What follows belongs to an exercise in optimizing a design on an open flow for small area, a short achievable clock period and few clock cycles; a production flow would make more cautious choices. The RTL was checked by simulation tests, not by an equivalence proof against the original design. The series may have gaps, and a smaller design here may also do less where the tests do not look. Power and IR drop assume default switching activity.

Figure 1. Metal 3 (run 1).
Bar = 200 um.
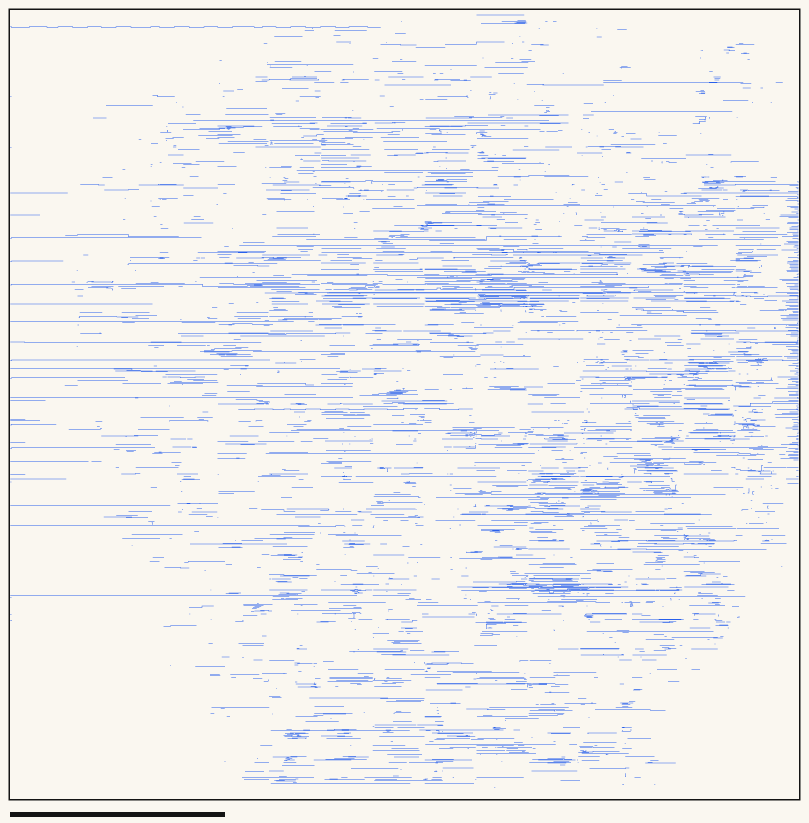
Figure 2. Routed metal, one colour a layer (run 1).
Bar = 200 um.
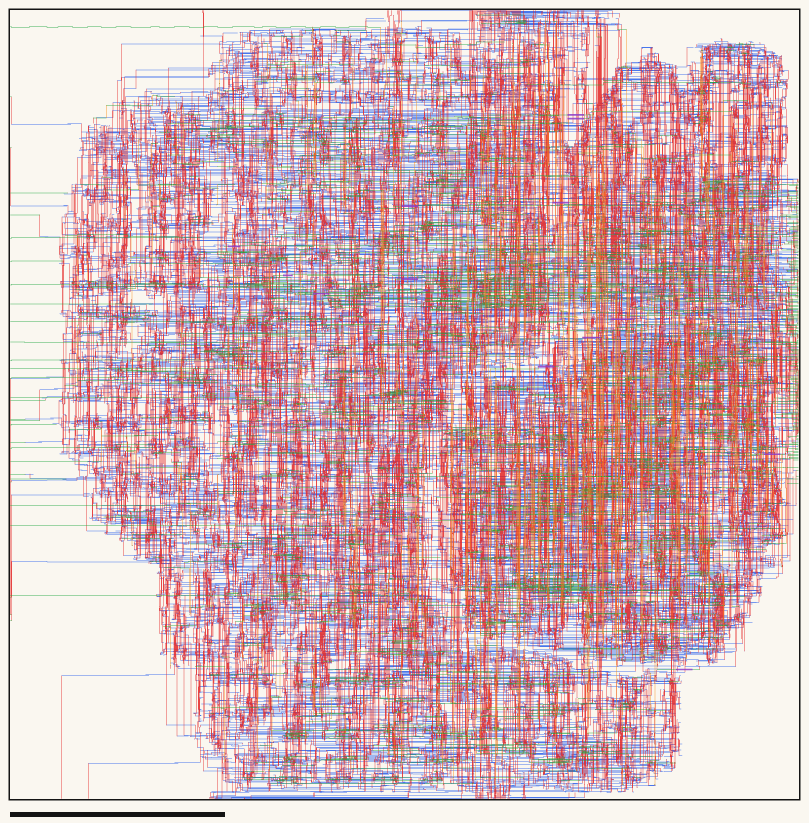
Figure 3. Clock wiring as the flow saved it (run 1).
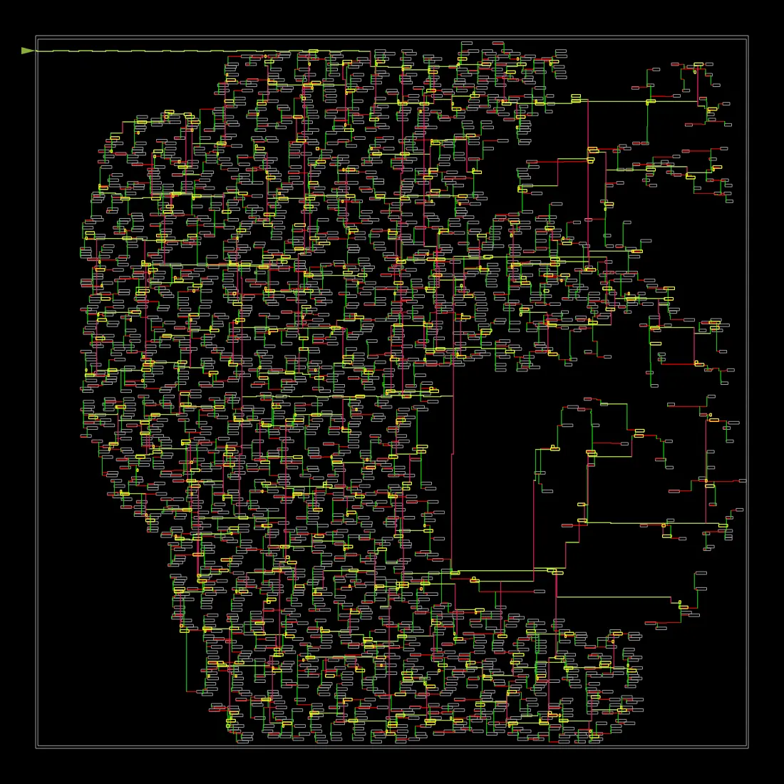
### flow/run.sh
#!/bin/bash
# synth_recipe.tcl (not shown) runs the flow's synth.tcl, then flattens the netlist and writes it again
# the make line also repeats each setting of config.mk as NAME=value (left out here)
make -C /OpenROAD-flow-scripts/flow DESIGN_CONFIG=/design/flow/config.mk WORK_HOME=/design/flow/orfs CLKGATE_MAP_FILE= SYNTH_SCRIPT=/design/flow/synth_recipe.tcl finish
### flow/config.mk
export PLATFORM = sky130hd
export DESIGN_NAME = main
export DESIGN_NICKNAME = main
export VERILOG_FILES = /design/flow/design.v
export SDC_FILE = /design/flow/constraint.sdc
export NUM_CORES = 4
export LEC_CHECK = 0
export CAP_MARGIN = 20
export CORE_MARGIN = 2
export CORE_UTILIZATION = 25
export PLACE_DENSITY = 0.35
export SLEW_MARGIN = 20
### flow/constraint.sdc
create_clock -name core_clock -period 10.0 [get_ports {clk}]
set_input_delay 2.0000 -clock core_clock [delete_from_list [all_inputs] [get_ports {clk}]]
set_output_delay 2.0000 -clock core_clock [all_outputs]
set_load 0.01 [all_outputs]
### flow/design.v
`timescale 1ns / 1ps
module ALU(input [63:0] A, B,input [3:0] op,output reg [63:0] result);
    always@(*) begin
        case(op)
            4'b0000 : result = A + B;
            4'b0001 : result = A - B;
            4'b0010 : result = A & B;
            4'b0011 : result = A | B;
            4'b0100 : result = A ^ B;
            4'b0101 : result = A << B[5:0];
            4'b0110 : result = A >> B[5:0];
            4'b0111 : result = $signed(A) >>> B[5:0];
            4'b1000 : result = (A==B) ? 64'd1 : 64'd0;
            4'b1001 : result = (A!=B) ? 64'd1 : 64'd0;
            4'b1010 : result = ($signed(A)<$signed(B)) ? 64'd1 : 64'd0;
            4'b1011 : result = ($signed(A)>=$signed(B)) ? 64'd1 : 64'd0;
            default : result = 64'd0;
        endcase
    end
endmodule
`timescale 1ns / 1ps
module REG_FILE(input clk,input [4:0] RA1, RA2, WA,input [63:0] WD,input W_EN,output [63:0] RD1,RD2);
    reg [63:0] reg_array [31:1];
    assign RD1 = (RA1 == 5'b0) ? 64'b0 : reg_array[RA1];
    assign RD2 = (RA2 == 5'b0) ? 64'b0 : reg_array[RA2];
    always@(posedge clk) begin
        if(W_EN==1 && WA != 5'b0)
            reg_array[WA] <= WD;
    end
endmodule
`timescale 1ns / 1ps
module PC(input clk,input rst,input en,input [1:0] pcsel,input [63:0] branch,immed,output reg [63:0] pc,output [63:0] pc_4);
    reg [63:0] pc2;
    assign pc_4 = pc + 64'd4;
    always@(*) begin
        case(pcsel)
            2'b01: pc2 = branch[0] ? pc + immed : pc_4;    
            2'b10: pc2 = branch & ~64'd1;                  
            2'b11: pc2 = pc + immed;                       
            default: pc2 = pc_4;
        endcase
    end
    always@(posedge clk) begin
        if (rst)
            pc <= 64'd0;
        else if (en)
            pc <= pc2;
    end
endmodule
`timescale 1ns / 1ps
module DECODER(input [31:0] inst,output [4:0] rs2,rd,output reg [4:0] rs1,output reg [63:0] immediate,output reg [3:0] AluFunc,output reg bsel,mwr,werf,typ,output reg [1:0] wdsel, pcsel);
    wire [6:0] opcode,func7;
    wire [5:0] func6;
    wire [2:0] func3;
    assign rs2 = inst[24:20];
    assign rd = inst[11:7];
    assign opcode = inst[6:0];
    assign func3 = inst[14:12];
    assign func7 = inst[31:25];
    assign func6 = inst[31:26];
    always@(*) begin
        AluFunc = 4'b0000;
        immediate = {{52{inst[31]}},inst[31:20]};
        bsel = 0;
        wdsel = 2'b0;
        mwr = 0;
        werf = 0;
        pcsel = 2'b00;
        typ = 1;
        rs1 = inst[19:15];
        case(opcode)
            7'b0110011 : begin      
                    if(func3 == 3'b000)begin
                        if(func7==7'b0100000)
                            AluFunc = 4'b0001;       
                        else
                            AluFunc = 4'b0000;       
                    end
                    else if(func3 == 3'b111)         
                        AluFunc = 4'b0010;
                    else if(func3 == 3'b110)         
                        AluFunc = 4'b0011;
                    else if(func3 == 3'b100)         
                        AluFunc = 4'b0100;
                    bsel=0;
                    werf=1;
            end
            7'b0010011 : begin      
                    if(func3 == 3'b100)              
                        AluFunc = 4'b0100;
                    else if(func3 == 3'b001)begin    
                        AluFunc = 4'b0101;
                        immediate = {58'b0,inst[25:20]};
                    end
                    else if(func3 == 3'b101)begin
                        if(func6 == 6'b010000)
                            AluFunc = 4'b0111;       
                        else
                            AluFunc = 4'b0110;       
                        immediate = {58'b0,inst[25:20]};
                    end
                    else
                        AluFunc = 4'b0000;           
                    bsel = 1;
                    werf=1;
            end
            7'b0000011 : begin      
                    typ = (func3 != 3'b010);        
                    bsel = 1;
                    wdsel = 2'b01;
                    werf=1;
            end
            7'b0100011 : begin      
                    immediate = {{52{inst[31]}},inst[31:25],inst[11:7]};
                    bsel=1;
                    mwr = 1;
            end
            7'b1100011 : begin      
                    if (func3 == 3'b001)             
                        AluFunc = 4'b1001;
                    else if (func3 == 3'b100)        
                        AluFunc = 4'b1010;
                    else if (func3 == 3'b101)        
                        AluFunc = 4'b1011;
                    else                             
                        AluFunc = 4'b1000;
                    immediate = {{52{inst[31]}},inst[7],inst[30:25],inst[11:8],1'b0};
                    bsel=0;
                    pcsel = 2'b01;
            end
            7'b1100111 : begin      
                    wdsel = 2'b10;
                    bsel=1;
                    werf=1;
                    pcsel = 2'b10;
            end
            7'b1101111 : begin      
                    immediate = {{44{inst[31]}},inst[19:12],inst[20],inst[30:21],1'b0};
                    wdsel = 2'b10;
                    bsel=1;
                    werf=1;
                    pcsel = 2'b11;
                    rs1 = 5'b0;
            end
            default : ;
        endcase
    end
endmodule
`timescale 1ns / 1ps
module main(
    input clk,
    input rst,
    output [63:0] imem_addr,
    input  [31:0] imem_rdata,
    output        dmem_we,
    output [63:0] dmem_addr,
    output [63:0] dmem_wdata,
    input  [63:0] dmem_rdata,
    output        wb_en,
    output [4:0]  wb_rd,
    output [63:0] wb_data
);
    wire [63:0] A,B,immed,pc_out,pc4,res;
    wire [4:0] rs1,rs2,rd;
    wire [3:0] func;
    wire en,imm,mwr,ty;
    wire [1:0] wdsel,pcsel;
    reg [2:0] phase;
    reg [31:0] fetch;
    reg [63:0] val1,val2,out_val,to_mem,b1;
    reg [3:0] op;
    wire [31:0] word = to_mem[2] ? dmem_rdata[63:32] : dmem_rdata[31:0];
    wire [63:0] mem_out = (ty==1'b1) ? dmem_rdata : {{32{word[31]}},word};
    always@(posedge clk) begin
        if (rst)
            phase <= 3'd0;
        else
            phase <= (phase == 3'd4) ? 3'd0 : phase + 3'd1;
    end
    always@(posedge clk) begin
        if (phase == 3'd0)
            fetch <= imem_rdata;
        if (phase == 3'd1) begin
            op <= func;
            val1 <= A;
            val2 <= (imm==0)?B:immed;
            b1 <= B;
        end
        if (rst)
            to_mem <= 64'd0;
        else if (phase == 3'd2)
            to_mem <= res;
        if (phase == 3'd3)
            out_val <= (wdsel==2'b01)? mem_out : ( (wdsel==2'b00)?to_mem : pc4 );
    end
    assign imem_addr = pc_out;
    assign dmem_we = mwr & (phase == 3'd3);
    assign dmem_addr = to_mem;
    assign dmem_wdata = b1;
    assign wb_en = en & (phase == 3'd4);
    assign wb_rd = rd;
    assign wb_data = out_val;
    PC PC(.clk(clk),.rst(rst),.en(phase == 3'd4),.pcsel(pcsel),.branch(to_mem),.immed(immed),.pc(pc_out),.pc_4(pc4));
    DECODER control(.inst(fetch),.rs1(rs1),.rs2(rs2),.rd(rd),.AluFunc(func),.bsel(imm),.immediate(immed),.wdsel(wdsel),.mwr(mwr),.werf(en),.pcsel(pcsel),.typ(ty) );
    REG_FILE rf(.clk(clk),.RA1(rs1),.RA2(rs2),.WA(rd),.WD(out_val),.W_EN(wb_en),.RD1(A),.RD2(B));
    ALU alu32(.A(val1),.B(val2),.op(op),.result(res));
endmodule
==> summary.txt, run 1 <==
unrepaired setup endpoints after global routing=false; vias in the first global route=105,000; Syn. warnings=5; Worst Hold Class=flip-flop to flip-flop; first drt pass iteration count=7; EDFF count, synth=2,276; number of placement rows=268; clk buf depth=4; GP Congestion=0.994; delay-heaviest family, CP=compound AO/OA/AOI/OAI gates; worst path arrival time=7170 ps; CTS clk-pin slew, worst paths=60 ps; crit path kind=flip-flop to flip-flop; Hold Crit Start=phase[0]; max incr delay on CP=720 ps; Placed Cells=17,800; mux contribution to synthesized area=16.1%; crit path launch=fetch[4]; Core ar.=533,000 um^2; Adder-Cell Fraction of Synth Area=2.56%; most numerous cell in the Yosys netlist=edfxtp_1; Non-Filler Instances=18,600; post-synthesis compound-gate area fraction=15.1%; Synth Area in Simple Gates=8.81%; worst setup margin=3670 ps; Root Buffer=clkbuf_16; # DRC=0; Slew Limit Fails=0; Synth cell types=109; hold depth=1; die height=735 um; Post-synth ARST share=0%; synthesized instance count=10,900; initial DRC count=13,600; period utilization=63.3%; area of the mapped netlist=134,000 um^2; ys flop type=edfxtp_1; Leak=52.1 nW; initial antenna violation count=99; hpwl dp=507,000 um; Clock Skew=84.9 ps; IO Count=361; Peak supply drop=0.133 mV; main combinational cell family by area after synthesis=multiplexers; largest net degree at the start of global routing=134; startpoint types=flip-flop; nets=11,500; gr ovfl total=0; via/cell ratio=5.84; Setup WS pre-CTS=3730 ps; Max-Cap Viols=0; Post-Synth XOR/XNOR Area=0.878%; Synth area leaders=edfxtp_1 51%, mux4_2 11%, mux2i_1 4.1%; post-synthesis area per instance=12.3 um^2; first-pass GRT wire length=995,000 um; Synth Register Bits=2,412; critical path's most frequent cell=nor2_1; setup_tns=0 ps; Tmin final=6330 ps; Final ANT Viol Nets=0; Yosys top cell by area=edfxtp_1; Starting Density=25.1%; Hold Violations, Final=0; share of cells above drive strength 1=16.0%; Yosys top cell area share=51.1%; CP Data Required Time=10,840 ps; final setup vio count=0; # port buffers=360; worst path bufs/invs=1; post-synth net total=11,300; R2R Path Start=fetch[4]; CP max FO=49; CTS Hold Bufs=0; Max stage delay cell, worst path=and2_0; most instantiated cells after synthesis=2,276 x edfxtp_1, 1,102 x nand2_1, 831 x a21oi_1, 727 x nor2_1, 677 x mux4_2; Reg2Reg Depth=20; outcome=complete, no violations; critical path cell sequence=nand2b_1, nor3_2, buf_4, and2_0, nor2_2, a22oi_1, nor2_1, a21oi_1, o21ai_0, ha_1, a21oi_1, o21a_1, o32ai_1, or3_1, a211oi_1, nor2_1, a311o_1, mux2i_1, a221oi_1, nor2_1; Die ar.=541,000 um^2; Clock Sinks=2,412; Worst R2R End=PC.pc[58]; H-tree lvl count=5; Post-CTS Setup Bufs=0; worst-margin pin slew=1430 ps; Synth-to-Final Area Change=17.8%; post-CTS resize count=0; Hold Path End=phase[0]; sequential area share after synthesis=53.2%; relative slew slack=3.77%; TritonCTS clock tree=done; Worst Setup End Kind=flip-flop; fmax=158 MHz; R2R setup slack=3670 ps; die width=735 um; Pwr Density=220 nW/um^2
Testbench counts for the RTL of run 1, summed over its fixed seeds: cycles 150,150.
Back to the opening pictures, Figure 1:
The layer holds 7.6% of the routed length. The longest straight run is 446 um. The layer carries 57.5 mm of wire.
global routing usage on met3: 5.20%
routed wire length: 755,000 um
Vias: 109,000

Back to the opening pictures, Figure 2:
Purple is metal 5, wire length 179 um. Orange is metal 4, wire length 44.2 mm. Blue is metal 1, wire length 317 mm. Red is metal 2, wire length 336 mm. Green is metal 3, wire length 57.5 mm.
GR Util All Layers: 26.9%
DR WL/cell: 40.6 um

Back to the opening pictures, Figure 3:
clkbuf count: 395
Seq Cell Count: 2,412
Skew-Pair Late Insertion Delay: 990 ps
CTS buffer count: 309

[run 1: area by class of cell]
type	count	area [um^2]
antenna	193	483
clock buffer	395	8280
clock inverter	157	1470
fill	54100	375000
inverter	227	863
multi-input combinational	7351	58700
sequential	2412	71100
tap	7020	8780
timing repair buffer	826	7820
[run 1: kinds of logic after synthesis]
family          after synthesis
compound gates             2969
simple gates               2678
flops                      2412
mux                        1298
buf+inv                    1138
fa+ha+maj                   272
xor+xnor                    134
[run 1: cells in the final DEF, fill, tap and decap left out, types with 45 or more instances in the layout]
master           Yosys  layout
a22oi_1             50      50
a21oi_1            831     827
o31ai_1             48      47
a221oi_1            72      69
buf_4               11     405
o211ai_1            51      51
a211oi_1           144     143
clkbuf_16            0     318
diode_2              0     193
clkdlybuf4s50_1      0     359
inv_1              214     214
a31oi_1            104     104
nor3_1              97      95
a221o_1             45      45
o22ai_1            240     240
o21bai_1            50      50
xnor2_1             79      79
buf_12               2      54
o221ai_1           445     443
edfxtp_1          2276    2276
mux2i_1            544     541
clkinv_1             4      69
clkbuf_1           640      74
mux4_2             677     677
nor2b_1             90      88
a311oi_1           139     139
mux2_2              76      76
ha_1               269     268
o21ai_0            361     356
dfxtp_1            136     131
nand2_1           1102    1091
nand4_1             62      62
xor2_1              55      55
a21o_1             104     104
nand3_1            357     357
nor2_1             727     666
[run 1: flip-flops by register name, indices dropped and copies added (netlist names), named ones only]
name / cells
b1: 64
to_mem: 64
rf.reg_array: 1984
phase: 3
fetch: 32
op: 4
out_val: 64
val2: 64
PC.pc: 64
val1: 64
[run 1: power breakdown]
part,internal [mW],switching [mW],total [mW]
clock,6.44,4.71,11.2
sequential,11.4,0.462,11.8
combinational,3.60,8.03,11.6
[run 1: worst reg2reg max path, stage by stage, from the launching register on]
cell and delay [ps]:
edfxtp_1 450, nand2b_1 240, nor3_2 180, buf_4 580
and2_0 730, nor2_2 120, a22oi_1 200, nor2_1 140
a21oi_1 160, o21ai_0 160, ha_1 510, a21oi_1 330
o21a_1 180, o32ai_1 80, or3_1 380, a211oi_1 650
nor2_1 250, a311o_1 380, mux2i_1 150, a221oi_1 280
nor2_1 60
[run 1: worst max-delay path by stage]
stage / cells past startpoint / slack [ps] / end
global placement: 20 / 3530 / PC.pc[58]
finish: 20 / 3670 / PC.pc[58]
detailed placement: 20 / 3730 / PC.pc[58]
global route: 20 / 3290 / PC.pc[54]
floorplan: 3 / 90 / b1[0]
CTS: 20 / 3680 / PC.pc[58]
[run 1: through the flow]
step                      total power, mW  utilization (%)  hold slack (ps)  area [um^2]
final                                34.6             29.6              512       158000
after global routing                 35.5             29.5              534       157000
after CTS                            34.6             29.5              514       157000
after detailed placement             23.4             27.6              504       147000
after global placement               23.4             27.6              493       147000
after floorplan                      17.9                -              463       134000
[run 1: routing by layer]
layer	global-route usage, %	share of wire, %	vias up
li1	-	-	44100
met1	35.8	42	57500
met2	41.6	45	5754
met3	5.20	7.6	1185
met4	13.6	5.8	28
met5	0	0.024	-
Figure 4. Where the registers sit (run 1).
Other sequential cells in the stronger grey, the rest of the logic in the fainter grey.
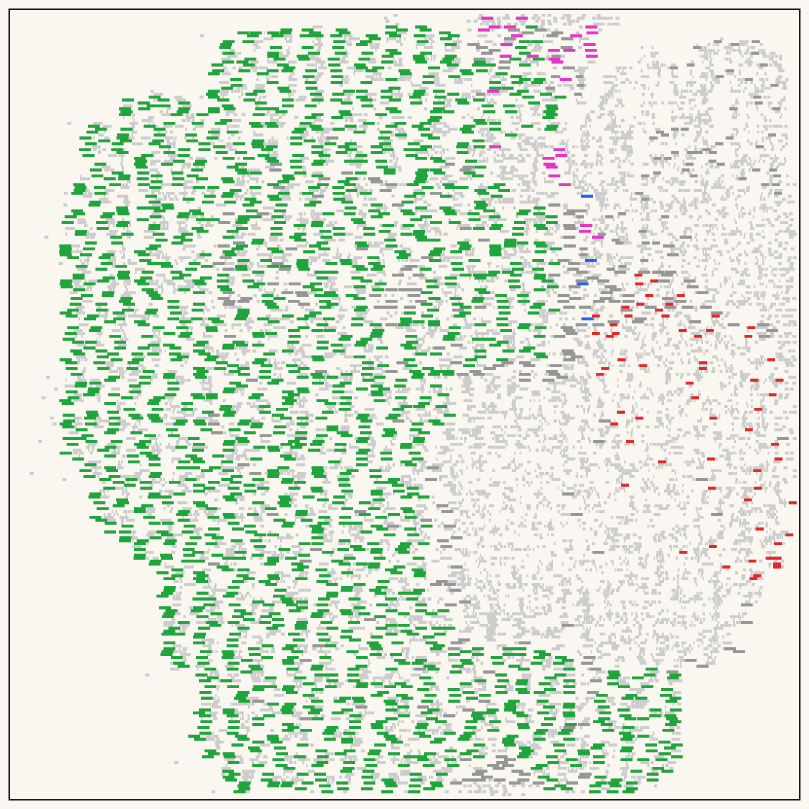

--- run 2 (changed files replaced; the others as in run 1) ---
==> flow/design.v <==
`timescale 1ns / 1ps
module ALU(
    input  [63:0] A, B,
    input         sub,               
    input         sel_add, sel_and, sel_or, sel_xor, sel_sh,
    input         sh_left, sh_arith,
    output [63:0] result,
    output        eq, lt
);
    wire [63:0] bx  = sub ? ~B : B;
    wire [63:0] sum = A + bx + {63'd0, sub};
    assign eq = (A == B);
    assign lt = (A[63] ^ B[63]) ? A[63] : sum[63];
    wire [63:0] sin;
    wire [63:0] sout;
    genvar i;
    generate for (i = 0; i < 64; i = i + 1) begin : rev
        assign sin[i] = sh_left ? A[63-i] : A[i];
    end endgenerate
    wire        fill = sh_arith & A[63];
    wire [63:0] r = $signed({fill, sin}) >>> B[5:0];
    assign sout = r;
    wire [63:0] shres;
    generate for (i = 0; i < 64; i = i + 1) begin : rev2
        assign shres[i] = sh_left ? sout[63-i] : sout[i];
    end endgenerate
    assign result = ({64{sel_add}} & sum)
                  | ({64{sel_and}} & (A & B))
                  | ({64{sel_or}}  & (A | B))
                  | ({64{sel_xor}} & (A ^ B))
                  | ({64{sel_sh}}  & shres);
endmodule
`timescale 1ns / 1ps
module REG_FILE(input clk,input [4:0] RA1, RA2, WA,input [63:0] WD,input W_EN,output [63:0] RD1,RD2);
    reg [63:0] reg_array [31:1];
    assign RD1 = (RA1 == 5'b0) ? 64'b0 : reg_array[RA1];
    assign RD2 = (RA2 == 5'b0) ? 64'b0 : reg_array[RA2];
    always@(posedge clk) begin
        if(W_EN==1 && WA != 5'b0)
            reg_array[WA] <= WD;
    end
endmodule
`timescale 1ns / 1ps
module PC(
    input             clk, rst,
    input             redirect,         
    input      [63:0] redirect_pc,
    input             hold,             
    input             predict,          
    input      [63:0] predict_pc,
    output reg [63:0] pc
);
    always @(posedge clk) begin
        if (rst)
            pc <= 64'd0;
        else if (redirect)
            pc <= redirect_pc;
        else if (hold)
            pc <= pc;
        else if (predict)
            pc <= predict_pc;
        else
            pc <= pc + 64'd4;
    end
endmodule
`timescale 1ns / 1ps
module DECODER(
    input  [31:0] inst,
    output [63:0] imm,
    output        is_load, is_store, is_branch, is_jal, is_jalr,
    output        wen,                 
    output        use1, use2,          
    output        bsel,                
    output        sub,
    output        sel_add, sel_and, sel_or, sel_xor, sel_sh,
    output        sh_left, sh_arith,
    output        lw
);
    wire [6:0] op = inst[6:0];
    wire [2:0] f3 = inst[14:12];
    wire r_t  = (op == 7'b0110011);
    wire i_t  = (op == 7'b0010011);
    assign is_load   = (op == 7'b0000011);
    assign is_store  = (op == 7'b0100011);
    assign is_branch = (op == 7'b1100011);
    assign is_jalr   = (op == 7'b1100111);
    assign is_jal    = (op == 7'b1101111);
    wire [63:0] imm_i = {{52{inst[31]}}, inst[31:20]};
    wire [63:0] imm_s = {{52{inst[31]}}, inst[31:25], inst[11:7]};
    wire [63:0] imm_b = {{52{inst[31]}}, inst[7], inst[30:25], inst[11:8], 1'b0};
    wire [63:0] imm_j = {{44{inst[31]}}, inst[19:12], inst[20], inst[30:21], 1'b0};
    assign imm = is_store ? imm_s : is_branch ? imm_b : is_jal ? imm_j : imm_i;
    assign wen  = (r_t | i_t | is_load | is_jal | is_jalr) & (inst[11:7] != 5'd0);
    assign use1 = ~is_jal;
    assign use2 = r_t | is_store | is_branch;
    assign bsel = ~(r_t | is_branch);
    wire sh   = i_t & (f3 == 3'b001 || f3 == 3'b101);
    wire lxor = (r_t | i_t) & (f3 == 3'b100);
    wire land = r_t & (f3 == 3'b111);
    wire lor  = r_t & (f3 == 3'b110);
    assign sel_sh  = sh;
    assign sel_xor = lxor;
    assign sel_and = land;
    assign sel_or  = lor;
    assign sel_add = ~(sh | lxor | land | lor);
    assign sub      = is_branch | (r_t & (f3 == 3'b000) & (inst[31:25] == 7'b0100000));
    assign sh_left  = (f3 == 3'b001);
    assign sh_arith = (inst[31:26] == 6'b010000);
    assign lw       = (f3 == 3'b010);
endmodule
`timescale 1ns / 1ps
module main(
    input clk,
    input rst,
    output [63:0] imem_addr,
    input  [31:0] imem_rdata,
    output        dmem_we,
    output [63:0] dmem_addr,
    output [63:0] dmem_wdata,
    input  [63:0] dmem_rdata,
    output        wb_en,
    output [4:0]  wb_rd,
    output [63:0] wb_data
);
    reg        d_v;
    reg [31:0] d_ir;
    reg [63:0] d_pc;
    reg        e_v;
    reg [63:0] e_a, e_b, e_imm, e_pc;
    reg [4:0]  e_rs1, e_rs2, e_rd;
    reg        e_wen, e_load, e_store, e_branch, e_jal, e_jalr, e_pred;
    reg        e_bsel, e_sub, e_add, e_and, e_or, e_xor, e_sh, e_left, e_arith, e_lw;
    reg [2:0]  e_f3;
    reg        m_v;
    reg [63:0] m_res, m_sd;
    reg [4:0]  m_rd;
    reg        m_wen, m_load, m_store, m_lw;
    reg        w_v;
    reg [63:0] w_data;
    reg [4:0]  w_rd;
    reg        w_wen;
    wire [4:0]  d_rs1 = d_ir[19:15];
    wire [4:0]  d_rs2 = d_ir[24:20];
    wire [4:0]  d_rd  = d_ir[11:7];
    wire [63:0] d_imm;
    wire d_load, d_store, d_branch, d_jal, d_jalr, d_wen, d_use1, d_use2, d_bsel;
    wire d_sub, d_add, d_and, d_or, d_xor, d_sh, d_left, d_arith, d_lw;
    DECODER dec(.inst(d_ir), .imm(d_imm), .is_load(d_load), .is_store(d_store),
                .is_branch(d_branch), .is_jal(d_jal), .is_jalr(d_jalr), .wen(d_wen),
                .use1(d_use1), .use2(d_use2), .bsel(d_bsel), .sub(d_sub),
                .sel_add(d_add), .sel_and(d_and), .sel_or(d_or), .sel_xor(d_xor),
                .sel_sh(d_sh), .sh_left(d_left), .sh_arith(d_arith), .lw(d_lw));
    wire        wb_write = w_v & w_wen;
    wire [63:0] rf_a, rf_b;
    REG_FILE rf(.clk(clk), .RA1(d_rs1), .RA2(d_rs2), .WA(w_rd), .WD(w_data),
                .W_EN(wb_write), .RD1(rf_a), .RD2(rf_b));
    wire [63:0] d_a = (wb_write && w_rd == d_rs1) ? w_data : rf_a;
    wire [63:0] d_b = (wb_write && w_rd == d_rs2) ? w_data : rf_b;
    wire load_use = e_v & e_load & e_wen &
                    ((d_use1 && e_rd == d_rs1) || (d_use2 && e_rd == d_rs2));
    wire stall    = d_v & load_use;
    wire d_pred   = d_v & (d_jal | (d_branch & d_ir[31]));
    wire [63:0] d_target = d_pc + d_imm;
    wire fwd_m1 = m_v & m_wen & (m_rd == e_rs1);
    wire fwd_w1 = w_v & w_wen & (w_rd == e_rs1);
    wire fwd_m2 = m_v & m_wen & (m_rd == e_rs2);
    wire fwd_w2 = w_v & w_wen & (w_rd == e_rs2);
    wire [63:0] fa = fwd_m1 ? m_res : fwd_w1 ? w_data : e_a;
    wire [63:0] fb = fwd_m2 ? m_res : fwd_w2 ? w_data : e_b;
    wire [63:0] opb = e_bsel ? e_imm : fb;
    wire [63:0] alu_res;
    wire        eq, lt;
    ALU alu(.A(fa), .B(opb), .sub(e_sub), .sel_add(e_add), .sel_and(e_and),
            .sel_or(e_or), .sel_xor(e_xor), .sel_sh(e_sh), .sh_left(e_left),
            .sh_arith(e_arith), .result(alu_res), .eq(eq), .lt(lt));
    reg taken;
    always @(*) begin
        case (e_f3)
            3'b001:  taken = ~eq;
            3'b100:  taken = lt;
            3'b101:  taken = ~lt;
            default: taken = eq;
        endcase
    end
    wire        link = e_jal | e_jalr;
    wire [63:0] alt  = e_pc + ((e_branch & ~e_pred) ? e_imm : 64'd4);
    wire        mispredict = e_v & (e_jalr | (e_branch & (taken ^ e_pred)));
    wire [63:0] redirect_pc = e_jalr ? {alu_res[63:1], 1'b0} : alt;
    wire [63:0] pc;
    PC pcr(.clk(clk), .rst(rst), .redirect(mispredict), .redirect_pc(redirect_pc),
           .hold(stall), .predict(d_pred), .predict_pc(d_target), .pc(pc));
    assign imem_addr = pc;
    always @(posedge clk) begin
        if (rst | mispredict | (d_pred & ~stall))
            d_v <= 1'b0;
        else if (~stall)
            d_v <= 1'b1;
        if (~stall) begin
            d_ir <= imem_rdata;
            d_pc <= pc;
        end
    end
    always @(posedge clk) begin
        e_v <= ~rst & ~mispredict & ~stall & d_v;
        e_a <= d_a;       e_b <= d_b;      e_imm <= d_imm;  e_pc <= d_pc;
        e_rs1 <= d_rs1;   e_rs2 <= d_rs2;  e_rd <= d_rd;
        e_wen <= d_wen;   e_load <= d_load; e_store <= d_store;
        e_branch <= d_branch; e_jal <= d_jal; e_jalr <= d_jalr; e_pred <= d_pred;
        e_bsel <= d_bsel; e_sub <= d_sub;  e_add <= d_add;  e_and <= d_and;
        e_or <= d_or;     e_xor <= d_xor;  e_sh <= d_sh;    e_left <= d_left;
        e_arith <= d_arith; e_lw <= d_lw;  e_f3 <= d_ir[14:12];
    end
    always @(posedge clk) begin
        m_v     <= ~rst & e_v;
        m_res   <= link ? alt : alu_res;
        m_sd    <= fb;
        m_rd    <= e_rd;
        m_wen   <= e_wen;
        m_load  <= e_load;
        m_store <= e_store;
        m_lw    <= e_lw;
    end
    assign dmem_addr  = m_res;
    assign dmem_we    = m_v & m_store;
    assign dmem_wdata = m_sd;
    wire [31:0] word    = m_res[2] ? dmem_rdata[63:32] : dmem_rdata[31:0];
    wire [63:0] ld_data = m_lw ? {{32{word[31]}}, word} : dmem_rdata;
    always @(posedge clk) begin
        w_v    <= ~rst & m_v;
        w_data <= m_load ? ld_data : m_res;
        w_rd   <= m_rd;
        w_wen  <= m_wen;
    end
    assign wb_en   = wb_write;
    assign wb_rd   = w_rd;
    assign wb_data = w_data;
endmodule
Figure 5. Where the registers sit (run 2).
Other sequential cells in the stronger grey, the rest of the logic in the fainter grey.
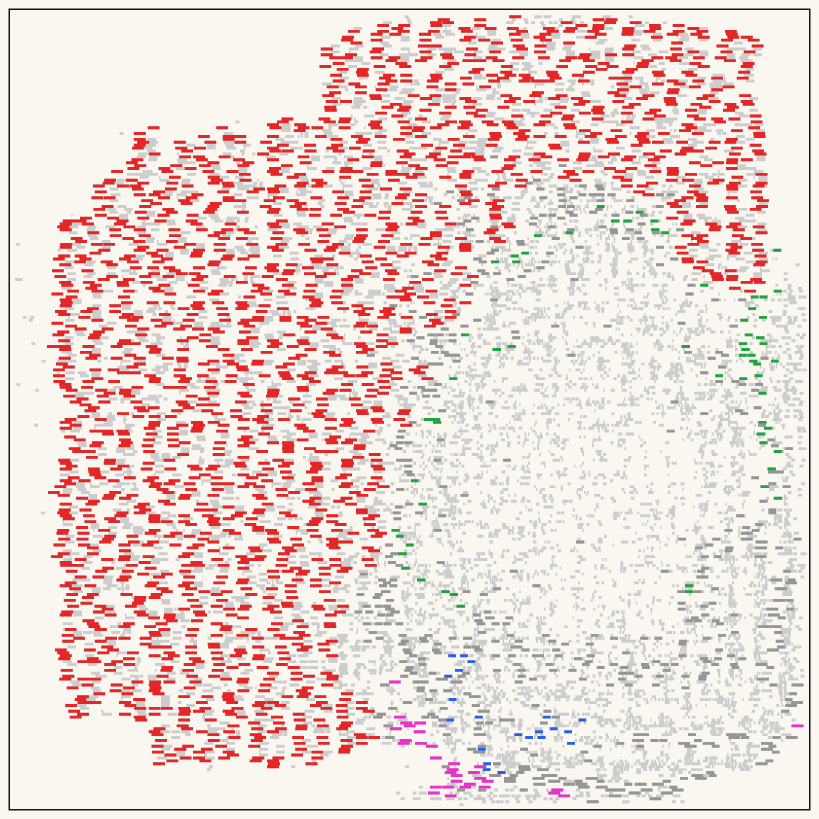
Blue is e_imm, flops 21, where bottom centre. Red is rf.reg_array, flops 1,984, where spread over the die. Magenta is d_ir, flops 32, where bottom centre. Green is w_data, flops 64.
post-layout util: 29.6%
Reg area: 73,200 um^2
fraction of area in registers: 45.2%
Sequential Power: 14.2 mW

Figure 6. Clock wiring as the flow saved it (run 2).
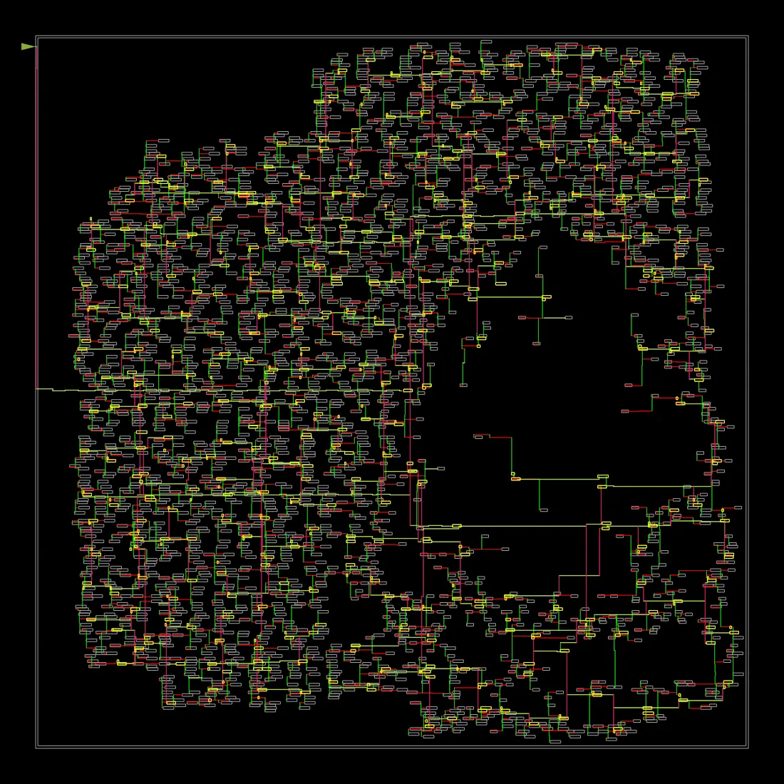
clkbuf count: 428
Skew-Pair Late Insertion Delay: 970 ps
clk pwr: 11.7 mW
Clock Sinks: 2,613
CTS buffer count: 330

Figure 7. Metal 3 (run 2).
Bar = 200 um.
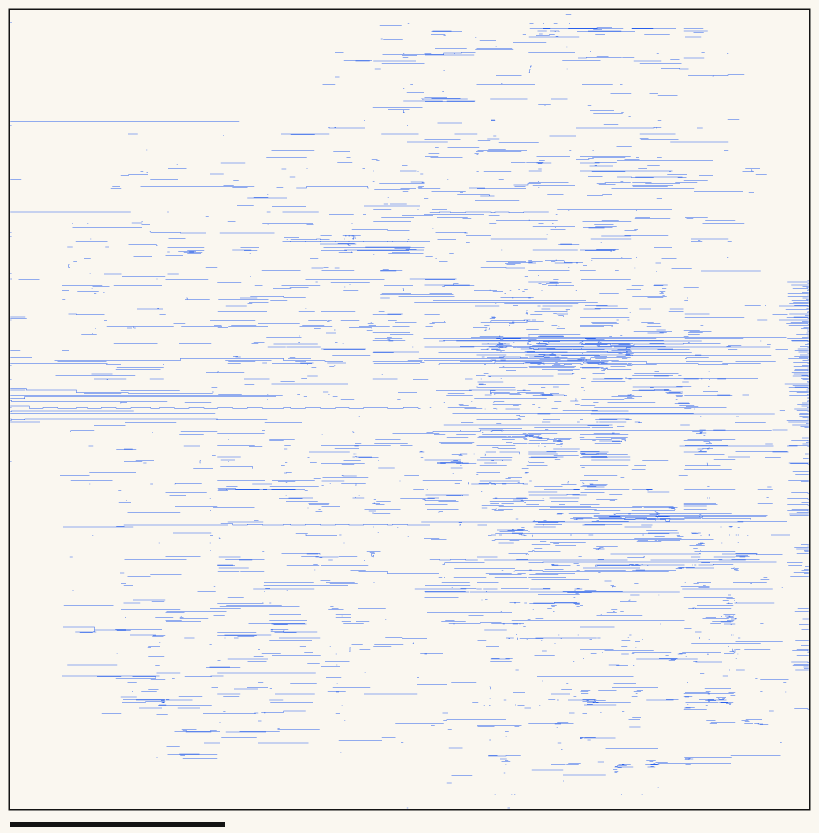
The longest straight run is 300 um. The layer holds 6.2% of the routed length. The layer carries 43.7 mm of wire.
routed wire length: 706,000 um
Vias: 99,200
global routing usage on met3: 3.74%

Figure 8. Routed metal, one colour a layer (run 2).
Bar = 200 um.
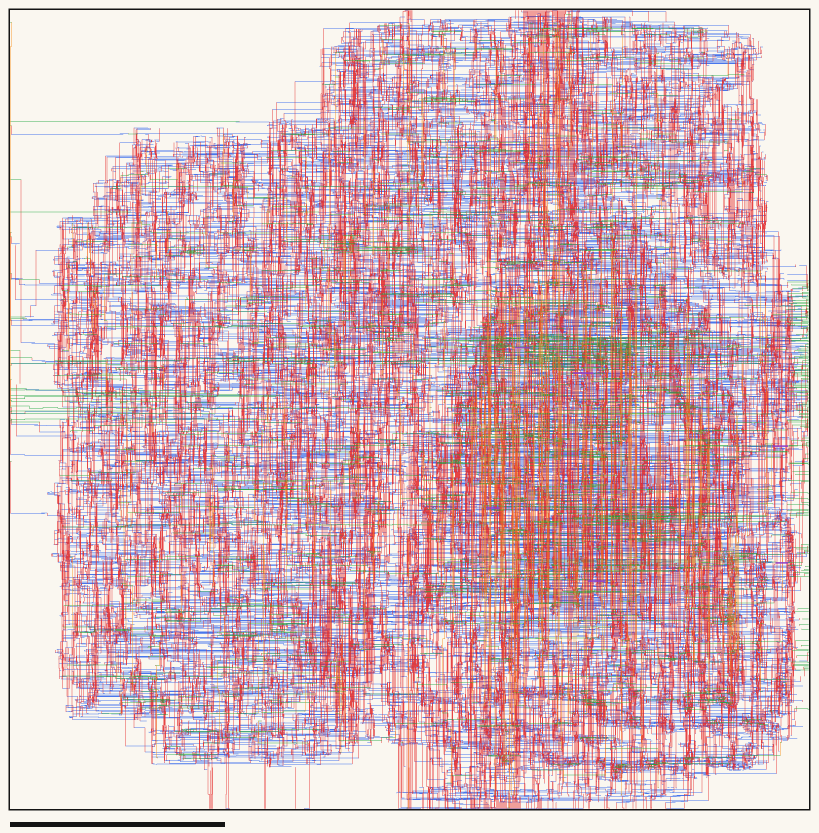
Orange is metal 4, wire length 33.5 mm. Purple is metal 5, wire length 79.1 um. Red is metal 2, wire length 323 mm. Blue is metal 1, wire length 306 mm. Green is metal 3, wire length 43.7 mm.

==> run 2 against run 1 <==
Synthesized cell count decreased by 8.0%. Area after synthesis increased by 2.6%. Global-route usage decreased by 2.2 points. Setup slack got worse by 2200 ps. Critical path type unchanged. Largest power group unchanged.
==> summary.txt, run 2 <==
Largest register FFs=1,984; CTS Hold Bufs=0; R2R Path Start=w_rd[4]; gr ovfl total=0; Yosys top cell area share=45.5%; Slew Limit Fails=0; Worst Hold Class=flip-flop to flip-flop; Post-synth ARST share=0%; EDFF count, synth=2,080; unrepaired setup endpoints after global routing=false; Hold Path End=m_lw; GR Util All Layers=24.7%; Root Buffer=clkbuf_16; Post-CTS Setup Bufs=0; Largest Register=rf.reg_array; worst path arrival time=9440 ps; hold depth=0; # DRC=0; clk buf depth=4; Synth Register Bits=2,613; Syn. warnings=3; wire length on met2=323,000 um; area of the mapped netlist=137,000 um^2; most frequent cells in the layout=2,080 x edfxtp_1, 1,164 x mux4_2, 648 x a21oi_1; Flop pwr share=43.0%; DR WL/cell=39.0 um; Yosys top cell by area=edfxtp_1; R2R setup slack=1430 ps; share of cells above drive strength 1=21.6%; ys flop type=edfxtp_1; # port buffers=360; Total Power=33.0 mW; vias in the first global route=98,900; Synth area leaders=edfxtp_1 46%, mux4_2 19%, dfxtp_1 7.8%; hpwl dp=484,000 um; post-CTS resize count=0; startpoint types=flip-flop; sequential area share after synthesis=53.3%; TritonCTS clock tree=done; Tmin final=8570 ps; Final ANT Viol Nets=0; Reg2Reg Depth=25; clock power share=35.6%; fmax=117 MHz; initial antenna violation count=119; initial DRC count=12,100; CP max FO=57; total internal power=21.8 mW; Hold Crit Start=e_lw; GP Congestion=1.00; H-tree lvl count=5; Starting Density=25.1%; multi-input combinational cell area=60,900 um^2; most instantiated cells after synthesis=2,080 x edfxtp_1, 1,164 x mux4_2, 658 x nor2_1, 657 x a21oi_1, 601 x nand2_1; synthesized instance count=10,000; die width=745 um; Comb power frac=21.4%; IO Count=361; most numerous cell in the Yosys netlist=edfxtp_1; CP Data Required Time=10,870 ps; Core ar.=548,000 um^2; first-pass GRT wire length=931,000 um; Pwr Density=203 nW/um^2; period utilization=85.7%; Worst Setup End Kind=flip-flop; worst-margin pin slew=1310 ps; nets=10,800; Hold Violations, Final=0; Max-Cap Viols=0; crit path kind=flip-flop to flip-flop; met1 WL=306,000 um; Synth-to-Final Area Change=18.1%; outcome=complete, no violations; CTS clk-pin slew, worst paths=60 ps; sw frac=33.8%; Fillers=54,900; commonest non-fill, non-tap cell in the layout=edfxtp_1; final setup vio count=0; post-synth net total=10,500; via/cell ratio=5.48; Net Switching=11.2 mW; relative slew slack=12.5%; largest net degree at the start of global routing=105; setup_tns=0 ps; first drt pass iteration count=8; Peak supply drop=0.127 mV; number of placement rows=272; metal3 WL=43,700 um; post-synthesis area per instance=13.7 um^2; Worst R2R End=pcr.pc[19]; Die ar.=555,000 um^2; top sig layer=met5; Clock Skew=80.4 ps; Leak=54.7 nW; Synth cell types=102; die height=745 um
Testbench counts for the RTL of run 2, summed over its fixed seeds: cycles 38,287.
==> run 2: how the worst max path moves through the flow <==
stage | slack, ps | endpoint | startpoint
floorplan | 2380 | rf.reg_array[28][0] | w_rd[2]
global placement | 1460 | m_res[48] | w_rd[2]
detailed placement | 1790 | pcr.pc[19] | w_rd[3]
CTS | 1790 | m_res[48] | w_rd[3]
global route | 1240 | pcr.pc[24] | w_rd[4]
finish | 1430 | pcr.pc[19] | w_rd[4]
==> run 2: layout make-up <==
cell class | instances | area share, %
Sequential cell | 2613 | 45.2
Multi-Input combinational cell | 6449 | 37.6
Tap cell | 7261 | 5.61
Clock buffer | 428 | 5.44
Timing Repair Buffer | 784 | 4.49
Clock inverter | 158 | 0.913
Inverter | 235 | 0.549
Antenna cell | 172 | 0.266
==> run 2: per-stage QoR <==
step	util [%]	instance area (um^2)	hold slack, ps	std cells	setup WS [ps]
CTS	29.5	162000	345	17900	1790
global placement	27.6	151000	322	17300	1460
finish	29.6	162000	341	18100	1430
detailed placement	27.6	151000	326	17300	1790
floorplan	-	137000	310	10000	2380
global route	29.6	162000	348	18100	1240
==> run 2: per-layer routing <==
metal | up-vias | GRT usage, %
li1 | 40900 | -
met1 | 53300 | 33.7
met2 | 4121 | 39.3
met3 | 844 | 3.74
met4 | 12 | 10.2
met5 | - | 0
==> run 2: power by group through the flow <==
stage                     clock network [mW]  logic (mW)  registers, mW
after floorplan                            0        2.29           14.2
after global placement                     0        6.95           14.4
after detailed placement                   0        6.98           14.4
after CTS                               12.1        7.00           14.1
after global routing                    12.4        7.29           14.2
final                                   11.7        7.05           14.2
==> run 2: logic make-up after synthesis <==
logic type,after synthesis,synth area share [%]
adders and majority gates,320,2.93
xor gates and xnor gates,273,1.75
AOI/OAI and AO/OA,2178,10.0
buffers and inverters,970,2.74
and+or+nand+nor,2069,6.84
DFF,2613,53.3
muxes,1609,22.4
==> run 2: critical path, stage by stage, from the launching register on <==
cell and delay [ps]:
dfxtp_1 650, xnor2_1 200, nand4_1 360, nor2_4 240, buf_12 290, mux2i_1 310
nand2_1 80, o21ai_0 100, inv_1 80, a21oi_1 280, xnor2_1 120, ha_1 420
a21oi_1 220, o21bai_1 90, a21oi_1 480, o22ai_1 130, o21ai_0 710, o211ai_1 500
a221oi_1 470, nand2_1 130, a311oi_1 330, mux2_1 420, or2_2 540, buf_4 330
or4_1 550, o21ai_0 100
Figure 9. Nets reached from selected ports (run 2).
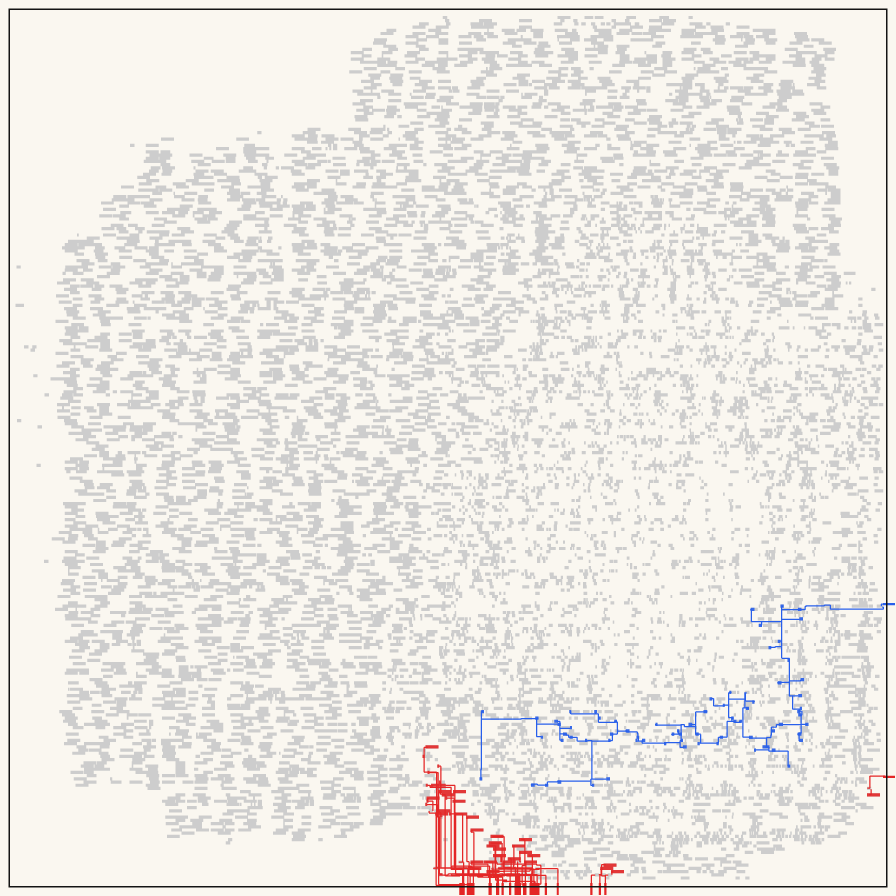

==> run 3: a larger rewrite; changed files in full <==
==> flow/design.v <==
`timescale 1ns / 1ps
module ALU(
    input  [63:0] A, B,
    input         sub,               
    input         sel_add, sel_and, sel_or, sel_xor, sel_sh,
    input         sh_left, sh_arith,
    output [63:0] result,
    output [63:0] sum
);
    wire [63:0] bx  = sub ? ~B : B;
    assign sum = A + bx + {63'd0, sub};
    wire [63:0] sin;
    wire [63:0] sout;
    genvar i;
    generate for (i = 0; i < 64; i = i + 1) begin : rev
        assign sin[i] = sh_left ? A[63-i] : A[i];
    end endgenerate
    wire        fill = sh_arith & A[63];
    wire [63:0] r = $signed({fill, sin}) >>> B[5:0];
    assign sout = r;
    wire [63:0] shres;
    generate for (i = 0; i < 64; i = i + 1) begin : rev2
        assign shres[i] = sh_left ? sout[63-i] : sout[i];
    end endgenerate
    assign result = ({64{sel_add}} & sum)
                  | ({64{sel_and}} & (A & B))
                  | ({64{sel_or}}  & (A | B))
                  | ({64{sel_xor}} & (A ^ B))
                  | ({64{sel_sh}}  & shres);
endmodule
module CMP(
    input  [63:0] A, B,
    output        eq, lt
);
    wire [63:0] l0, e0;
    genvar i, k;
    generate for (i = 0; i < 64; i = i + 1) begin : bit0
        if (i == 63) begin : s
            assign l0[i] = A[i] & ~B[i];
        end else begin : u
            assign l0[i] = ~A[i] & B[i];
        end
        assign e0[i] = ~(A[i] ^ B[i]);
    end endgenerate
    wire [31:0] l1, e1;
    wire [15:0] l2, e2;
    wire [7:0]  l3, e3;
    wire [3:0]  l4, e4;
    wire [1:0]  l5, e5;
    generate
        for (k = 0; k < 32; k = k + 1) begin : g1
            assign l1[k] = l0[2*k+1] | (e0[2*k+1] & l0[2*k]);
            assign e1[k] = e0[2*k+1] & e0[2*k];
        end
        for (k = 0; k < 16; k = k + 1) begin : g2
            assign l2[k] = l1[2*k+1] | (e1[2*k+1] & l1[2*k]);
            assign e2[k] = e1[2*k+1] & e1[2*k];
        end
        for (k = 0; k < 8; k = k + 1) begin : g3
            assign l3[k] = l2[2*k+1] | (e2[2*k+1] & l2[2*k]);
            assign e3[k] = e2[2*k+1] & e2[2*k];
        end
        for (k = 0; k < 4; k = k + 1) begin : g4
            assign l4[k] = l3[2*k+1] | (e3[2*k+1] & l3[2*k]);
            assign e4[k] = e3[2*k+1] & e3[2*k];
        end
        for (k = 0; k < 2; k = k + 1) begin : g5
            assign l5[k] = l4[2*k+1] | (e4[2*k+1] & l4[2*k]);
            assign e5[k] = e4[2*k+1] & e4[2*k];
        end
    endgenerate
    assign lt = l5[1] | (e5[1] & l5[0]);
    assign eq = e5[1] & e5[0];
endmodule
`timescale 1ns / 1ps
module REG_FILE(input clk,input [4:0] RA1, RA2, WA,input [63:0] WD,input W_EN,output reg [63:0] RD1,RD2);
    reg [63:0] reg_array [31:1];
    integer i;
    always @(*) begin
        RD1 = 64'd0;
        RD2 = 64'd0;
        for (i = 1; i < 32; i = i + 1) begin
            RD1 = RD1 | ({64{RA1 == i}} & reg_array[i]);
            RD2 = RD2 | ({64{RA2 == i}} & reg_array[i]);
        end
    end
    always@(posedge clk) begin
        if(W_EN==1 && WA != 5'b0)
            reg_array[WA] <= WD;
    end
endmodule
`timescale 1ns / 1ps
module PC(
    input             clk, rst,
    input             br_mis,           
    input      [63:0] br_pc,
    input             jalr_mis,         
    input      [63:0] jalr_pc,
    input             hold,             
    input             predict,          
    input      [63:0] predict_pc,
    input      [63:0] pc4,
    output reg [63:0] pc
);
    wire [63:0] seq  = hold ? pc : predict ? predict_pc : pc4;
    wire [63:0] base = jalr_mis ? jalr_pc : seq;
    wire [63:0] nxt  = br_mis ? br_pc : base;
    always @(posedge clk) begin
        if (rst)
            pc <= 64'd0;
        else
            pc <= nxt;
    end
endmodule
`timescale 1ns / 1ps
module DECODER(
    input  [31:0] inst,
    output [63:0] imm,
    output        is_load, is_store, is_branch, is_jal, is_jalr,
    output        wen,                 
    output        use1, use2,          
    output        bsel,                
    output        sub,
    output        sel_add, sel_and, sel_or, sel_xor, sel_sh,
    output        sh_left, sh_arith,
    output        lw
);
    wire [6:0] op = inst[6:0];
    wire [2:0] f3 = inst[14:12];
    wire r_t  = (op == 7'b0110011);
    wire i_t  = (op == 7'b0010011);
    assign is_load   = (op == 7'b0000011);
    assign is_store  = (op == 7'b0100011);
    assign is_branch = (op == 7'b1100011);
    assign is_jalr   = (op == 7'b1100111);
    assign is_jal    = (op == 7'b1101111);
    wire [63:0] imm_i = {{52{inst[31]}}, inst[31:20]};
    wire [63:0] imm_s = {{52{inst[31]}}, inst[31:25], inst[11:7]};
    assign imm = is_store ? imm_s : imm_i;
    assign wen  = (r_t | i_t | is_load | is_jal | is_jalr) & (inst[11:7] != 5'd0);
    assign use1 = ~is_jal;
    assign use2 = r_t | is_store | is_branch;
    assign bsel = ~(r_t | is_branch);
    wire sh   = i_t & (f3 == 3'b001 || f3 == 3'b101);
    wire lxor = (r_t | i_t) & (f3 == 3'b100);
    wire land = r_t & (f3 == 3'b111);
    wire lor  = r_t & (f3 == 3'b110);
    assign sel_sh  = sh;
    assign sel_xor = lxor;
    assign sel_and = land;
    assign sel_or  = lor;
    assign sel_add = ~(sh | lxor | land | lor);
    assign sub      = is_branch | (r_t & (f3 == 3'b000) & (inst[31:25] == 7'b0100000));
    assign sh_left  = (f3 == 3'b001);
    assign sh_arith = (inst[31:26] == 6'b010000);
    assign lw       = (f3 == 3'b010);
endmodule
`timescale 1ns / 1ps
module main(
    input clk,
    input rst,
    output [63:0] imem_addr,
    input  [31:0] imem_rdata,
    output        dmem_we,
    output [63:0] dmem_addr,
    output [63:0] dmem_wdata,
    input  [63:0] dmem_rdata,
    output        wb_en,
    output [4:0]  wb_rd,
    output [63:0] wb_data
);
    reg        e_v;
    reg [63:0] e_a, e_b, e_imm, e_alt;
    reg [4:0]  e_rd;
    reg        e_wen, e_load, e_store, e_jal, e_jalr;
    reg        e_bsel, e_sub, e_add, e_and, e_or, e_xor, e_sh, e_left, e_arith, e_lw;
    reg        e_brv, e_jmis, e_uselt, e_inv;
    reg [63:0] m_res, m_sd;
    reg [4:0]  m_rd;
    reg        m_rfwe, m_load, m_we, m_lw;
    reg [63:0] w_data;
    reg [4:0]  w_rd;
    reg        w_en;
    wire [63:0] pc;
    assign imem_addr = pc;
    wire [31:0] ir    = imem_rdata;
    wire [4:0]  d_rs1 = ir[19:15];
    wire [4:0]  d_rs2 = ir[24:20];
    wire [4:0]  d_rd  = ir[11:7];
    wire [63:0] d_imm;
    wire d_load, d_store, d_branch, d_jal, d_jalr, d_wen, d_use1, d_use2, d_bsel;
    wire d_sub, d_add, d_and, d_or, d_xor, d_sh, d_left, d_arith, d_lw;
    DECODER dec(.inst(ir), .imm(d_imm), .is_load(d_load), .is_store(d_store),
                .is_branch(d_branch), .is_jal(d_jal), .is_jalr(d_jalr), .wen(d_wen),
                .use1(d_use1), .use2(d_use2), .bsel(d_bsel), .sub(d_sub),
                .sel_add(d_add), .sel_and(d_and), .sel_or(d_or), .sel_xor(d_xor),
                .sel_sh(d_sh), .sh_left(d_left), .sh_arith(d_arith), .lw(d_lw));
    wire        rf_we = m_rfwe;
    wire [63:0] m_wdata;
    wire [63:0] rf_a, rf_b;
    REG_FILE rf(.clk(clk), .RA1(d_rs1), .RA2(d_rs2), .WA(m_rd), .WD(m_wdata),
                .W_EN(rf_we), .RD1(rf_a), .RD2(rf_b));
    wire [63:0] d_a = (rf_we && m_rd == d_rs1) ? m_wdata : rf_a;
    wire [63:0] d_b = (rf_we && m_rd == d_rs2) ? m_wdata : rf_b;
    wire stall = e_v & e_load & e_wen &
                 ((d_use1 && e_rd == d_rs1) || (d_use2 && e_rd == d_rs2));
    wire jalr0  = d_jalr & (d_rs1 == 5'd0);
    wire d_pred = d_jal | (d_branch & ir[31]) | jalr0;
    wire [20:0] p_imm = ir[2] ? {ir[31], ir[19:12], ir[20], ir[30:21], 1'b0}
                              : {{8{ir[31]}}, ir[31], ir[7], ir[30:25], ir[11:8], 1'b0};
    wire [21:0] p_lo  = {1'b0, pc[20:0]} + {1'b0, p_imm};
    wire [42:0] pc_hi_inc = pc[63:21] + 43'd1;
    wire [42:0] pc_hi_dec = pc[63:21] - 43'd1;
    wire [42:0] p_hi  = (p_lo[21] & ~ir[31]) ? pc_hi_inc :
                        (~p_lo[21] & ir[31]) ? pc_hi_dec : pc[63:21];
    wire [63:0] d_target = jalr0 ? {{52{ir[31]}}, ir[31:21], 1'b0} : {p_hi, p_lo[20:0]};
    wire [21:0] s_lo  = {1'b0, pc[20:0]} + 22'd4;
    wire [63:0] pc4   = {s_lo[21] ? pc_hi_inc : pc[63:21], s_lo[20:0]};
    wire [63:0] d_alt = (d_branch & ~ir[31]) ? {p_hi, p_lo[20:0]} : pc4;
    reg fwd_m1, fwd_m2;
    wire [63:0] fa = fwd_m1 ? m_res : e_a;
    wire [63:0] fb = fwd_m2 ? m_res : e_b;
    wire [63:0] opb = e_bsel ? e_imm : fb;
    wire [63:0] alu_res, alu_sum;
    ALU alu(.A(fa), .B(opb), .sub(e_sub), .sel_add(e_add), .sel_and(e_and),
            .sel_or(e_or), .sel_xor(e_xor), .sel_sh(e_sh), .sh_left(e_left),
            .sh_arith(e_arith), .result(alu_res), .sum(alu_sum));
    wire        eq, lt;
    CMP cmp(.A(fa), .B(fb), .eq(eq), .lt(lt));
    wire        br_mis = e_brv & (e_inv ^ (e_uselt ? lt : eq));
    wire        mispredict = br_mis | e_jmis;
    wire        link = e_jal | e_jalr;
    PC pcr(.clk(clk), .rst(rst), .br_mis(br_mis), .br_pc(e_alt),
           .jalr_mis(e_jmis), .jalr_pc({alu_sum[63:1], 1'b0}),
           .hold(stall), .predict(d_pred), .predict_pc(d_target), .pc4(pc4), .pc(pc));
    always @(posedge clk) begin
        e_v <= ~rst & ~mispredict & ~stall;
        e_a <= d_a;       e_b <= d_b;      e_imm <= d_imm;  e_alt <= d_alt;
        e_rd <= d_rd;
        fwd_m1 <= e_v & e_wen & (e_rd == d_rs1);
        fwd_m2 <= e_v & e_wen & (e_rd == d_rs2);
        e_wen <= d_wen;   e_load <= d_load; e_store <= d_store;
        e_jal <= d_jal; e_jalr <= d_jalr;
        e_bsel <= d_bsel; e_sub <= d_sub;  e_add <= d_add;  e_and <= d_and;
        e_or <= d_or;     e_xor <= d_xor;  e_sh <= d_sh;    e_left <= d_left;
        e_arith <= d_arith; e_lw <= d_lw;
        e_brv  <= ~rst & ~mispredict & ~stall & d_branch;
        e_jmis <= ~rst & ~mispredict & ~stall & d_jalr & ~jalr0;
        e_uselt <= ir[14];
        e_inv  <= ir[12] ^ d_pred;
    end
    always @(posedge clk) begin
        m_res   <= link ? e_alt : alu_res;
        m_sd    <= fb;
        m_rd    <= e_rd;
        m_rfwe  <= ~rst & e_v & e_wen;
        m_load  <= e_load;
        m_we    <= ~rst & e_v & e_store;
        m_lw    <= e_lw;
    end
    assign dmem_addr  = m_res;
    assign dmem_we    = m_we;
    assign dmem_wdata = m_sd;
    wire [31:0] word    = m_res[2] ? dmem_rdata[63:32] : dmem_rdata[31:0];
    wire [63:0] ld_data = m_lw ? {{32{word[31]}}, word} : dmem_rdata;
    assign m_wdata = m_load ? ld_data : m_res;
    always @(posedge clk) begin
        w_data <= m_wdata;
        w_rd   <= m_rd;
        w_en   <= ~rst & m_rfwe;
    end
    assign wb_en   = w_en;
    assign wb_rd   = w_rd;
    assign wb_data = w_data;
endmodule
==> flow/config.mk <==
export PLATFORM = sky130hd
export DESIGN_NAME = main
export DESIGN_NICKNAME = main
export VERILOG_FILES = /design/flow/design.v
export SDC_FILE = /design/flow/constraint.sdc
export NUM_CORES = 4
export LEC_CHECK = 0
export CAP_MARGIN = 20
export CORE_MARGIN = 2
export CORE_UTILIZATION = 35
export PLACE_DENSITY = 0.45
export SETUP_SLACK_MARGIN = 5
export SLEW_MARGIN = 20
Figure 10. Nets reached from selected ports (run 3).
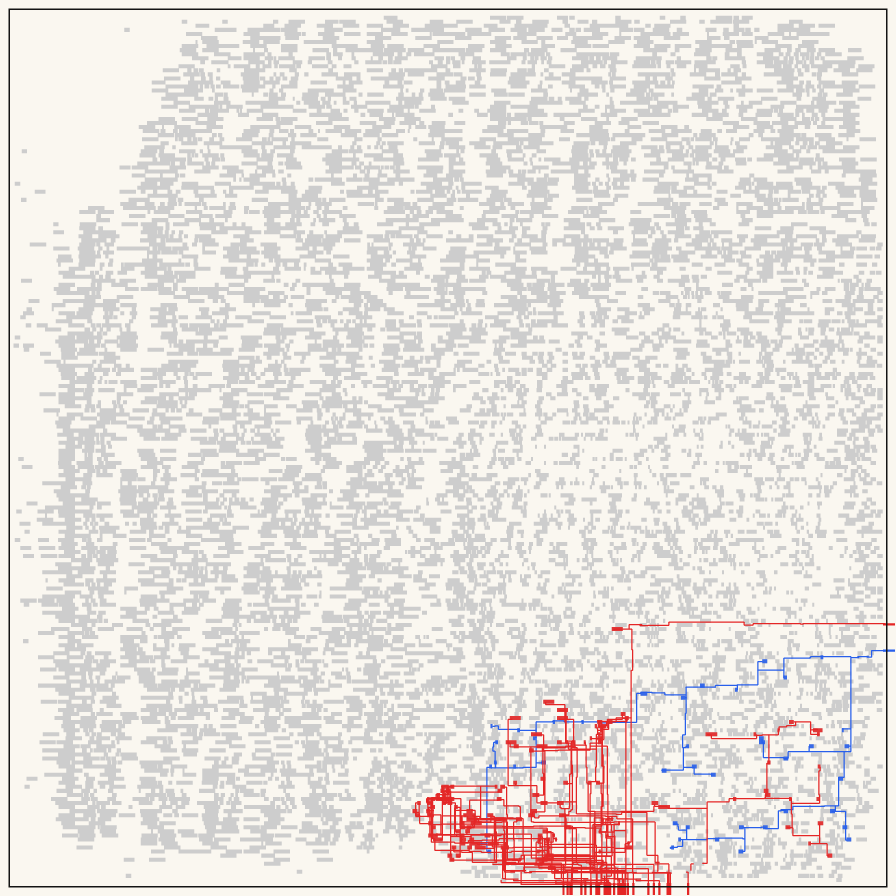
Red is imem_rdata, bits 32, direction input, end cells 152, buffers 33, wire 6,910 um. Blue is rst, bits 1, direction input, end cells 42, buffers 2, wire 1,000 um.

Figure 11. Clock wiring as the flow saved it (run 3).
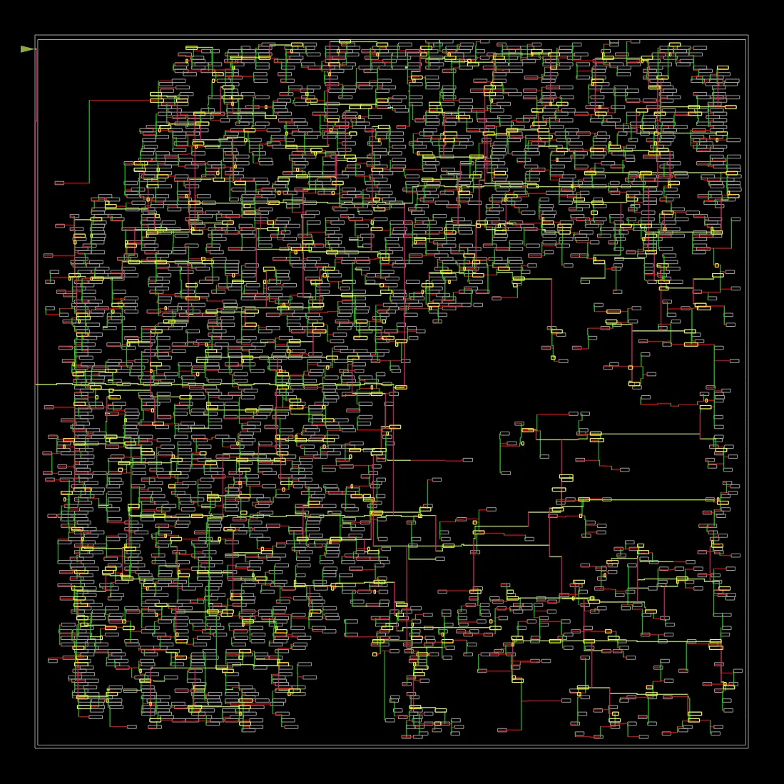
CTS buffer count: 293
Clock Skew: 79.2 ps
clk pwr: 11.3 mW

==> run 3 against run 2 <==
Worst hold slack gained 2.1 ps. Via count is 11% higher. Sequential power is 4% lower. Critical endpoint is now e_a[37]. Maximum frequency is 69% higher. Largest cell class unchanged. Critical path type is now input pin to flip-flop. Count of clock-buffer cells in the layout fell by 56. Critical path depth shrank 15.
==> summary.txt, run 3 <==
R2R setup slack=4950 ps; number of placement rows=214; H-tree lvl count=5; commonest non-fill, non-tap cell in the layout=edfxtp_1; largest net degree at the start of global routing=71; R2R Path Start=fwd_m2; worst path bufs/invs=3; Max stage delay cell, worst path=nor2_4; critical path's most frequent cell=buf_4; GR Util All Layers=41.9%; unrepaired setup endpoints after global routing=true; Reg2Reg Depth=15; Max-Cap Viols=0; # port buffers=360; sequential area share after synthesis=58.2%; Flop pwr share=43.2%; Clock Sinks=2,486; # DRC=0; synthesized instance count=9,802; period utilization=50.6%; initial antenna violation count=81; Hold Crit Start=e_lw; setup_tns=0 ps; hold depth=0; GP Congestion=1.02; CP max FO=18; Pwr Density=221 nW/um^2; Synth Register Bits=2,486; crit path kind=input pin to flip-flop; Syn. warnings=3; CTS clk-pin slew, worst paths=60 ps; final instance area=143,000 um^2; Net Switching=10.5 mW; Post-synth ARST share=0%; Die ar.=346,000 um^2; max incr delay on CP=750 ps; most numerous cell in the Yosys netlist=edfxtp_1; post-synth net total=10,200; Comb power frac=21.2%; CTS Hold Bufs=0; vias in the first global route=102,000; Root Buffer=clkbuf_16; gr ovfl total=0; Hold Path End=m_lw; die width=589 um; post-layout util=42.1%; die height=589 um; sw frac=33.3%; CP Data Required Time=10,860 ps; Largest register FFs=1,984; Tmin final=5060 ps; Worst R2R End=pcr.pc[61]; Synth Area in Simple Gates=8.09%; first-pass GRT wire length=979,000 um; Final ANT Viol Nets=0; most frequent cells in the layout=1,984 x edfxtp_1, 845 x a22oi_1, 529 x a221oi_1; mux contribution to synthesized area=5.02%; Yosys top cell by area=edfxtp_1; relative slew slack=9.41%; nets=10,500; first drt pass iteration count=17; Largest Register=rf.reg_array; fmax=197 MHz; EDFF count, synth=1,984; total internal power=21.1 mW; Synth-to-Final Area Change=19.5%; Post-Synth XOR/XNOR Area=1.83%; main combinational cell family by area after synthesis=compound AO/OA/AOI/OAI gates; Core ar.=340,000 um^2; outcome=complete, no violations; worst-margin pin slew=1360 ps; Leak=48.4 nW; Worst Hold Class=flip-flop to flip-flop; via/cell ratio=7.38; IO Count=361; most instantiated cells after synthesis=1,984 x edfxtp_1, 846 x a22oi_1, 637 x nor2_1, 610 x clkbuf_1, 536 x a221oi_1; share of cells above drive strength 1=14.3%; Yosys top cell area share=49.8%; Area after DPL=131,000 um^2; delay-heaviest family, CP=buffers and inverters; Starting Density=35.2%; Slew Limit Fails=0; Skew-Pair Late Insertion Delay=970 ps; Synth cell types=102; worst path arrival time=5920 ps; ys flop type=edfxtp_1; Total Power=31.6 mW; clk buf depth=4; Hold Violations, Final=0; area of the mapped netlist=120,000 um^2; post-synthesis area per instance=12.2 um^2; hpwl dp=458,000 um; critical path cell sequence=dlygate4sd2_1, nand3b_1, nor2_4, buf_4, buf_4, a22o_1, a221oi_1, nand4_1, nor3_1, a21oi_1; Non-Filler Instances=15,000; TritonCTS clock tree=done; Worst Setup End Kind=flip-flop; initial DRC count=24,100; clock power share=35.6%; startpoint types=input pin; post-synthesis compound-gate area fraction=20.8%; DR WL/cell=50.6 um; Synth area leaders=edfxtp_1 50%, dfxtp_1 8.4%, a22oi_1 5.3%; Adder-Cell Fraction of Synth Area=2.93%; Peak supply drop=0.125 mV; final setup vio count=0; Placed Cells=14,300
Testbench counts for the RTL of run 3, summed over its fixed seeds: cycles 33,171.
Figure 12. Metal 3 (run 3).
Bar = 200 um.
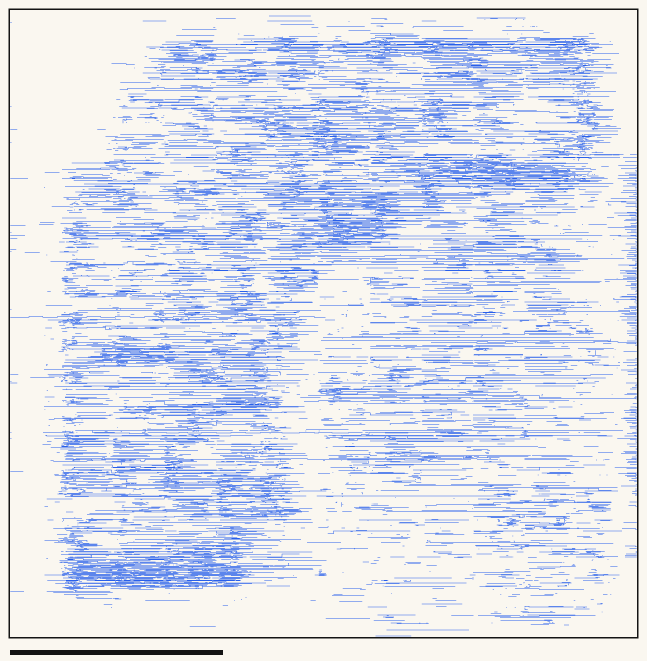
The longest straight run is 269 um. The layer carries 107 mm of wire. 2,270 nets have wire on it. The wires run mostly horizontal.
Vias: 110,000
global routing usage on met3: 14.1%
routed wire length: 757,000 um

Figure 13. Where the registers sit (run 3).
Other sequential cells in the stronger grey, the rest of the logic in the fainter grey.
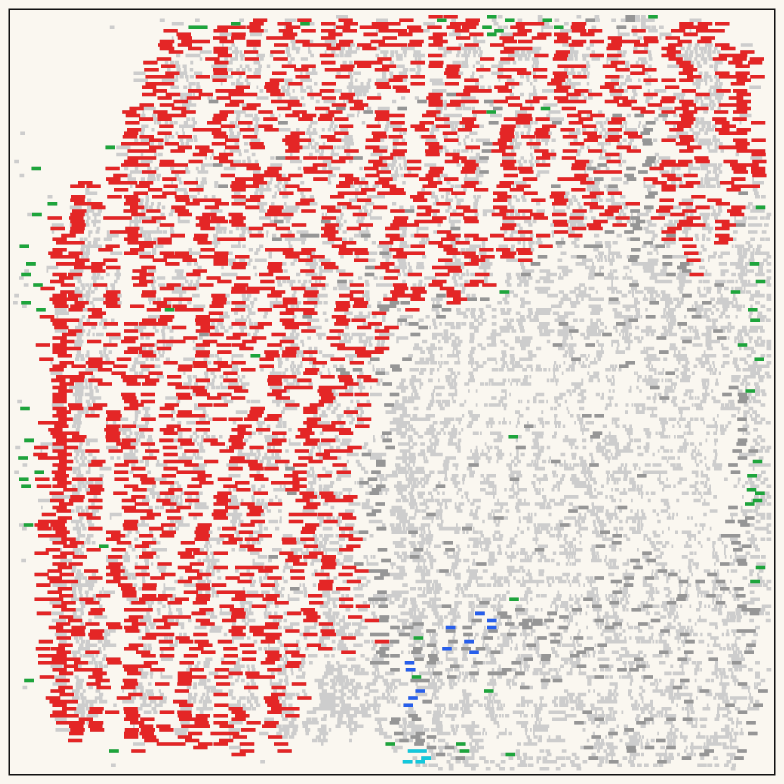
Green is w_data, flops 64, where spread over the die. Red is rf.reg_array, flops 1,984, where spread over the die. Blue is e_imm, flops 12, where bottom centre. Cyan is w_rd, flops 5, where bottom centre.

## run 3: changes by cell type in the layout (fill, tap and decap cells not counted), moves of 132 or more
cell | previous run | this run
a22oi_1 | 19 | 845
mux4_2 | 1164 | 69
a221oi_1 | 46 | 529
diode_2 | 172 | 40
nand4_1 | 64 | 329
o21ai_0 | 502 | 211
a21oi_1 | 648 | 488
a22o_1 | 2 | 497
nand2_1 | 599 | 363
## run 3: cell families after synthesis
kind of cell    count (synthesis)
compound gates               3330
xor+xnor                      250
fa+ha+maj                     279
buf+inv                       948
flops                        2486
mux                           501
simple gates                 2008
## run 3: layer usage
metal  vias up  GRT usage (%)  share of wire (%)
met5         -          0.301              0.045
met4        32           25.0                7.4
met3      2727           14.1                 14
met2     11100           60.8                 41
met1     55900           54.1                 37
li1      40600              -                  -
## run 3: worst register-to-register path, cell delays in order (launching register included)
cell and delay, ps:
dfxtp_4 350, buf_12 170, buf_8 290, mux2_2 460, ha_1 350, nand4_1 200, nor3_1 660, nand4_1 320
o2bb2ai_1 320, nor4_4 110, o211a_2 390, a211oi_2 210, buf_4 270, nand2_2 270, a221o_1 350, o32ai_1 250
## run 3: final cells by class
| cell class | instances | area (um^2) |
|---|---|---|
| sequential | 2486 | 69700 |
| timing repair buffer | 802 | 8310 |
| clock inverter | 163 | 1870 |
| tap | 4536 | 5680 |
| antenna | 40 | 100 |
| clock buffer | 372 | 7950 |
| inverter | 184 | 691 |
| fill | 31500 | 197000 |
| multi-input combinational | 6369 | 48700 |
## run 3: worst max path at each step
stage / start / endpoint / slack, ps / cells past startpoint
2_1_floorplan: imem_rdata[31] / pcr.pc[28] / 4930 / 17
3_3_place_gp: imem_rdata[2] / pcr.pc[38] / 2620 / 12
3_5_place_dp: imem_rdata[2] / pcr.pc[38] / 2650 / 12
4_1_cts: fwd_m2 / m_res[39] / 4970 / 17
5_1_grt: imem_rdata[10] / pcr.pc[26] / 4920 / 16
6_report: imem_rdata[17] / e_a[37] / 4940 / 10
## run 3: power by group through the flow
stage	registers (mW)	clock network [mW]	logic (mW)
after floorplan	13.2	0	2.60
after global placement	13.8	0	6.14
after detailed placement	13.8	0	6.18
after CTS	13.6	11.3	6.30
after global routing	13.6	11.7	6.80
final	13.7	11.3	6.70
## run 3: stage by stage
stage | worst slack (ps) | hold slack [ps]
floorplan | 4930 | 310
global placement | 2620 | 316
detailed placement | 2650 | 333
CTS | 4970 | 345
global route | 4920 | 343
finish | 4940 | 343
## run 3: timing repair
item / 4_1_cts / 5_1_grt
hold endpoints to repair: 0 / 0
setup endpoints to repair: 261 / 116
gates cloned: 2 / 1
gates resized for setup: 191 / 107
pin swaps: 21 / 13
setup buffers: 62 / 13
Figure 14. Routed metal, one colour a layer (run 3).
Bar = 200 um.
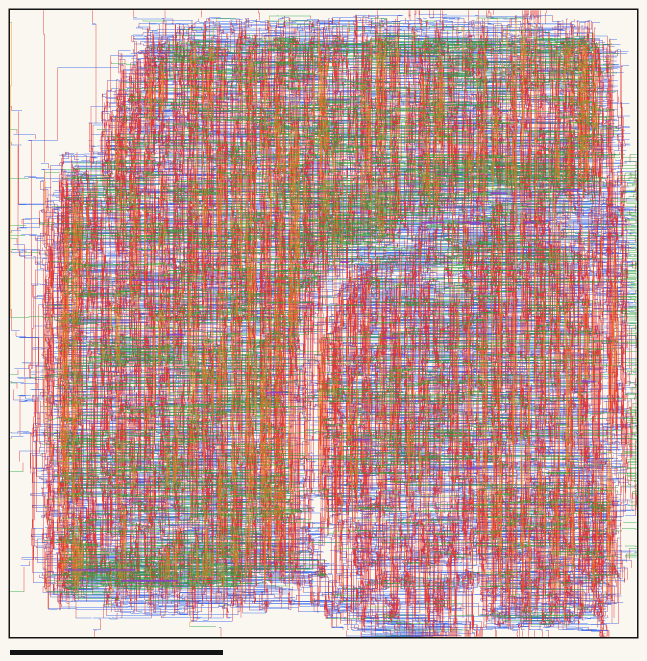

## Run 4: what changed since run 3
==> flow/flow/run.sh (new file) <==
#!/bin/bash
set -euo pipefail
bash standard.sh SETUP_SLACK_MARGIN=6.4 finish > flow_make.log 2>&1
==> flow/standard.sh (new file) <==
#!/bin/bash
# synth_recipe.tcl (not shown) runs the flow's synth.tcl, then flattens the netlist and writes it again
# the make line also repeats each setting of config.mk as NAME=value (left out here)
make -C /OpenROAD-flow-scripts/flow DESIGN_CONFIG=/design/flow/config.mk WORK_HOME=/design/flow/orfs CLKGATE_MAP_FILE= SYNTH_SCRIPT=/design/flow/synth_recipe.tcl "${@:-finish}"
--- a/flow/config.mk
+++ b/flow/config.mk
@@ -7,7 +7,7 @@
 export LEC_CHECK = 0
 export CAP_MARGIN = 20
 export CORE_MARGIN = 2
-export CORE_UTILIZATION = 35
-export PLACE_DENSITY = 0.45
+export CORE_UTILIZATION = 28
+export PLACE_DENSITY = 0.38
 export SETUP_SLACK_MARGIN = 5
 export SLEW_MARGIN = 20
removed: flow/run.sh
Figure 15. Routed metal, one colour a layer (run 4).
Bar = 200 um.
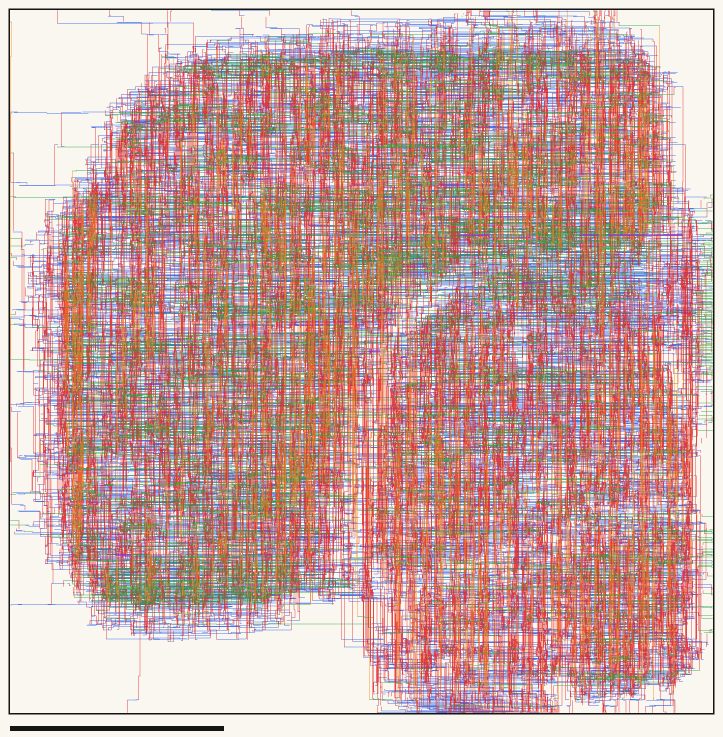
Blue is metal 1, wire length 319 mm. Orange is metal 4, wire length 72.5 mm. Green is metal 3, wire length 109 mm. Purple is metal 5, wire length 193 um. Red is metal 2, wire length 357 mm.
GR Util All Layers: 37.7%
Vias: 116,000
routed wire length: 857,000 um
DR WL/cell: 50.3 um

Figure 16. Where the registers sit (run 4).
Other sequential cells in the stronger grey, the rest of the logic in the fainter grey.
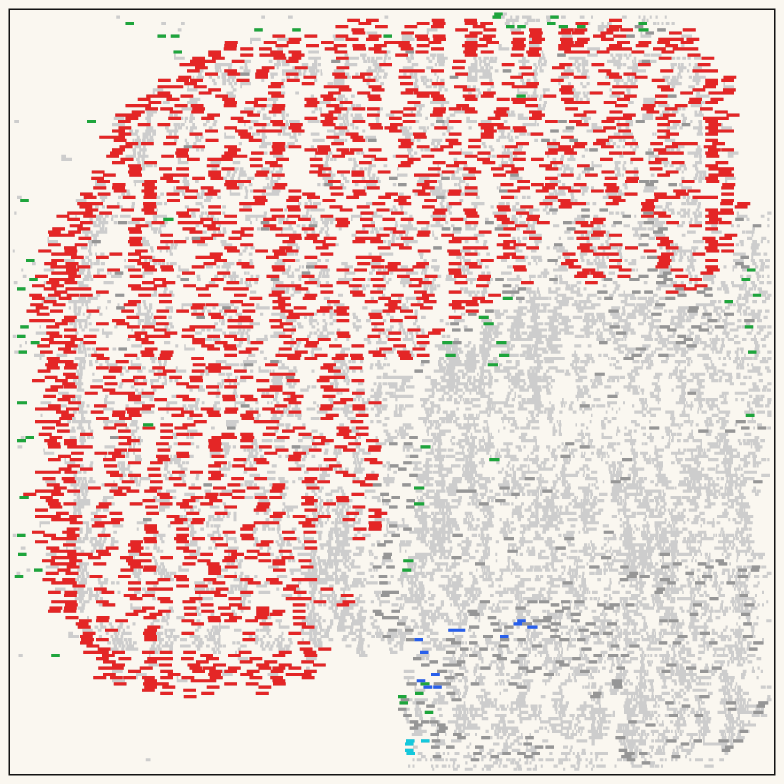
Green is w_data, flops 64, where spread over the die. Cyan is w_rd, flops 5, where bottom centre. Red is rf.reg_array, flops 1,984, where spread over the die. Blue is e_imm, flops 12, where bottom centre.

==> run 4 against run 3 <==
Routed wire length rose by 13%. Via count is 4.7% higher. Utilization shrank 3.8 points. Power increased by 8.3%. Critical path depth grew 9. Cell count grew 14%. Global-route usage is 4.2 points lower. First-iteration DRC count decreased by 9.0%. Sequential cell count stayed put. Clock skew barely moved. Cell area increased by 14%. Area after synthesis unchanged. Largest cell class unchanged. Largest power group unchanged.
==> summary.txt, run 4 <==
Reg2Reg Depth=19; gr ovfl total=0; Peak supply drop=0.149 mV; first drt pass iteration count=13; CP Data Required Time=10,840 ps; Flop pwr share=39.4%; Worst Setup End Kind=flip-flop; Synth area leaders=edfxtp_1 50%, dfxtp_1 8.4%, a22oi_1 5.3%; CP max FO=7; Comb power frac=26.7%; number of placement rows=240; clock power share=33.9%; sw frac=33.8%; commonest non-fill, non-tap cell in the layout=edfxtp_1; post-synth net total=10,200; Hold Violations, Final=0; most numerous cell in the Yosys netlist=edfxtp_1; CTS Hold Bufs=0; post-synthesis compound-gate area fraction=20.8%; R2R setup slack=5470 ps; share of cells above drive strength 1=32.5%; Starting Density=28.1%; startpoint types=flip-flop; die width=658 um; Post-synth ARST share=0%; Post-Synth XOR/XNOR Area=1.83%; Core ar.=426,000 um^2; area of the mapped netlist=120,000 um^2; unrepaired setup endpoints after global routing=true; Net Switching=11.6 mW; post-synthesis area per instance=12.2 um^2; CTS clk-pin slew, worst paths=60 ps; ys flop type=edfxtp_1; hold depth=0; initial antenna violation count=74; via/cell ratio=6.78; sequential area share after synthesis=58.2%; Worst R2R End=pcr.pc[61]; largest net degree at the start of global routing=106; EDFF count, synth=1,984; first-pass GRT wire length=1,090,000 um; Hold Path End=m_lw; Pwr Density=210 nW/um^2; Clock Skew=79.3 ps; TritonCTS clock tree=done; Synth Area in Simple Gates=8.09%; Root Buffer=clkbuf_16; synthesized instance count=9,802; Largest Register=rf.reg_array; most frequent cells in the layout=1,984 x edfxtp_1, 839 x a22oi_1, 815 x buf_4; die height=658 um; Die ar.=432,000 um^2; fmax=221 MHz; Leak=56.3 nW; total internal power=22.7 mW; H-tree lvl count=5; Tmin final=4530 ps; Max-Cap Viols=0; Slew Limit Fails=0; worst path arrival time=5360 ps; final setup vio count=0; # DRC=0; setup_tns=0 ps; Synth Register Bits=2,486; final hold slack=325 ps; Worst Hold Class=flip-flop to flip-flop; CTS buffer count=304; # port buffers=360; Final ANT Viol Nets=0; main combinational cell family by area after synthesis=compound AO/OA/AOI/OAI gates; vias in the first global route=108,000; IO Count=361; R2R Path Start=fwd_m2; Largest register FFs=1,984; GP Congestion=0.978; hpwl dp=508,000 um; worst-margin pin slew=1270 ps; period utilization=45.3%; Synth-to-Final Area Change=36.3%; initial DRC count=21,900; Adder-Cell Fraction of Synth Area=2.93%; most instantiated cells after synthesis=1,984 x edfxtp_1, 846 x a22oi_1, 637 x nor2_1, 610 x clkbuf_1, 536 x a221oi_1; nets=11,400; Clock Sinks=2,486; Yosys top cell by area=edfxtp_1; Syn. warnings=3; outcome=complete, no violations; mux contribution to synthesized area=5.02%; relative slew slack=15.3%; crit path kind=flip-flop to flip-flop; Synth cell types=102; clk buf depth=4; Hold Crit Start=e_lw; Yosys top cell area share=49.8%
Figure 17. Clock wiring as the flow saved it (run 4).
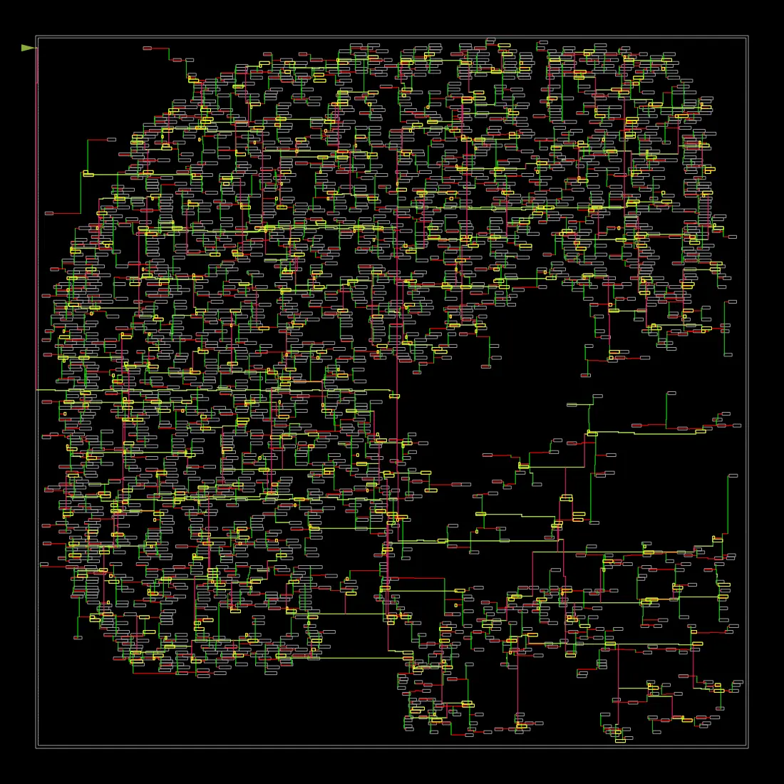
Seq Cell Count: 2,486
Skew-Pair Late Insertion Delay: 990 ps

Figure 18. Metal 3 (run 4).
Bar = 200 um.
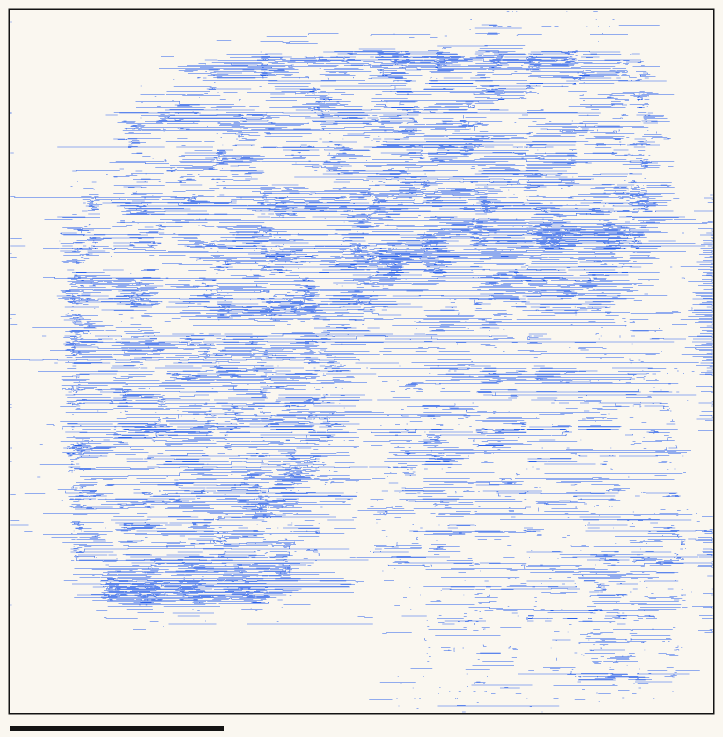
The layer holds 13% of the routed length. 2,412 nets have wire on it. The wires run mostly horizontal.

-- run 4: changes by cell type in the layout (fill, tap and decap cells not counted), sizes merged, moves of 16 or more --
cell	previous run	this run
buf	441	1502
bufbuf	1	17
clkbuf	374	402
clkdlybuf4s15	1	59
clkdlybuf4s50	347	69
dlygate4sd2	5	36
-- run 4: layout make-up --
cell class,instances,area [um^2]
multi-input cells,6375,56400
fillers,40700,263000
clock buffers,391,8460
well taps,5687,7120
repair buffers,1697,18300
diodes,50,125
clock inverters,167,1700
inverters,184,716
flip-flops and latches,2486,70200
-- run 4: timing repair --
| item | 4_1_cts | 5_1_grt |
|---|---|---|
| resized for setup | 2877 | 489 |
| setup endpoints to repair | 943 | 470 |
| pin swaps | 362 | 298 |
| hold endpoints to repair | 0 | 0 |
| gates cloned | 42 | 9 |
| setup buffers | 678 | 173 |
-- run 4: worst max-delay path, stage by stage (launching register included) --
cell	delay, ps
dfxtp_4	360
buf_12	170
bufbuf_16	310
mux2_4	340
ha_1	340
a21oi_1	200
o21ai_2	150
a221oi_4	380
o211ai_1	210
buf_4	200
nor4_4	220
buf_4	180
nor2_4	40
buf_6	120
a211oi_4	240
buf_6	160
buf_12	110
nand2_8	60
a221o_1	290
o32ai_2	250
-- run 4: how the worst max path moves through the flow --
stage                         startpoint         end  slack (ps)
after floorplan           imem_rdata[31]  pcr.pc[28]        4940
after global placement     imem_rdata[2]  pcr.pc[44]        2930
after detailed placement   imem_rdata[2]  pcr.pc[44]        2940
after CTS                         fwd_m1  pcr.pc[60]        5550
after global routing              fwd_m2  pcr.pc[44]        5410
final                             fwd_m2  pcr.pc[61]        5470
-- run 4: metal layers --
metal	share of wire (%)	vias to the layer above	GRT usage, %
li1	-	42600	-
met1	37	59400	47.7
met2	42	10800	55.4
met3	13	2800	11.7
met4	8.5	18	24.6
met5	0.023	-	0.377
-- run 4: per-stage QoR --
stage / cell area [um^2] / power, mW / cells / util [%] / setup WS (ps)
2_1_floorplan: 124000 / 16.0 / 9802 / - / 4940
3_5_place_dp: 134000 / 20.3 / 15500 / 31.4 / 2940
3_3_place_gp: 134000 / 20.3 / 15500 / 31.4 / 2930
4_1_cts: 159000 / 33.5 / 16800 / 37.3 / 5550
6_report: 163000 / 34.2 / 17000 / 38.2 / 5470
5_1_grt: 163000 / 34.8 / 17000 / 38.2 / 5410
-- run 4: power groups by stage --
stage               sequential [mW]  combinational, mW  clock (mW)
floorplan                      13.2               2.75           0
global placement               13.8               6.44           0
detailed placement             13.8               6.47           0
CTS                            13.5               8.44        11.7
global route                   13.5               9.29        12.0
finish                         13.5               9.14        11.6
-- run 4: cells by family (layout without fill, tap and decap cells) --
kind of cell	count (synthesis)	in the layout
simple gates	2008	2012
flops	2486	2486
other cells	0	50
fa+ha+maj	279	279
mux	501	501
xor+xnor	250	250
buf+inv	948	2439
compound gates	3330	3333
Figure 19. Nets reached from selected ports (run 4).
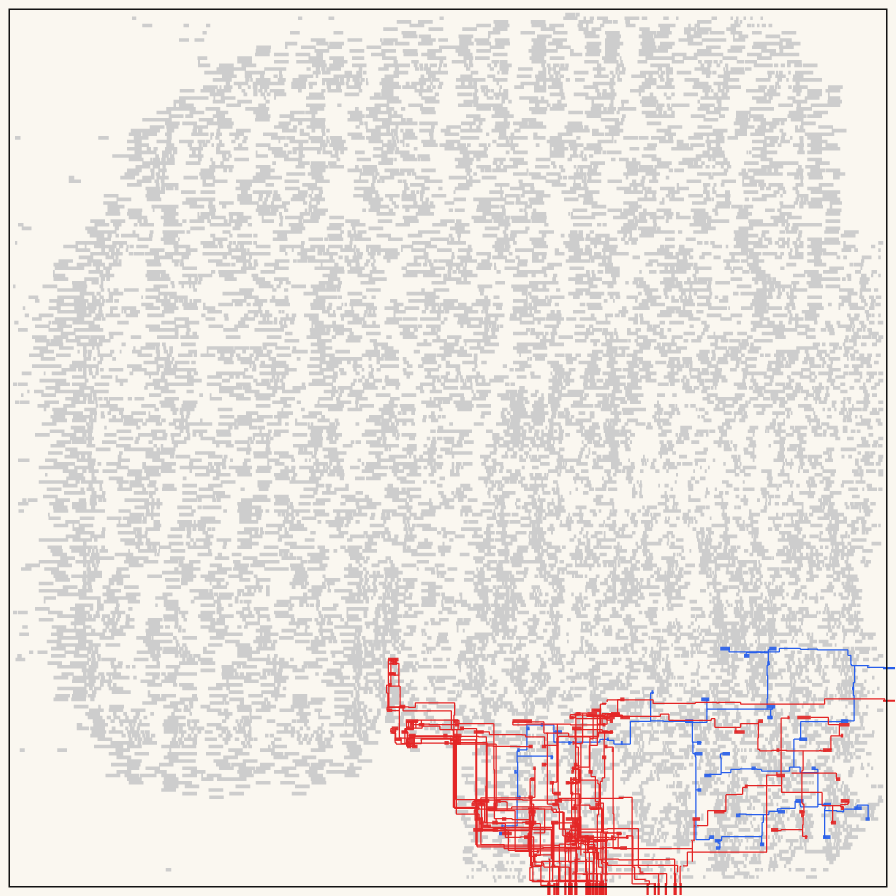

## Run 5: what changed since run 4
--- a/flow/design.v
+++ b/flow/design.v
@@ -37,10 +37,11 @@
     generate for (i = 0; i < 64; i = i + 1) begin : bit0
         if (i == 63) begin : s
             assign l0[i] = A[i] & ~B[i];
+            assign e0[i] = A[i] | ~B[i];
         end else begin : u
             assign l0[i] = ~A[i] & B[i];
-        end
-        assign e0[i] = ~(A[i] ^ B[i]);
+            assign e0[i] = ~A[i] | B[i];
+        end
     end endgenerate
     wire [31:0] l1, e1;
     wire [15:0] l2, e2;
@@ -50,27 +51,29 @@
     generate
         for (k = 0; k < 32; k = k + 1) begin : g1
             assign l1[k] = l0[2*k+1] | (e0[2*k+1] & l0[2*k]);
-            assign e1[k] = e0[2*k+1] & e0[2*k];
+            assign e1[k] = l0[2*k+1] | (e0[2*k+1] & e0[2*k]);
         end
         for (k = 0; k < 16; k = k + 1) begin : g2
             assign l2[k] = l1[2*k+1] | (e1[2*k+1] & l1[2*k]);
-            assign e2[k] = e1[2*k+1] & e1[2*k];
+            assign e2[k] = l1[2*k+1] | (e1[2*k+1] & e1[2*k]);
         end
         for (k = 0; k < 8; k = k + 1) begin : g3
             assign l3[k] = l2[2*k+1] | (e2[2*k+1] & l2[2*k]);
-            assign e3[k] = e2[2*k+1] & e2[2*k];
+            assign e3[k] = l2[2*k+1] | (e2[2*k+1] & e2[2*k]);
         end
         for (k = 0; k < 4; k = k + 1) begin : g4
             assign l4[k] = l3[2*k+1] | (e3[2*k+1] & l3[2*k]);
-            assign e4[k] = e3[2*k+1] & e3[2*k];
+            assign e4[k] = l3[2*k+1] | (e3[2*k+1] & e3[2*k]);
         end
         for (k = 0; k < 2; k = k + 1) begin : g5
             assign l5[k] = l4[2*k+1] | (e4[2*k+1] & l4[2*k]);
-            assign e5[k] = e4[2*k+1] & e4[2*k];
+            assign e5[k] = l4[2*k+1] | (e4[2*k+1] & e4[2*k]);
         end
     endgenerate
+    wire le;
     assign lt = l5[1] | (e5[1] & l5[0]);
-    assign eq = e5[1] & e5[0];
+    assign le = l5[1] | (e5[1] & e5[0]);
+    assign eq = le & ~lt;
 endmodule
 `timescale 1ns / 1ps
 module REG_FILE(input clk,input [4:0] RA1, RA2, WA,input [63:0] WD,input W_EN,output reg [63:0] RD1,RD2);
@@ -202,6 +205,8 @@
                 .W_EN(rf_we), .RD1(rf_a), .RD2(rf_b));
     wire [63:0] d_a = (rf_we && m_rd == d_rs1) ? m_wdata : rf_a;
     wire [63:0] d_b = (rf_we && m_rd == d_rs2) ? m_wdata : rf_b;
+    wire fwd_a = e_v & e_wen & (e_rd == d_rs1);
+    wire fwd_b = e_v & e_wen & (e_rd == d_rs2);
     wire stall = e_v & e_load & e_wen &
                  ((d_use1 && e_rd == d_rs1) || (d_use2 && e_rd == d_rs2));
     wire jalr0  = d_jalr & (d_rs1 == 5'd0);
@@ -217,9 +222,8 @@
     wire [21:0] s_lo  = {1'b0, pc[20:0]} + 22'd4;
     wire [63:0] pc4   = {s_lo[21] ? pc_hi_inc : pc[63:21], s_lo[20:0]};
     wire [63:0] d_alt = (d_branch & ~ir[31]) ? {p_hi, p_lo[20:0]} : pc4;
-    reg fwd_m1, fwd_m2;
-    wire [63:0] fa = fwd_m1 ? m_res : e_a;
-    wire [63:0] fb = fwd_m2 ? m_res : e_b;
+    wire [63:0] fa = e_a;
+    wire [63:0] fb = e_b;
     wire [63:0] opb = e_bsel ? e_imm : fb;
     wire [63:0] alu_res, alu_sum;
     ALU alu(.A(fa), .B(opb), .sub(e_sub), .sel_add(e_add), .sel_and(e_and),
@@ -230,15 +234,15 @@
     wire        br_mis = e_brv & (e_inv ^ (e_uselt ? lt : eq));
     wire        mispredict = br_mis | e_jmis;
     wire        link = e_jal | e_jalr;
+    wire [63:0] ex_res = link ? e_alt : alu_res;
     PC pcr(.clk(clk), .rst(rst), .br_mis(br_mis), .br_pc(e_alt),
            .jalr_mis(e_jmis), .jalr_pc({alu_sum[63:1], 1'b0}),
            .hold(stall), .predict(d_pred), .predict_pc(d_target), .pc4(pc4), .pc(pc));
     always @(posedge clk) begin
         e_v <= ~rst & ~mispredict & ~stall;
-        e_a <= d_a;       e_b <= d_b;      e_imm <= d_imm;  e_alt <= d_alt;
+        e_a <= fwd_a ? ex_res : d_a;
+        e_b <= fwd_b ? ex_res : d_b;      e_imm <= d_imm;  e_alt <= d_alt;
         e_rd <= d_rd;
-        fwd_m1 <= e_v & e_wen & (e_rd == d_rs1);
-        fwd_m2 <= e_v & e_wen & (e_rd == d_rs2);
         e_wen <= d_wen;   e_load <= d_load; e_store <= d_store;
         e_jal <= d_jal; e_jalr <= d_jalr;
         e_bsel <= d_bsel; e_sub <= d_sub;  e_add <= d_add;  e_and <= d_and;
@@ -250,7 +254,7 @@
         e_inv  <= ir[12] ^ d_pred;
     end
     always @(posedge clk) begin
-        m_res   <= link ? e_alt : alu_res;
+        m_res   <= ex_res;
         m_sd    <= fb;
         m_rd    <= e_rd;
         m_rfwe  <= ~rst & e_v & e_wen;
Figure 20. Nets reached from selected ports (run 5).
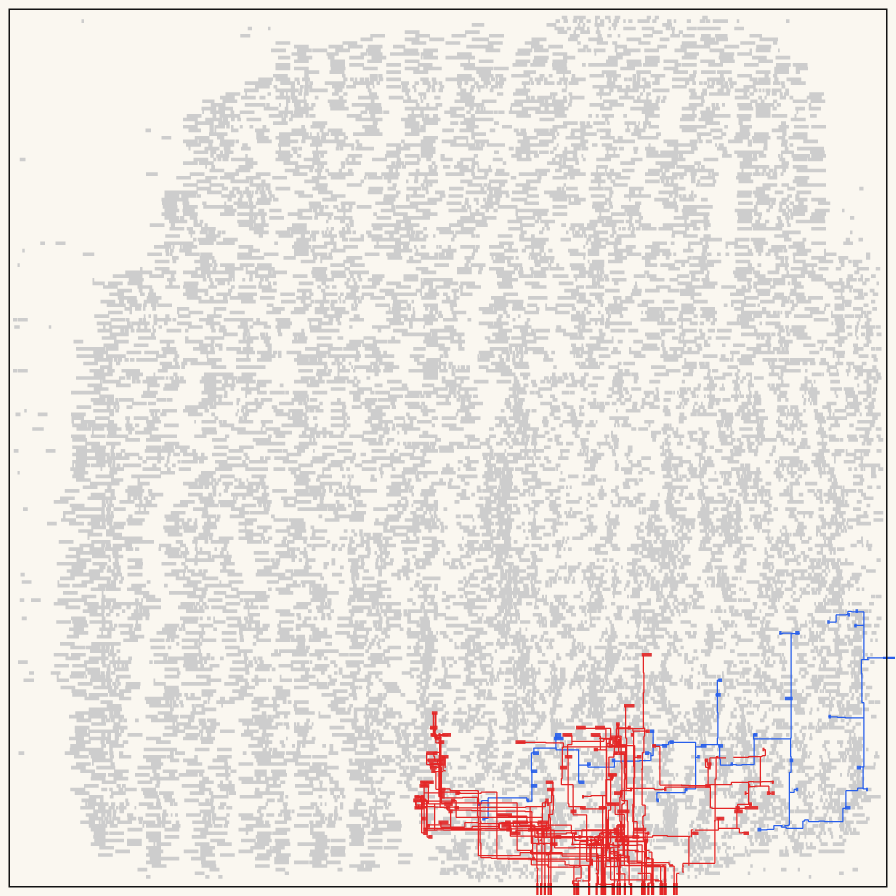
Blue is rst, bits 1, direction input, end cells 38, buffers 2, wire 1,060 um. Red is imem_rdata, bits 32, direction input, end cells 150, buffers 42, wire 6,730 um.
IO Count: 361
# port buffers: 360

Figure 21. Clock wiring as the flow saved it (run 5).
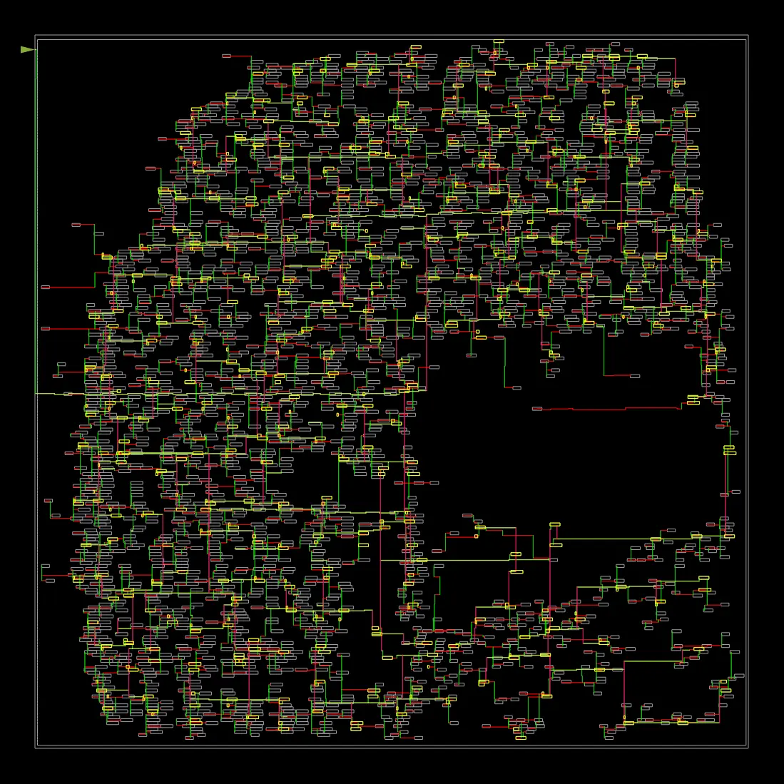
CTS buffer count: 300
Seq Cell Count: 2,484
Clock Sinks: 2,484

==> run 5 against run 4 <==
Maximum frequency down 5.8%. Still clean. Largest power group unchanged. Sequential power about the same. Highest routed layer unchanged. Sequential share of layout area up 0.99 points. Critical path depth down 3. Critical endpoint is now pcr.pc[57]. First-iteration DRC count down 0.49%.
==> summary.txt, run 5 <==
share of cells above drive strength 1=30.3%; first drt pass iteration count=13; Skew-Pair Late Insertion Delay=1010 ps; H-tree lvl count=5; worst path bufs/invs=2; clk buf depth=4; Root Buffer=clkbuf_16; post-synthesis area per instance=12.1 um^2; Hold Violations, Final=0; Largest Register=rf.reg_array; TritonCTS clock tree=done; delay-heaviest family, CP=compound AO/OA/AOI/OAI gates; CTS Hold Bufs=0; die height=654 um; startpoint types=input pin; CP max FO=6; Slew Limit Fails=0; initial DRC count=21,800; vias in the first global route=106,000; setup_tns=0 ps; Worst Hold Class=flip-flop to flip-flop; die width=654 um; nets=11,200; Pwr Density=208 nW/um^2; Max stage delay cell, worst path=or4_4; CP Data Required Time=10,870 ps; area of the mapped netlist=118,000 um^2; EDFF count, synth=1,984; Core ar.=421,000 um^2; unrepaired setup endpoints after global routing=true; most numerous cell in the Yosys netlist=edfxtp_1; gr ovfl total=0; Leak=55.2 nW; Die ar.=428,000 um^2; synthesized instance count=9,823; period utilization=48.1%; routed wire length=842,000 um; first-pass GRT wire length=1,080,000 um; Worst Setup End Kind=flip-flop; max incr delay on CP=530 ps; via/cell ratio=6.78; Yosys top cell area share=50.3%; Max-Cap Viols=0; Largest register FFs=1,984; Vias=114,000; Yosys top cell by area=edfxtp_1; number of placement rows=238; Peak supply drop=0.126 mV; CTS clk-pin slew, worst paths=60 ps; initial antenna violation count=77; Synth Register Bits=2,484; post-synth net total=10,100; outcome=complete, no violations; GP Congestion=0.963; fmax=208 MHz; Synth-to-Final Area Change=34.3%; R2R setup slack=5330 ps; largest net degree at the start of global routing=80; Syn. warnings=3; sequential area share after synthesis=58.8%; GR Util All Layers=37.7%
Testbench counts for the RTL of run 5, summed over its fixed seeds: cycles 33,171.
Figure 22. Where the registers sit (run 5).
Other sequential cells in the stronger grey, the rest of the logic in the fainter grey.
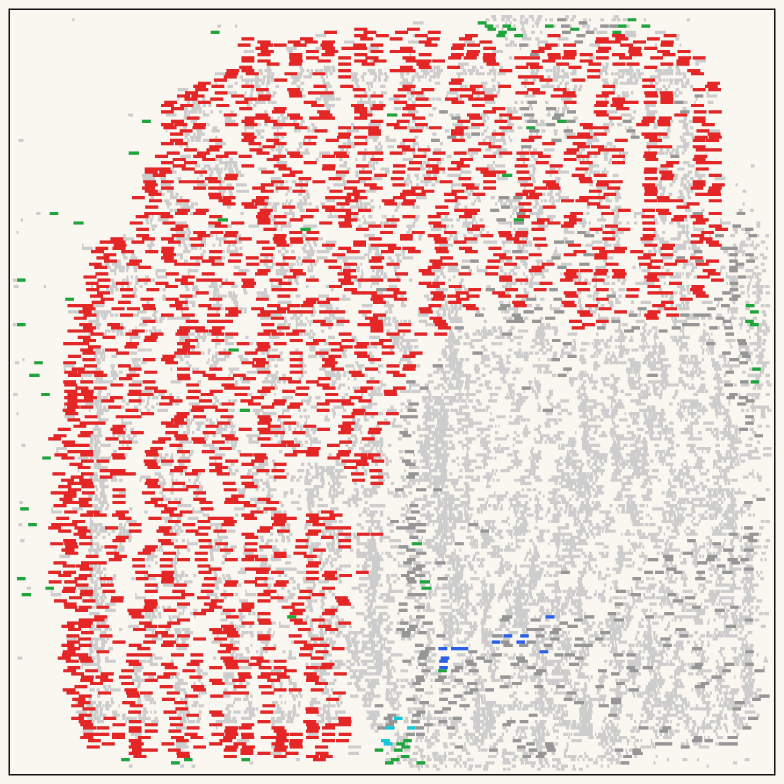
Blue is e_imm, flops 12, where bottom centre. Green is w_data, flops 64, where spread over the die. Red is rf.reg_array, flops 1,984, where spread over the die. Cyan is w_rd, flops 5, where bottom centre.
Another 419 sequential cells are not coloured.

Figure 23. Metal 3 (run 5).
Bar = 200 um.
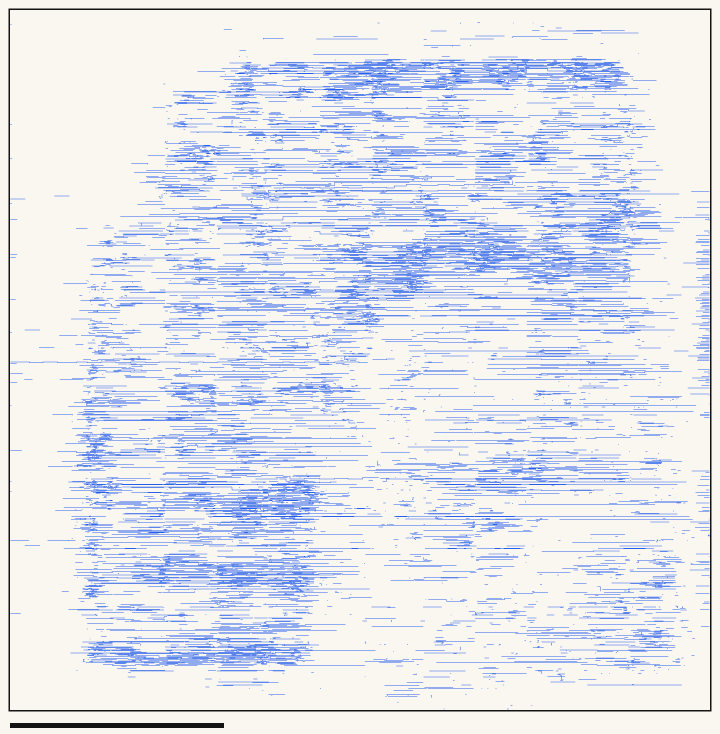
The layer carries 100 mm of wire. 2,199 nets have wire on it.

==> run 5: per-stage QoR <==
stage               worst slack [ps]  total power, mW  instances  hold slack (ps)  area, um^2
floorplan                       4400             15.9       9823              310      123000
global placement                2520             20.1      15500              312      133000
detailed placement              2680             20.1      15500              313      133000
CTS                             5180             32.6      16700              328      156000
global route                    5120             33.7      16800              338      159000
finish                          5190             33.1      16900              328      159000
==> run 5: kinds of logic (layout without fill, tap and decap cells) <==
kind of cell	after synthesis	count (layout)	synth area share, %
simple gates	2002	2012	8.19
fa+ha+maj	241	241	2.50
xor+xnor	251	251	1.86
compound gates	3386	3387	21.3
buf+inv	1005	2345	3.22
other cells	0	55	0
mux	454	454	4.13
flops	2484	2484	58.8
==> run 5: final timing paths <==
| kind | from | endpoint | depth (start not counted) |
|---|---|---|---|
| worst max register to register | e_bsel | e_a[52] | 22 |
| worst max-delay path | imem_rdata[2] | pcr.pc[57] | 16 |
| worst min-delay path | e_lw | m_lw | 0 |
| worst min register to register | e_lw | m_lw | 0 |
==> run 5: area by class of cell <==
cell class | instances | area [um^2]
Antenna cell | 55 | 138
Timing Repair inverter | 1 | 8.76
Tap cell | 5640 | 7060
Inverter | 246 | 1010
Timing Repair Buffer | 1554 | 16200
Multi-Input combinational cell | 6345 | 54800
Clock inverter | 149 | 1470
Clock buffer | 395 | 8260
Fill cell | 40200 | 262000
Sequential cell | 2484 | 70100
==> run 5: routing by layer <==
metal  wire, um  GRT usage (%)  up-vias
met5        249          0.543        -
met4      70300           24.9       36
met3     100000           10.9     2806
met2     354000           55.8    10600
met1     318000           47.8    58900
li1           -              -    42200
==> run 5: repair_timing <==
item	in CTS	in global routing
pin swaps	365	282
resized for setup	2542	372
gates cloned	43	5
buffers inserted	587	110
endpoints found under the setup margin	1131	587
==> run 5: power breakdown <==
part / switching, mW / total [mW] / internal (mW)
clock: 4.79 / 11.2 / 6.37
sequential: 0.716 / 13.4 / 12.7
combinational: 5.72 / 8.58 / 2.86
Figure 24. Routed metal, one colour a layer (run 5).
Bar = 200 um.
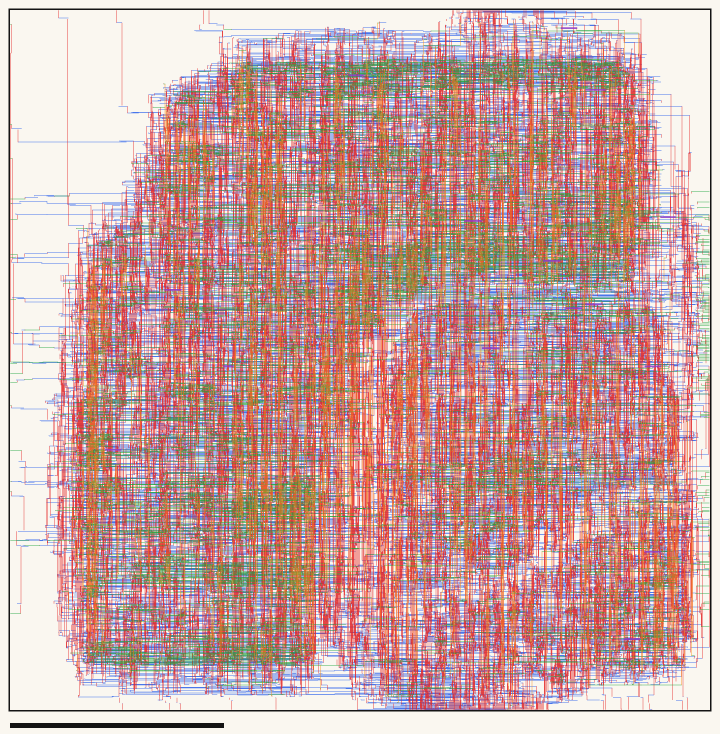

## Run 6: what changed since run 5
==> flow/flow/run.sh (replaced) <==
#!/bin/bash
# The standard layout (standard.sh: the standard synthesis, floorplan,
# placement, CTS, routing) at the design's clock and constraints, with:
#  - every port still buffered, with buf_2 rather than the delay cell
#    buffer_ports picks by default;
#  - CTS without dummy loads.
# make's output goes to flow_make.log; each tool's own log is in orfs/logs/.
set -euo pipefail
bash standard.sh SETUP_SLACK_MARGIN=6.4 \
  "BUFFER_PORTS_ARGS=-buffer_cell sky130_fd_sc_hd__buf_2" \
  "CTS_ARGS=-sink_clustering_enable -repair_clock_nets -dont_use_dummy_load" \
  finish > flow_make.log 2>&1
Figure 25. Routed metal, one colour a layer (run 6).
Bar = 200 um.
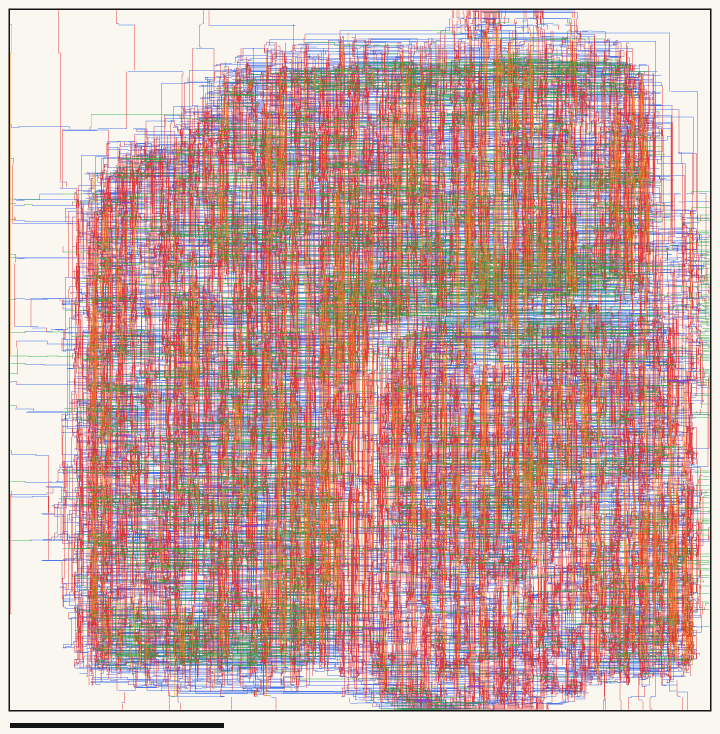
Purple is metal 5, wire length 241 um. Green is metal 3, wire length 99.8 mm. Blue is metal 1, wire length 308 mm. Orange is metal 4, wire length 67.0 mm. Red is metal 2, wire length 351 mm.

Figure 26. Nets reached from selected ports (run 6).
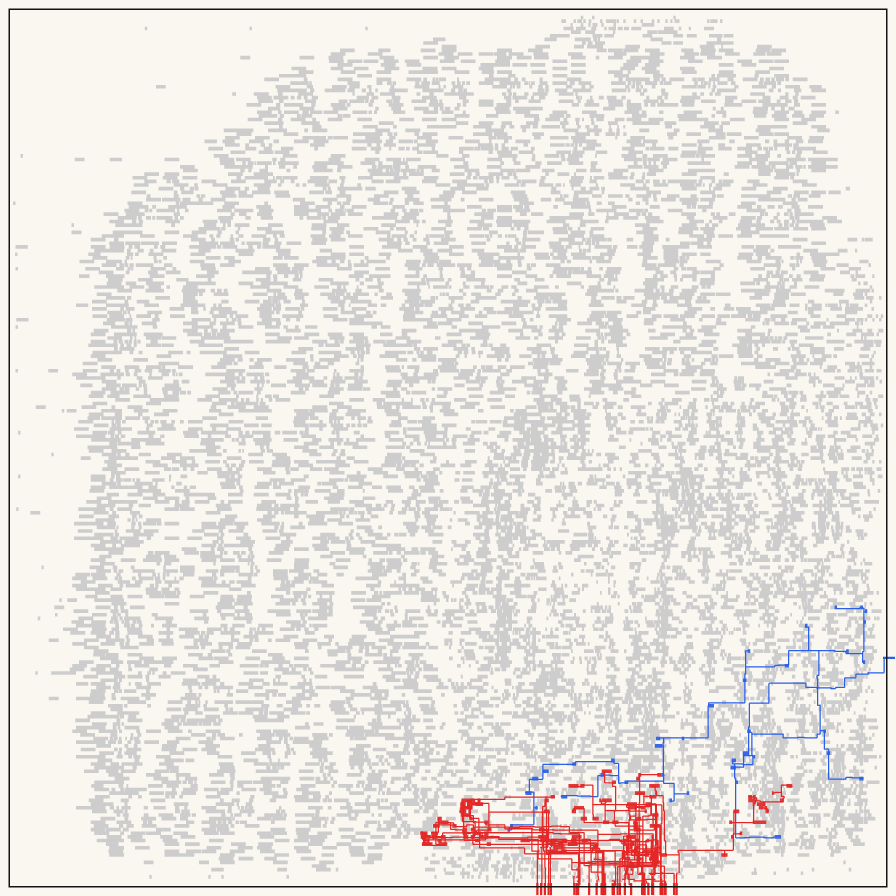
Red is imem_rdata, bits 32, direction input, end cells 150, buffers 35, wire 4,680 um. Blue is rst, bits 1, direction input, end cells 38, buffers 2, wire 1,190 um.

Figure 27. Where the registers sit (run 6).
Other sequential cells in the stronger grey, the rest of the logic in the fainter grey.
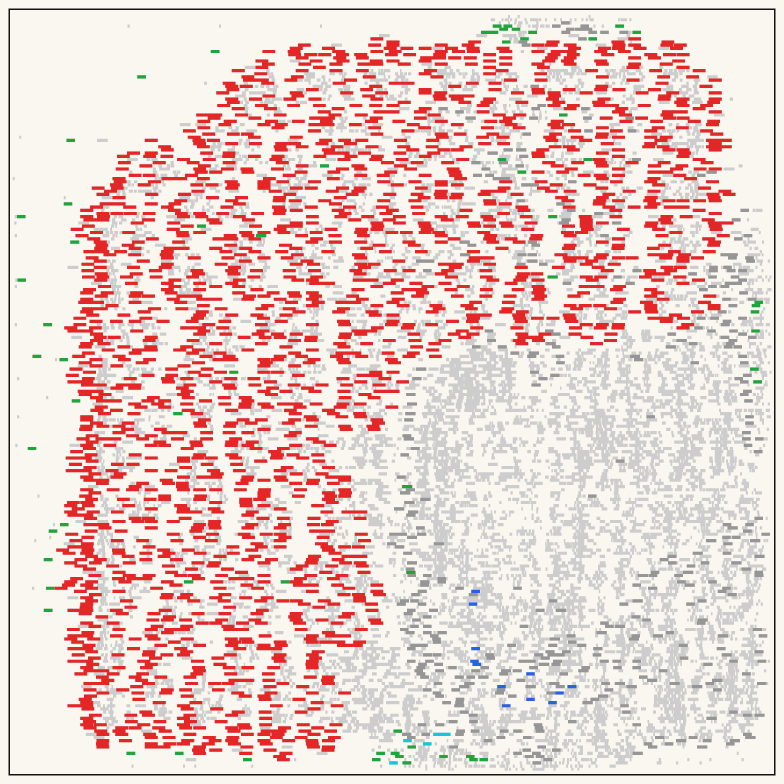
Red is rf.reg_array, flops 1,984, where spread over the die. Blue is e_imm, flops 12. Cyan is w_rd, flops 5, where bottom centre. Green is w_data, flops 64, where spread over the die.
Another 419 sequential cells are not coloured.
fraction of area in registers: 45.5%
post-layout util: 36.6%
Reg area: 70,000 um^2
Sequential Power: 13.4 mW

Figure 28. Clock wiring as the flow saved it (run 6).
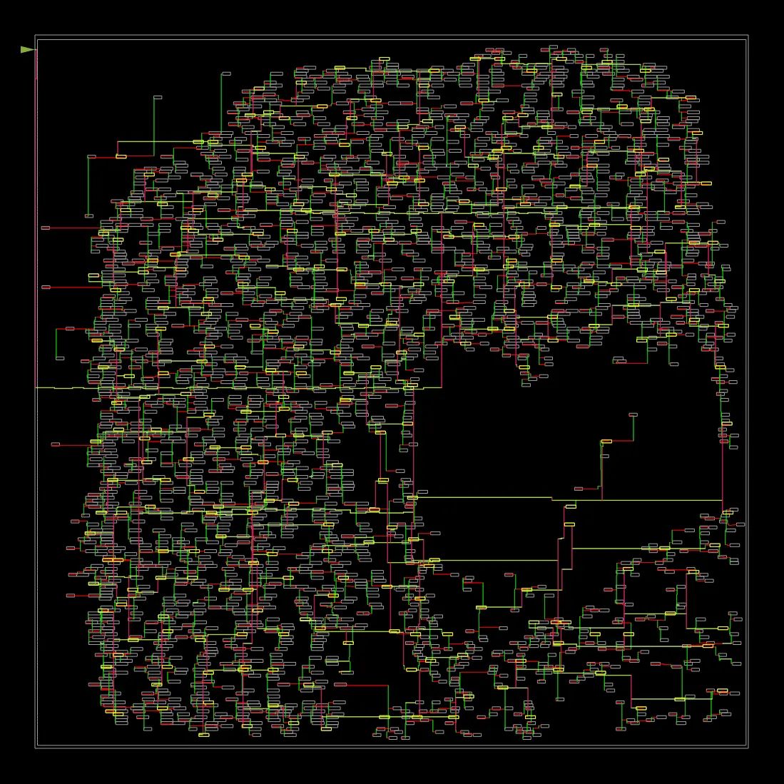
clk pwr: 9.59 mW
CTS buffer count: 303
clkbuf count: 303
Clock Skew: 118 ps
Skew-Pair Late Insertion Delay: 1000 ps

==> run 6 against run 5 <==
Setup slack worse by 120 ps. Count of clock-buffer cells in the layout is 92 lower. Sequential cell count stayed put. Cell count is 2.5% lower. Critical path depth is 4 higher. Critical endpoint is now pcr.pc[29]. Largest power group unchanged.
==> summary.txt, run 6 <==
share of cells above drive strength 1=29.9%; Total Power=31.3 mW; Synth Area in Simple Gates=8.19%; largest net degree at the start of global routing=70; Leak=52.9 nW; crit path kind=input pin to flip-flop; worst path arrival time=5670 ps; Worst Setup End Kind=flip-flop; number of placement rows=238; IO Count=361; initial DRC count=20,700; sequential area share after synthesis=58.8%; setup_tns=0 ps; fmax=203 MHz; Die ar.=428,000 um^2; first-pass GRT wire length=1,060,000 um; Syn. warnings=3; hold depth=0; Clock Sinks=2,484; commonest non-fill, non-tap cell in the layout=edfxtp_1; Starting Density=28.1%; area of the mapped netlist=118,000 um^2; CTS clk-pin slew, worst paths=60 ps; via/cell ratio=6.84; vias in the first global route=105,000; gr ovfl total=0; Reg2Reg Depth=21; period utilization=49.2%; Slew Limit Fails=0; Worst Hold Class=flip-flop to flip-flop; Vias=112,000; first drt pass iteration count=9; clk buf depth=4; TritonCTS clock tree=done; main combinational cell family by area after synthesis=compound AO/OA/AOI/OAI gates; worst-margin pin slew=1260 ps; Adder-Cell Fraction of Synth Area=2.50%; Max-Cap Viols=0; Area after DPL=131,000 um^2; Post-Synth XOR/XNOR Area=1.86%; Final ANT Viol Nets=0; synthesized instance count=9,823; outcome=complete, no violations; final instance area=154,000 um^2; Yosys top cell by area=edfxtp_1; CP Data Required Time=10,750 ps; CP max FO=6; Largest Register=rf.reg_array; die width=654 um; ys flop type=edfxtp_1; Synth Register Bits=2,484; most instantiated cells after synthesis=1,984 x edfxtp_1, 1,002 x a22oi_1, 642 x clkbuf_1, 570 x nor2_1, 500 x dfxtp_1; post-synth net total=10,100; Core ar.=421,000 um^2; nets=11,100; EDFF count, synth=1,984; most frequent cells in the layout=1,984 x edfxtp_1, 921 x a22oi_1, 613 x buf_4; # port buffers=360; Synth cell types=93; Root Buffer=clkbuf_16; Peak supply drop=0.147 mV; # DRC=0; Synth area leaders=edfxtp_1 50%, dfxtp_1 8.5%, a22oi_1 6.4%; most numerous cell in the Yosys netlist=edfxtp_1; Hold Violations, Final=0; hpwl dp=484,000 um; post-synthesis area per instance=12.1 um^2; mux contribution to synthesized area=4.13%; Tmin final=4920 ps; Yosys top cell area share=50.3%; unrepaired setup endpoints after global routing=true; H-tree lvl count=5; routed wire length=826,000 um; final setup vio count=0; Post-synth ARST share=0%; initial antenna violation count=68; DR WL/cell=50.2 um; Largest register FFs=1,984; post-synthesis compound-gate area fraction=21.3%; die height=654 um; startpoint types=input pin; GP Congestion=0.967; GR Util All Layers=37.0%; Pwr Density=203 nW/um^2; Synth-to-Final Area Change=30.0%; relative slew slack=15.9%
## run 6: cell count changes in the layout (fill, tap and decap cells not counted), sizes merged, moves of 10 or more
cell and delta:
diode -11, inv -10, clkdlybuf4s50 -66, dlygate4sd2 -74, clkdlybuf4s15 -107, bufinv -20, buf +96, clkinv -108
clkbuf -99
## run 6: cells by family after synthesis
group	count (synthesis)
AO/OA/AOI/OAI	3386
XOR/XNOR	251
adder cells (fa/ha/maj)	241
buffers and inverters	1005
flip-flops	2484
multiplexers	454
AND/OR/NAND/NOR	2002
## run 6: report_power, final
part | internal [mW] | switching, mW | total (mW) | leakage [nW]
Combinational | 2.71 | 5.59 | 8.30 | 27.1
Clock | 5.29 | 4.30 | 9.59 | 3.73
Sequential | 12.7 | 0.755 | 13.4 | 22.0
Total | 20.7 | 10.6 | 31.3 | 52.9
## run 6: area by class of cell
class,count,area (um^2)
Timing Repair Buffer,1388,13500
Antenna cell,44,110
Fill cell,40600,267000
Tap cell,5640,7060
Timing Repair inverter,3,28.8
Multi-Input combinational cell,6345,54700
Sequential cell,2484,70000
Inverter,246,1000
Clock buffer,303,7580
## run 6: per-layer routing
layer  vias up  GRT usage [%]  share of wire, %
met2     10200           55.4                43
met5         -              0             0.029
li1      41600              -                 -
met4        28           23.8               8.1
met1     58000           46.4                37
met3      2650           10.9                12
## run 6: final timing paths
kind / start / endpoint / slack (ps)
max reg2reg: e_bsel / e_a[49] / 5450
min reg2reg: e_b[6] / m_sd[6] / 340
min: e_b[6] / m_sd[6] / 340
max: imem_rdata[2] / pcr.pc[29] / 5080
## run 6: critical path, stage by stage
cell	delay, ps
buf_16	120
mux2_4	310
ha_4	180
inv_4	60
fa_2	220
nor2b_2	60
o31a_1	270
o41a_1	490
buf_6	170
o21ai_4	270
buf_6	140
a21oi_2	40
buf_6	150
buf_12	140
a21oi_4	220
o32a_1	230
nor4_2	50
a31o_2	250
a2111oi_4	200
o41ai_1	100
## run 6: per-stage QoR
stage                     setup slack, ps  hold WS, ps  std cells
after floorplan                      4400          310       9823
after global placement               2690          364      15500
after detailed placement             2810          366      15500
after CTS                            5100          339      16300
after global routing                 5030          345      16400
final                                5080          342      16500
## run 6: timing repair
action / CTS / global route
buffers inserted: 447 / 131
pin swaps: 381 / 271
setup endpoints to repair: 1077 / 443
gates resized for setup: 1611 / 334
gates cloned: 40 / 4
hold buffers: 0 / 0

-- afterwards: timing with drivers on the ports --
In the flow no input, the clock included, has a driving cell. The finished layouts below were timed again as built, in two steps.
Step 1, drivers: a clkbuf_16 drives clk and a buf_2 each remaining input, both assumed.
Step 2, shift: input delay + t, output delay - t, t = (earliest + latest rising clock arrival at the registers) / 2. This alone moves slack from input paths to output paths.
a / b / c = no drivers / after step 1 / after step 2; a / b = the first two.
| run | t (ns) | slack for setup (ns) | cell pins on the clock port's net |
|---|---|---|---|
| run 1 | 1.078 | 3.669 / 3.669 / 3.669 | 1 |
| run 2 | 1.061 | 1.434 / 1.434 / 1.434 | 1 |
| run 3 | 1.043 | 4.936 / 4.952 / 3.927 | 1 |
| run 4 | 1.074 | 5.472 / 5.472 / 4.506 | 1 |
| run 5 | 1.066 | 5.192 / 5.227 / 4.162 | 1 |
| run 6 | 1.045 | 5.077 / 5.123 / 4.078 | 1 |
After both steps setup and hold are still met in every run listed. The setup slack of run 5, which loses most, moves by +0.035 ns with the drivers and by -1.030 ns with both steps.
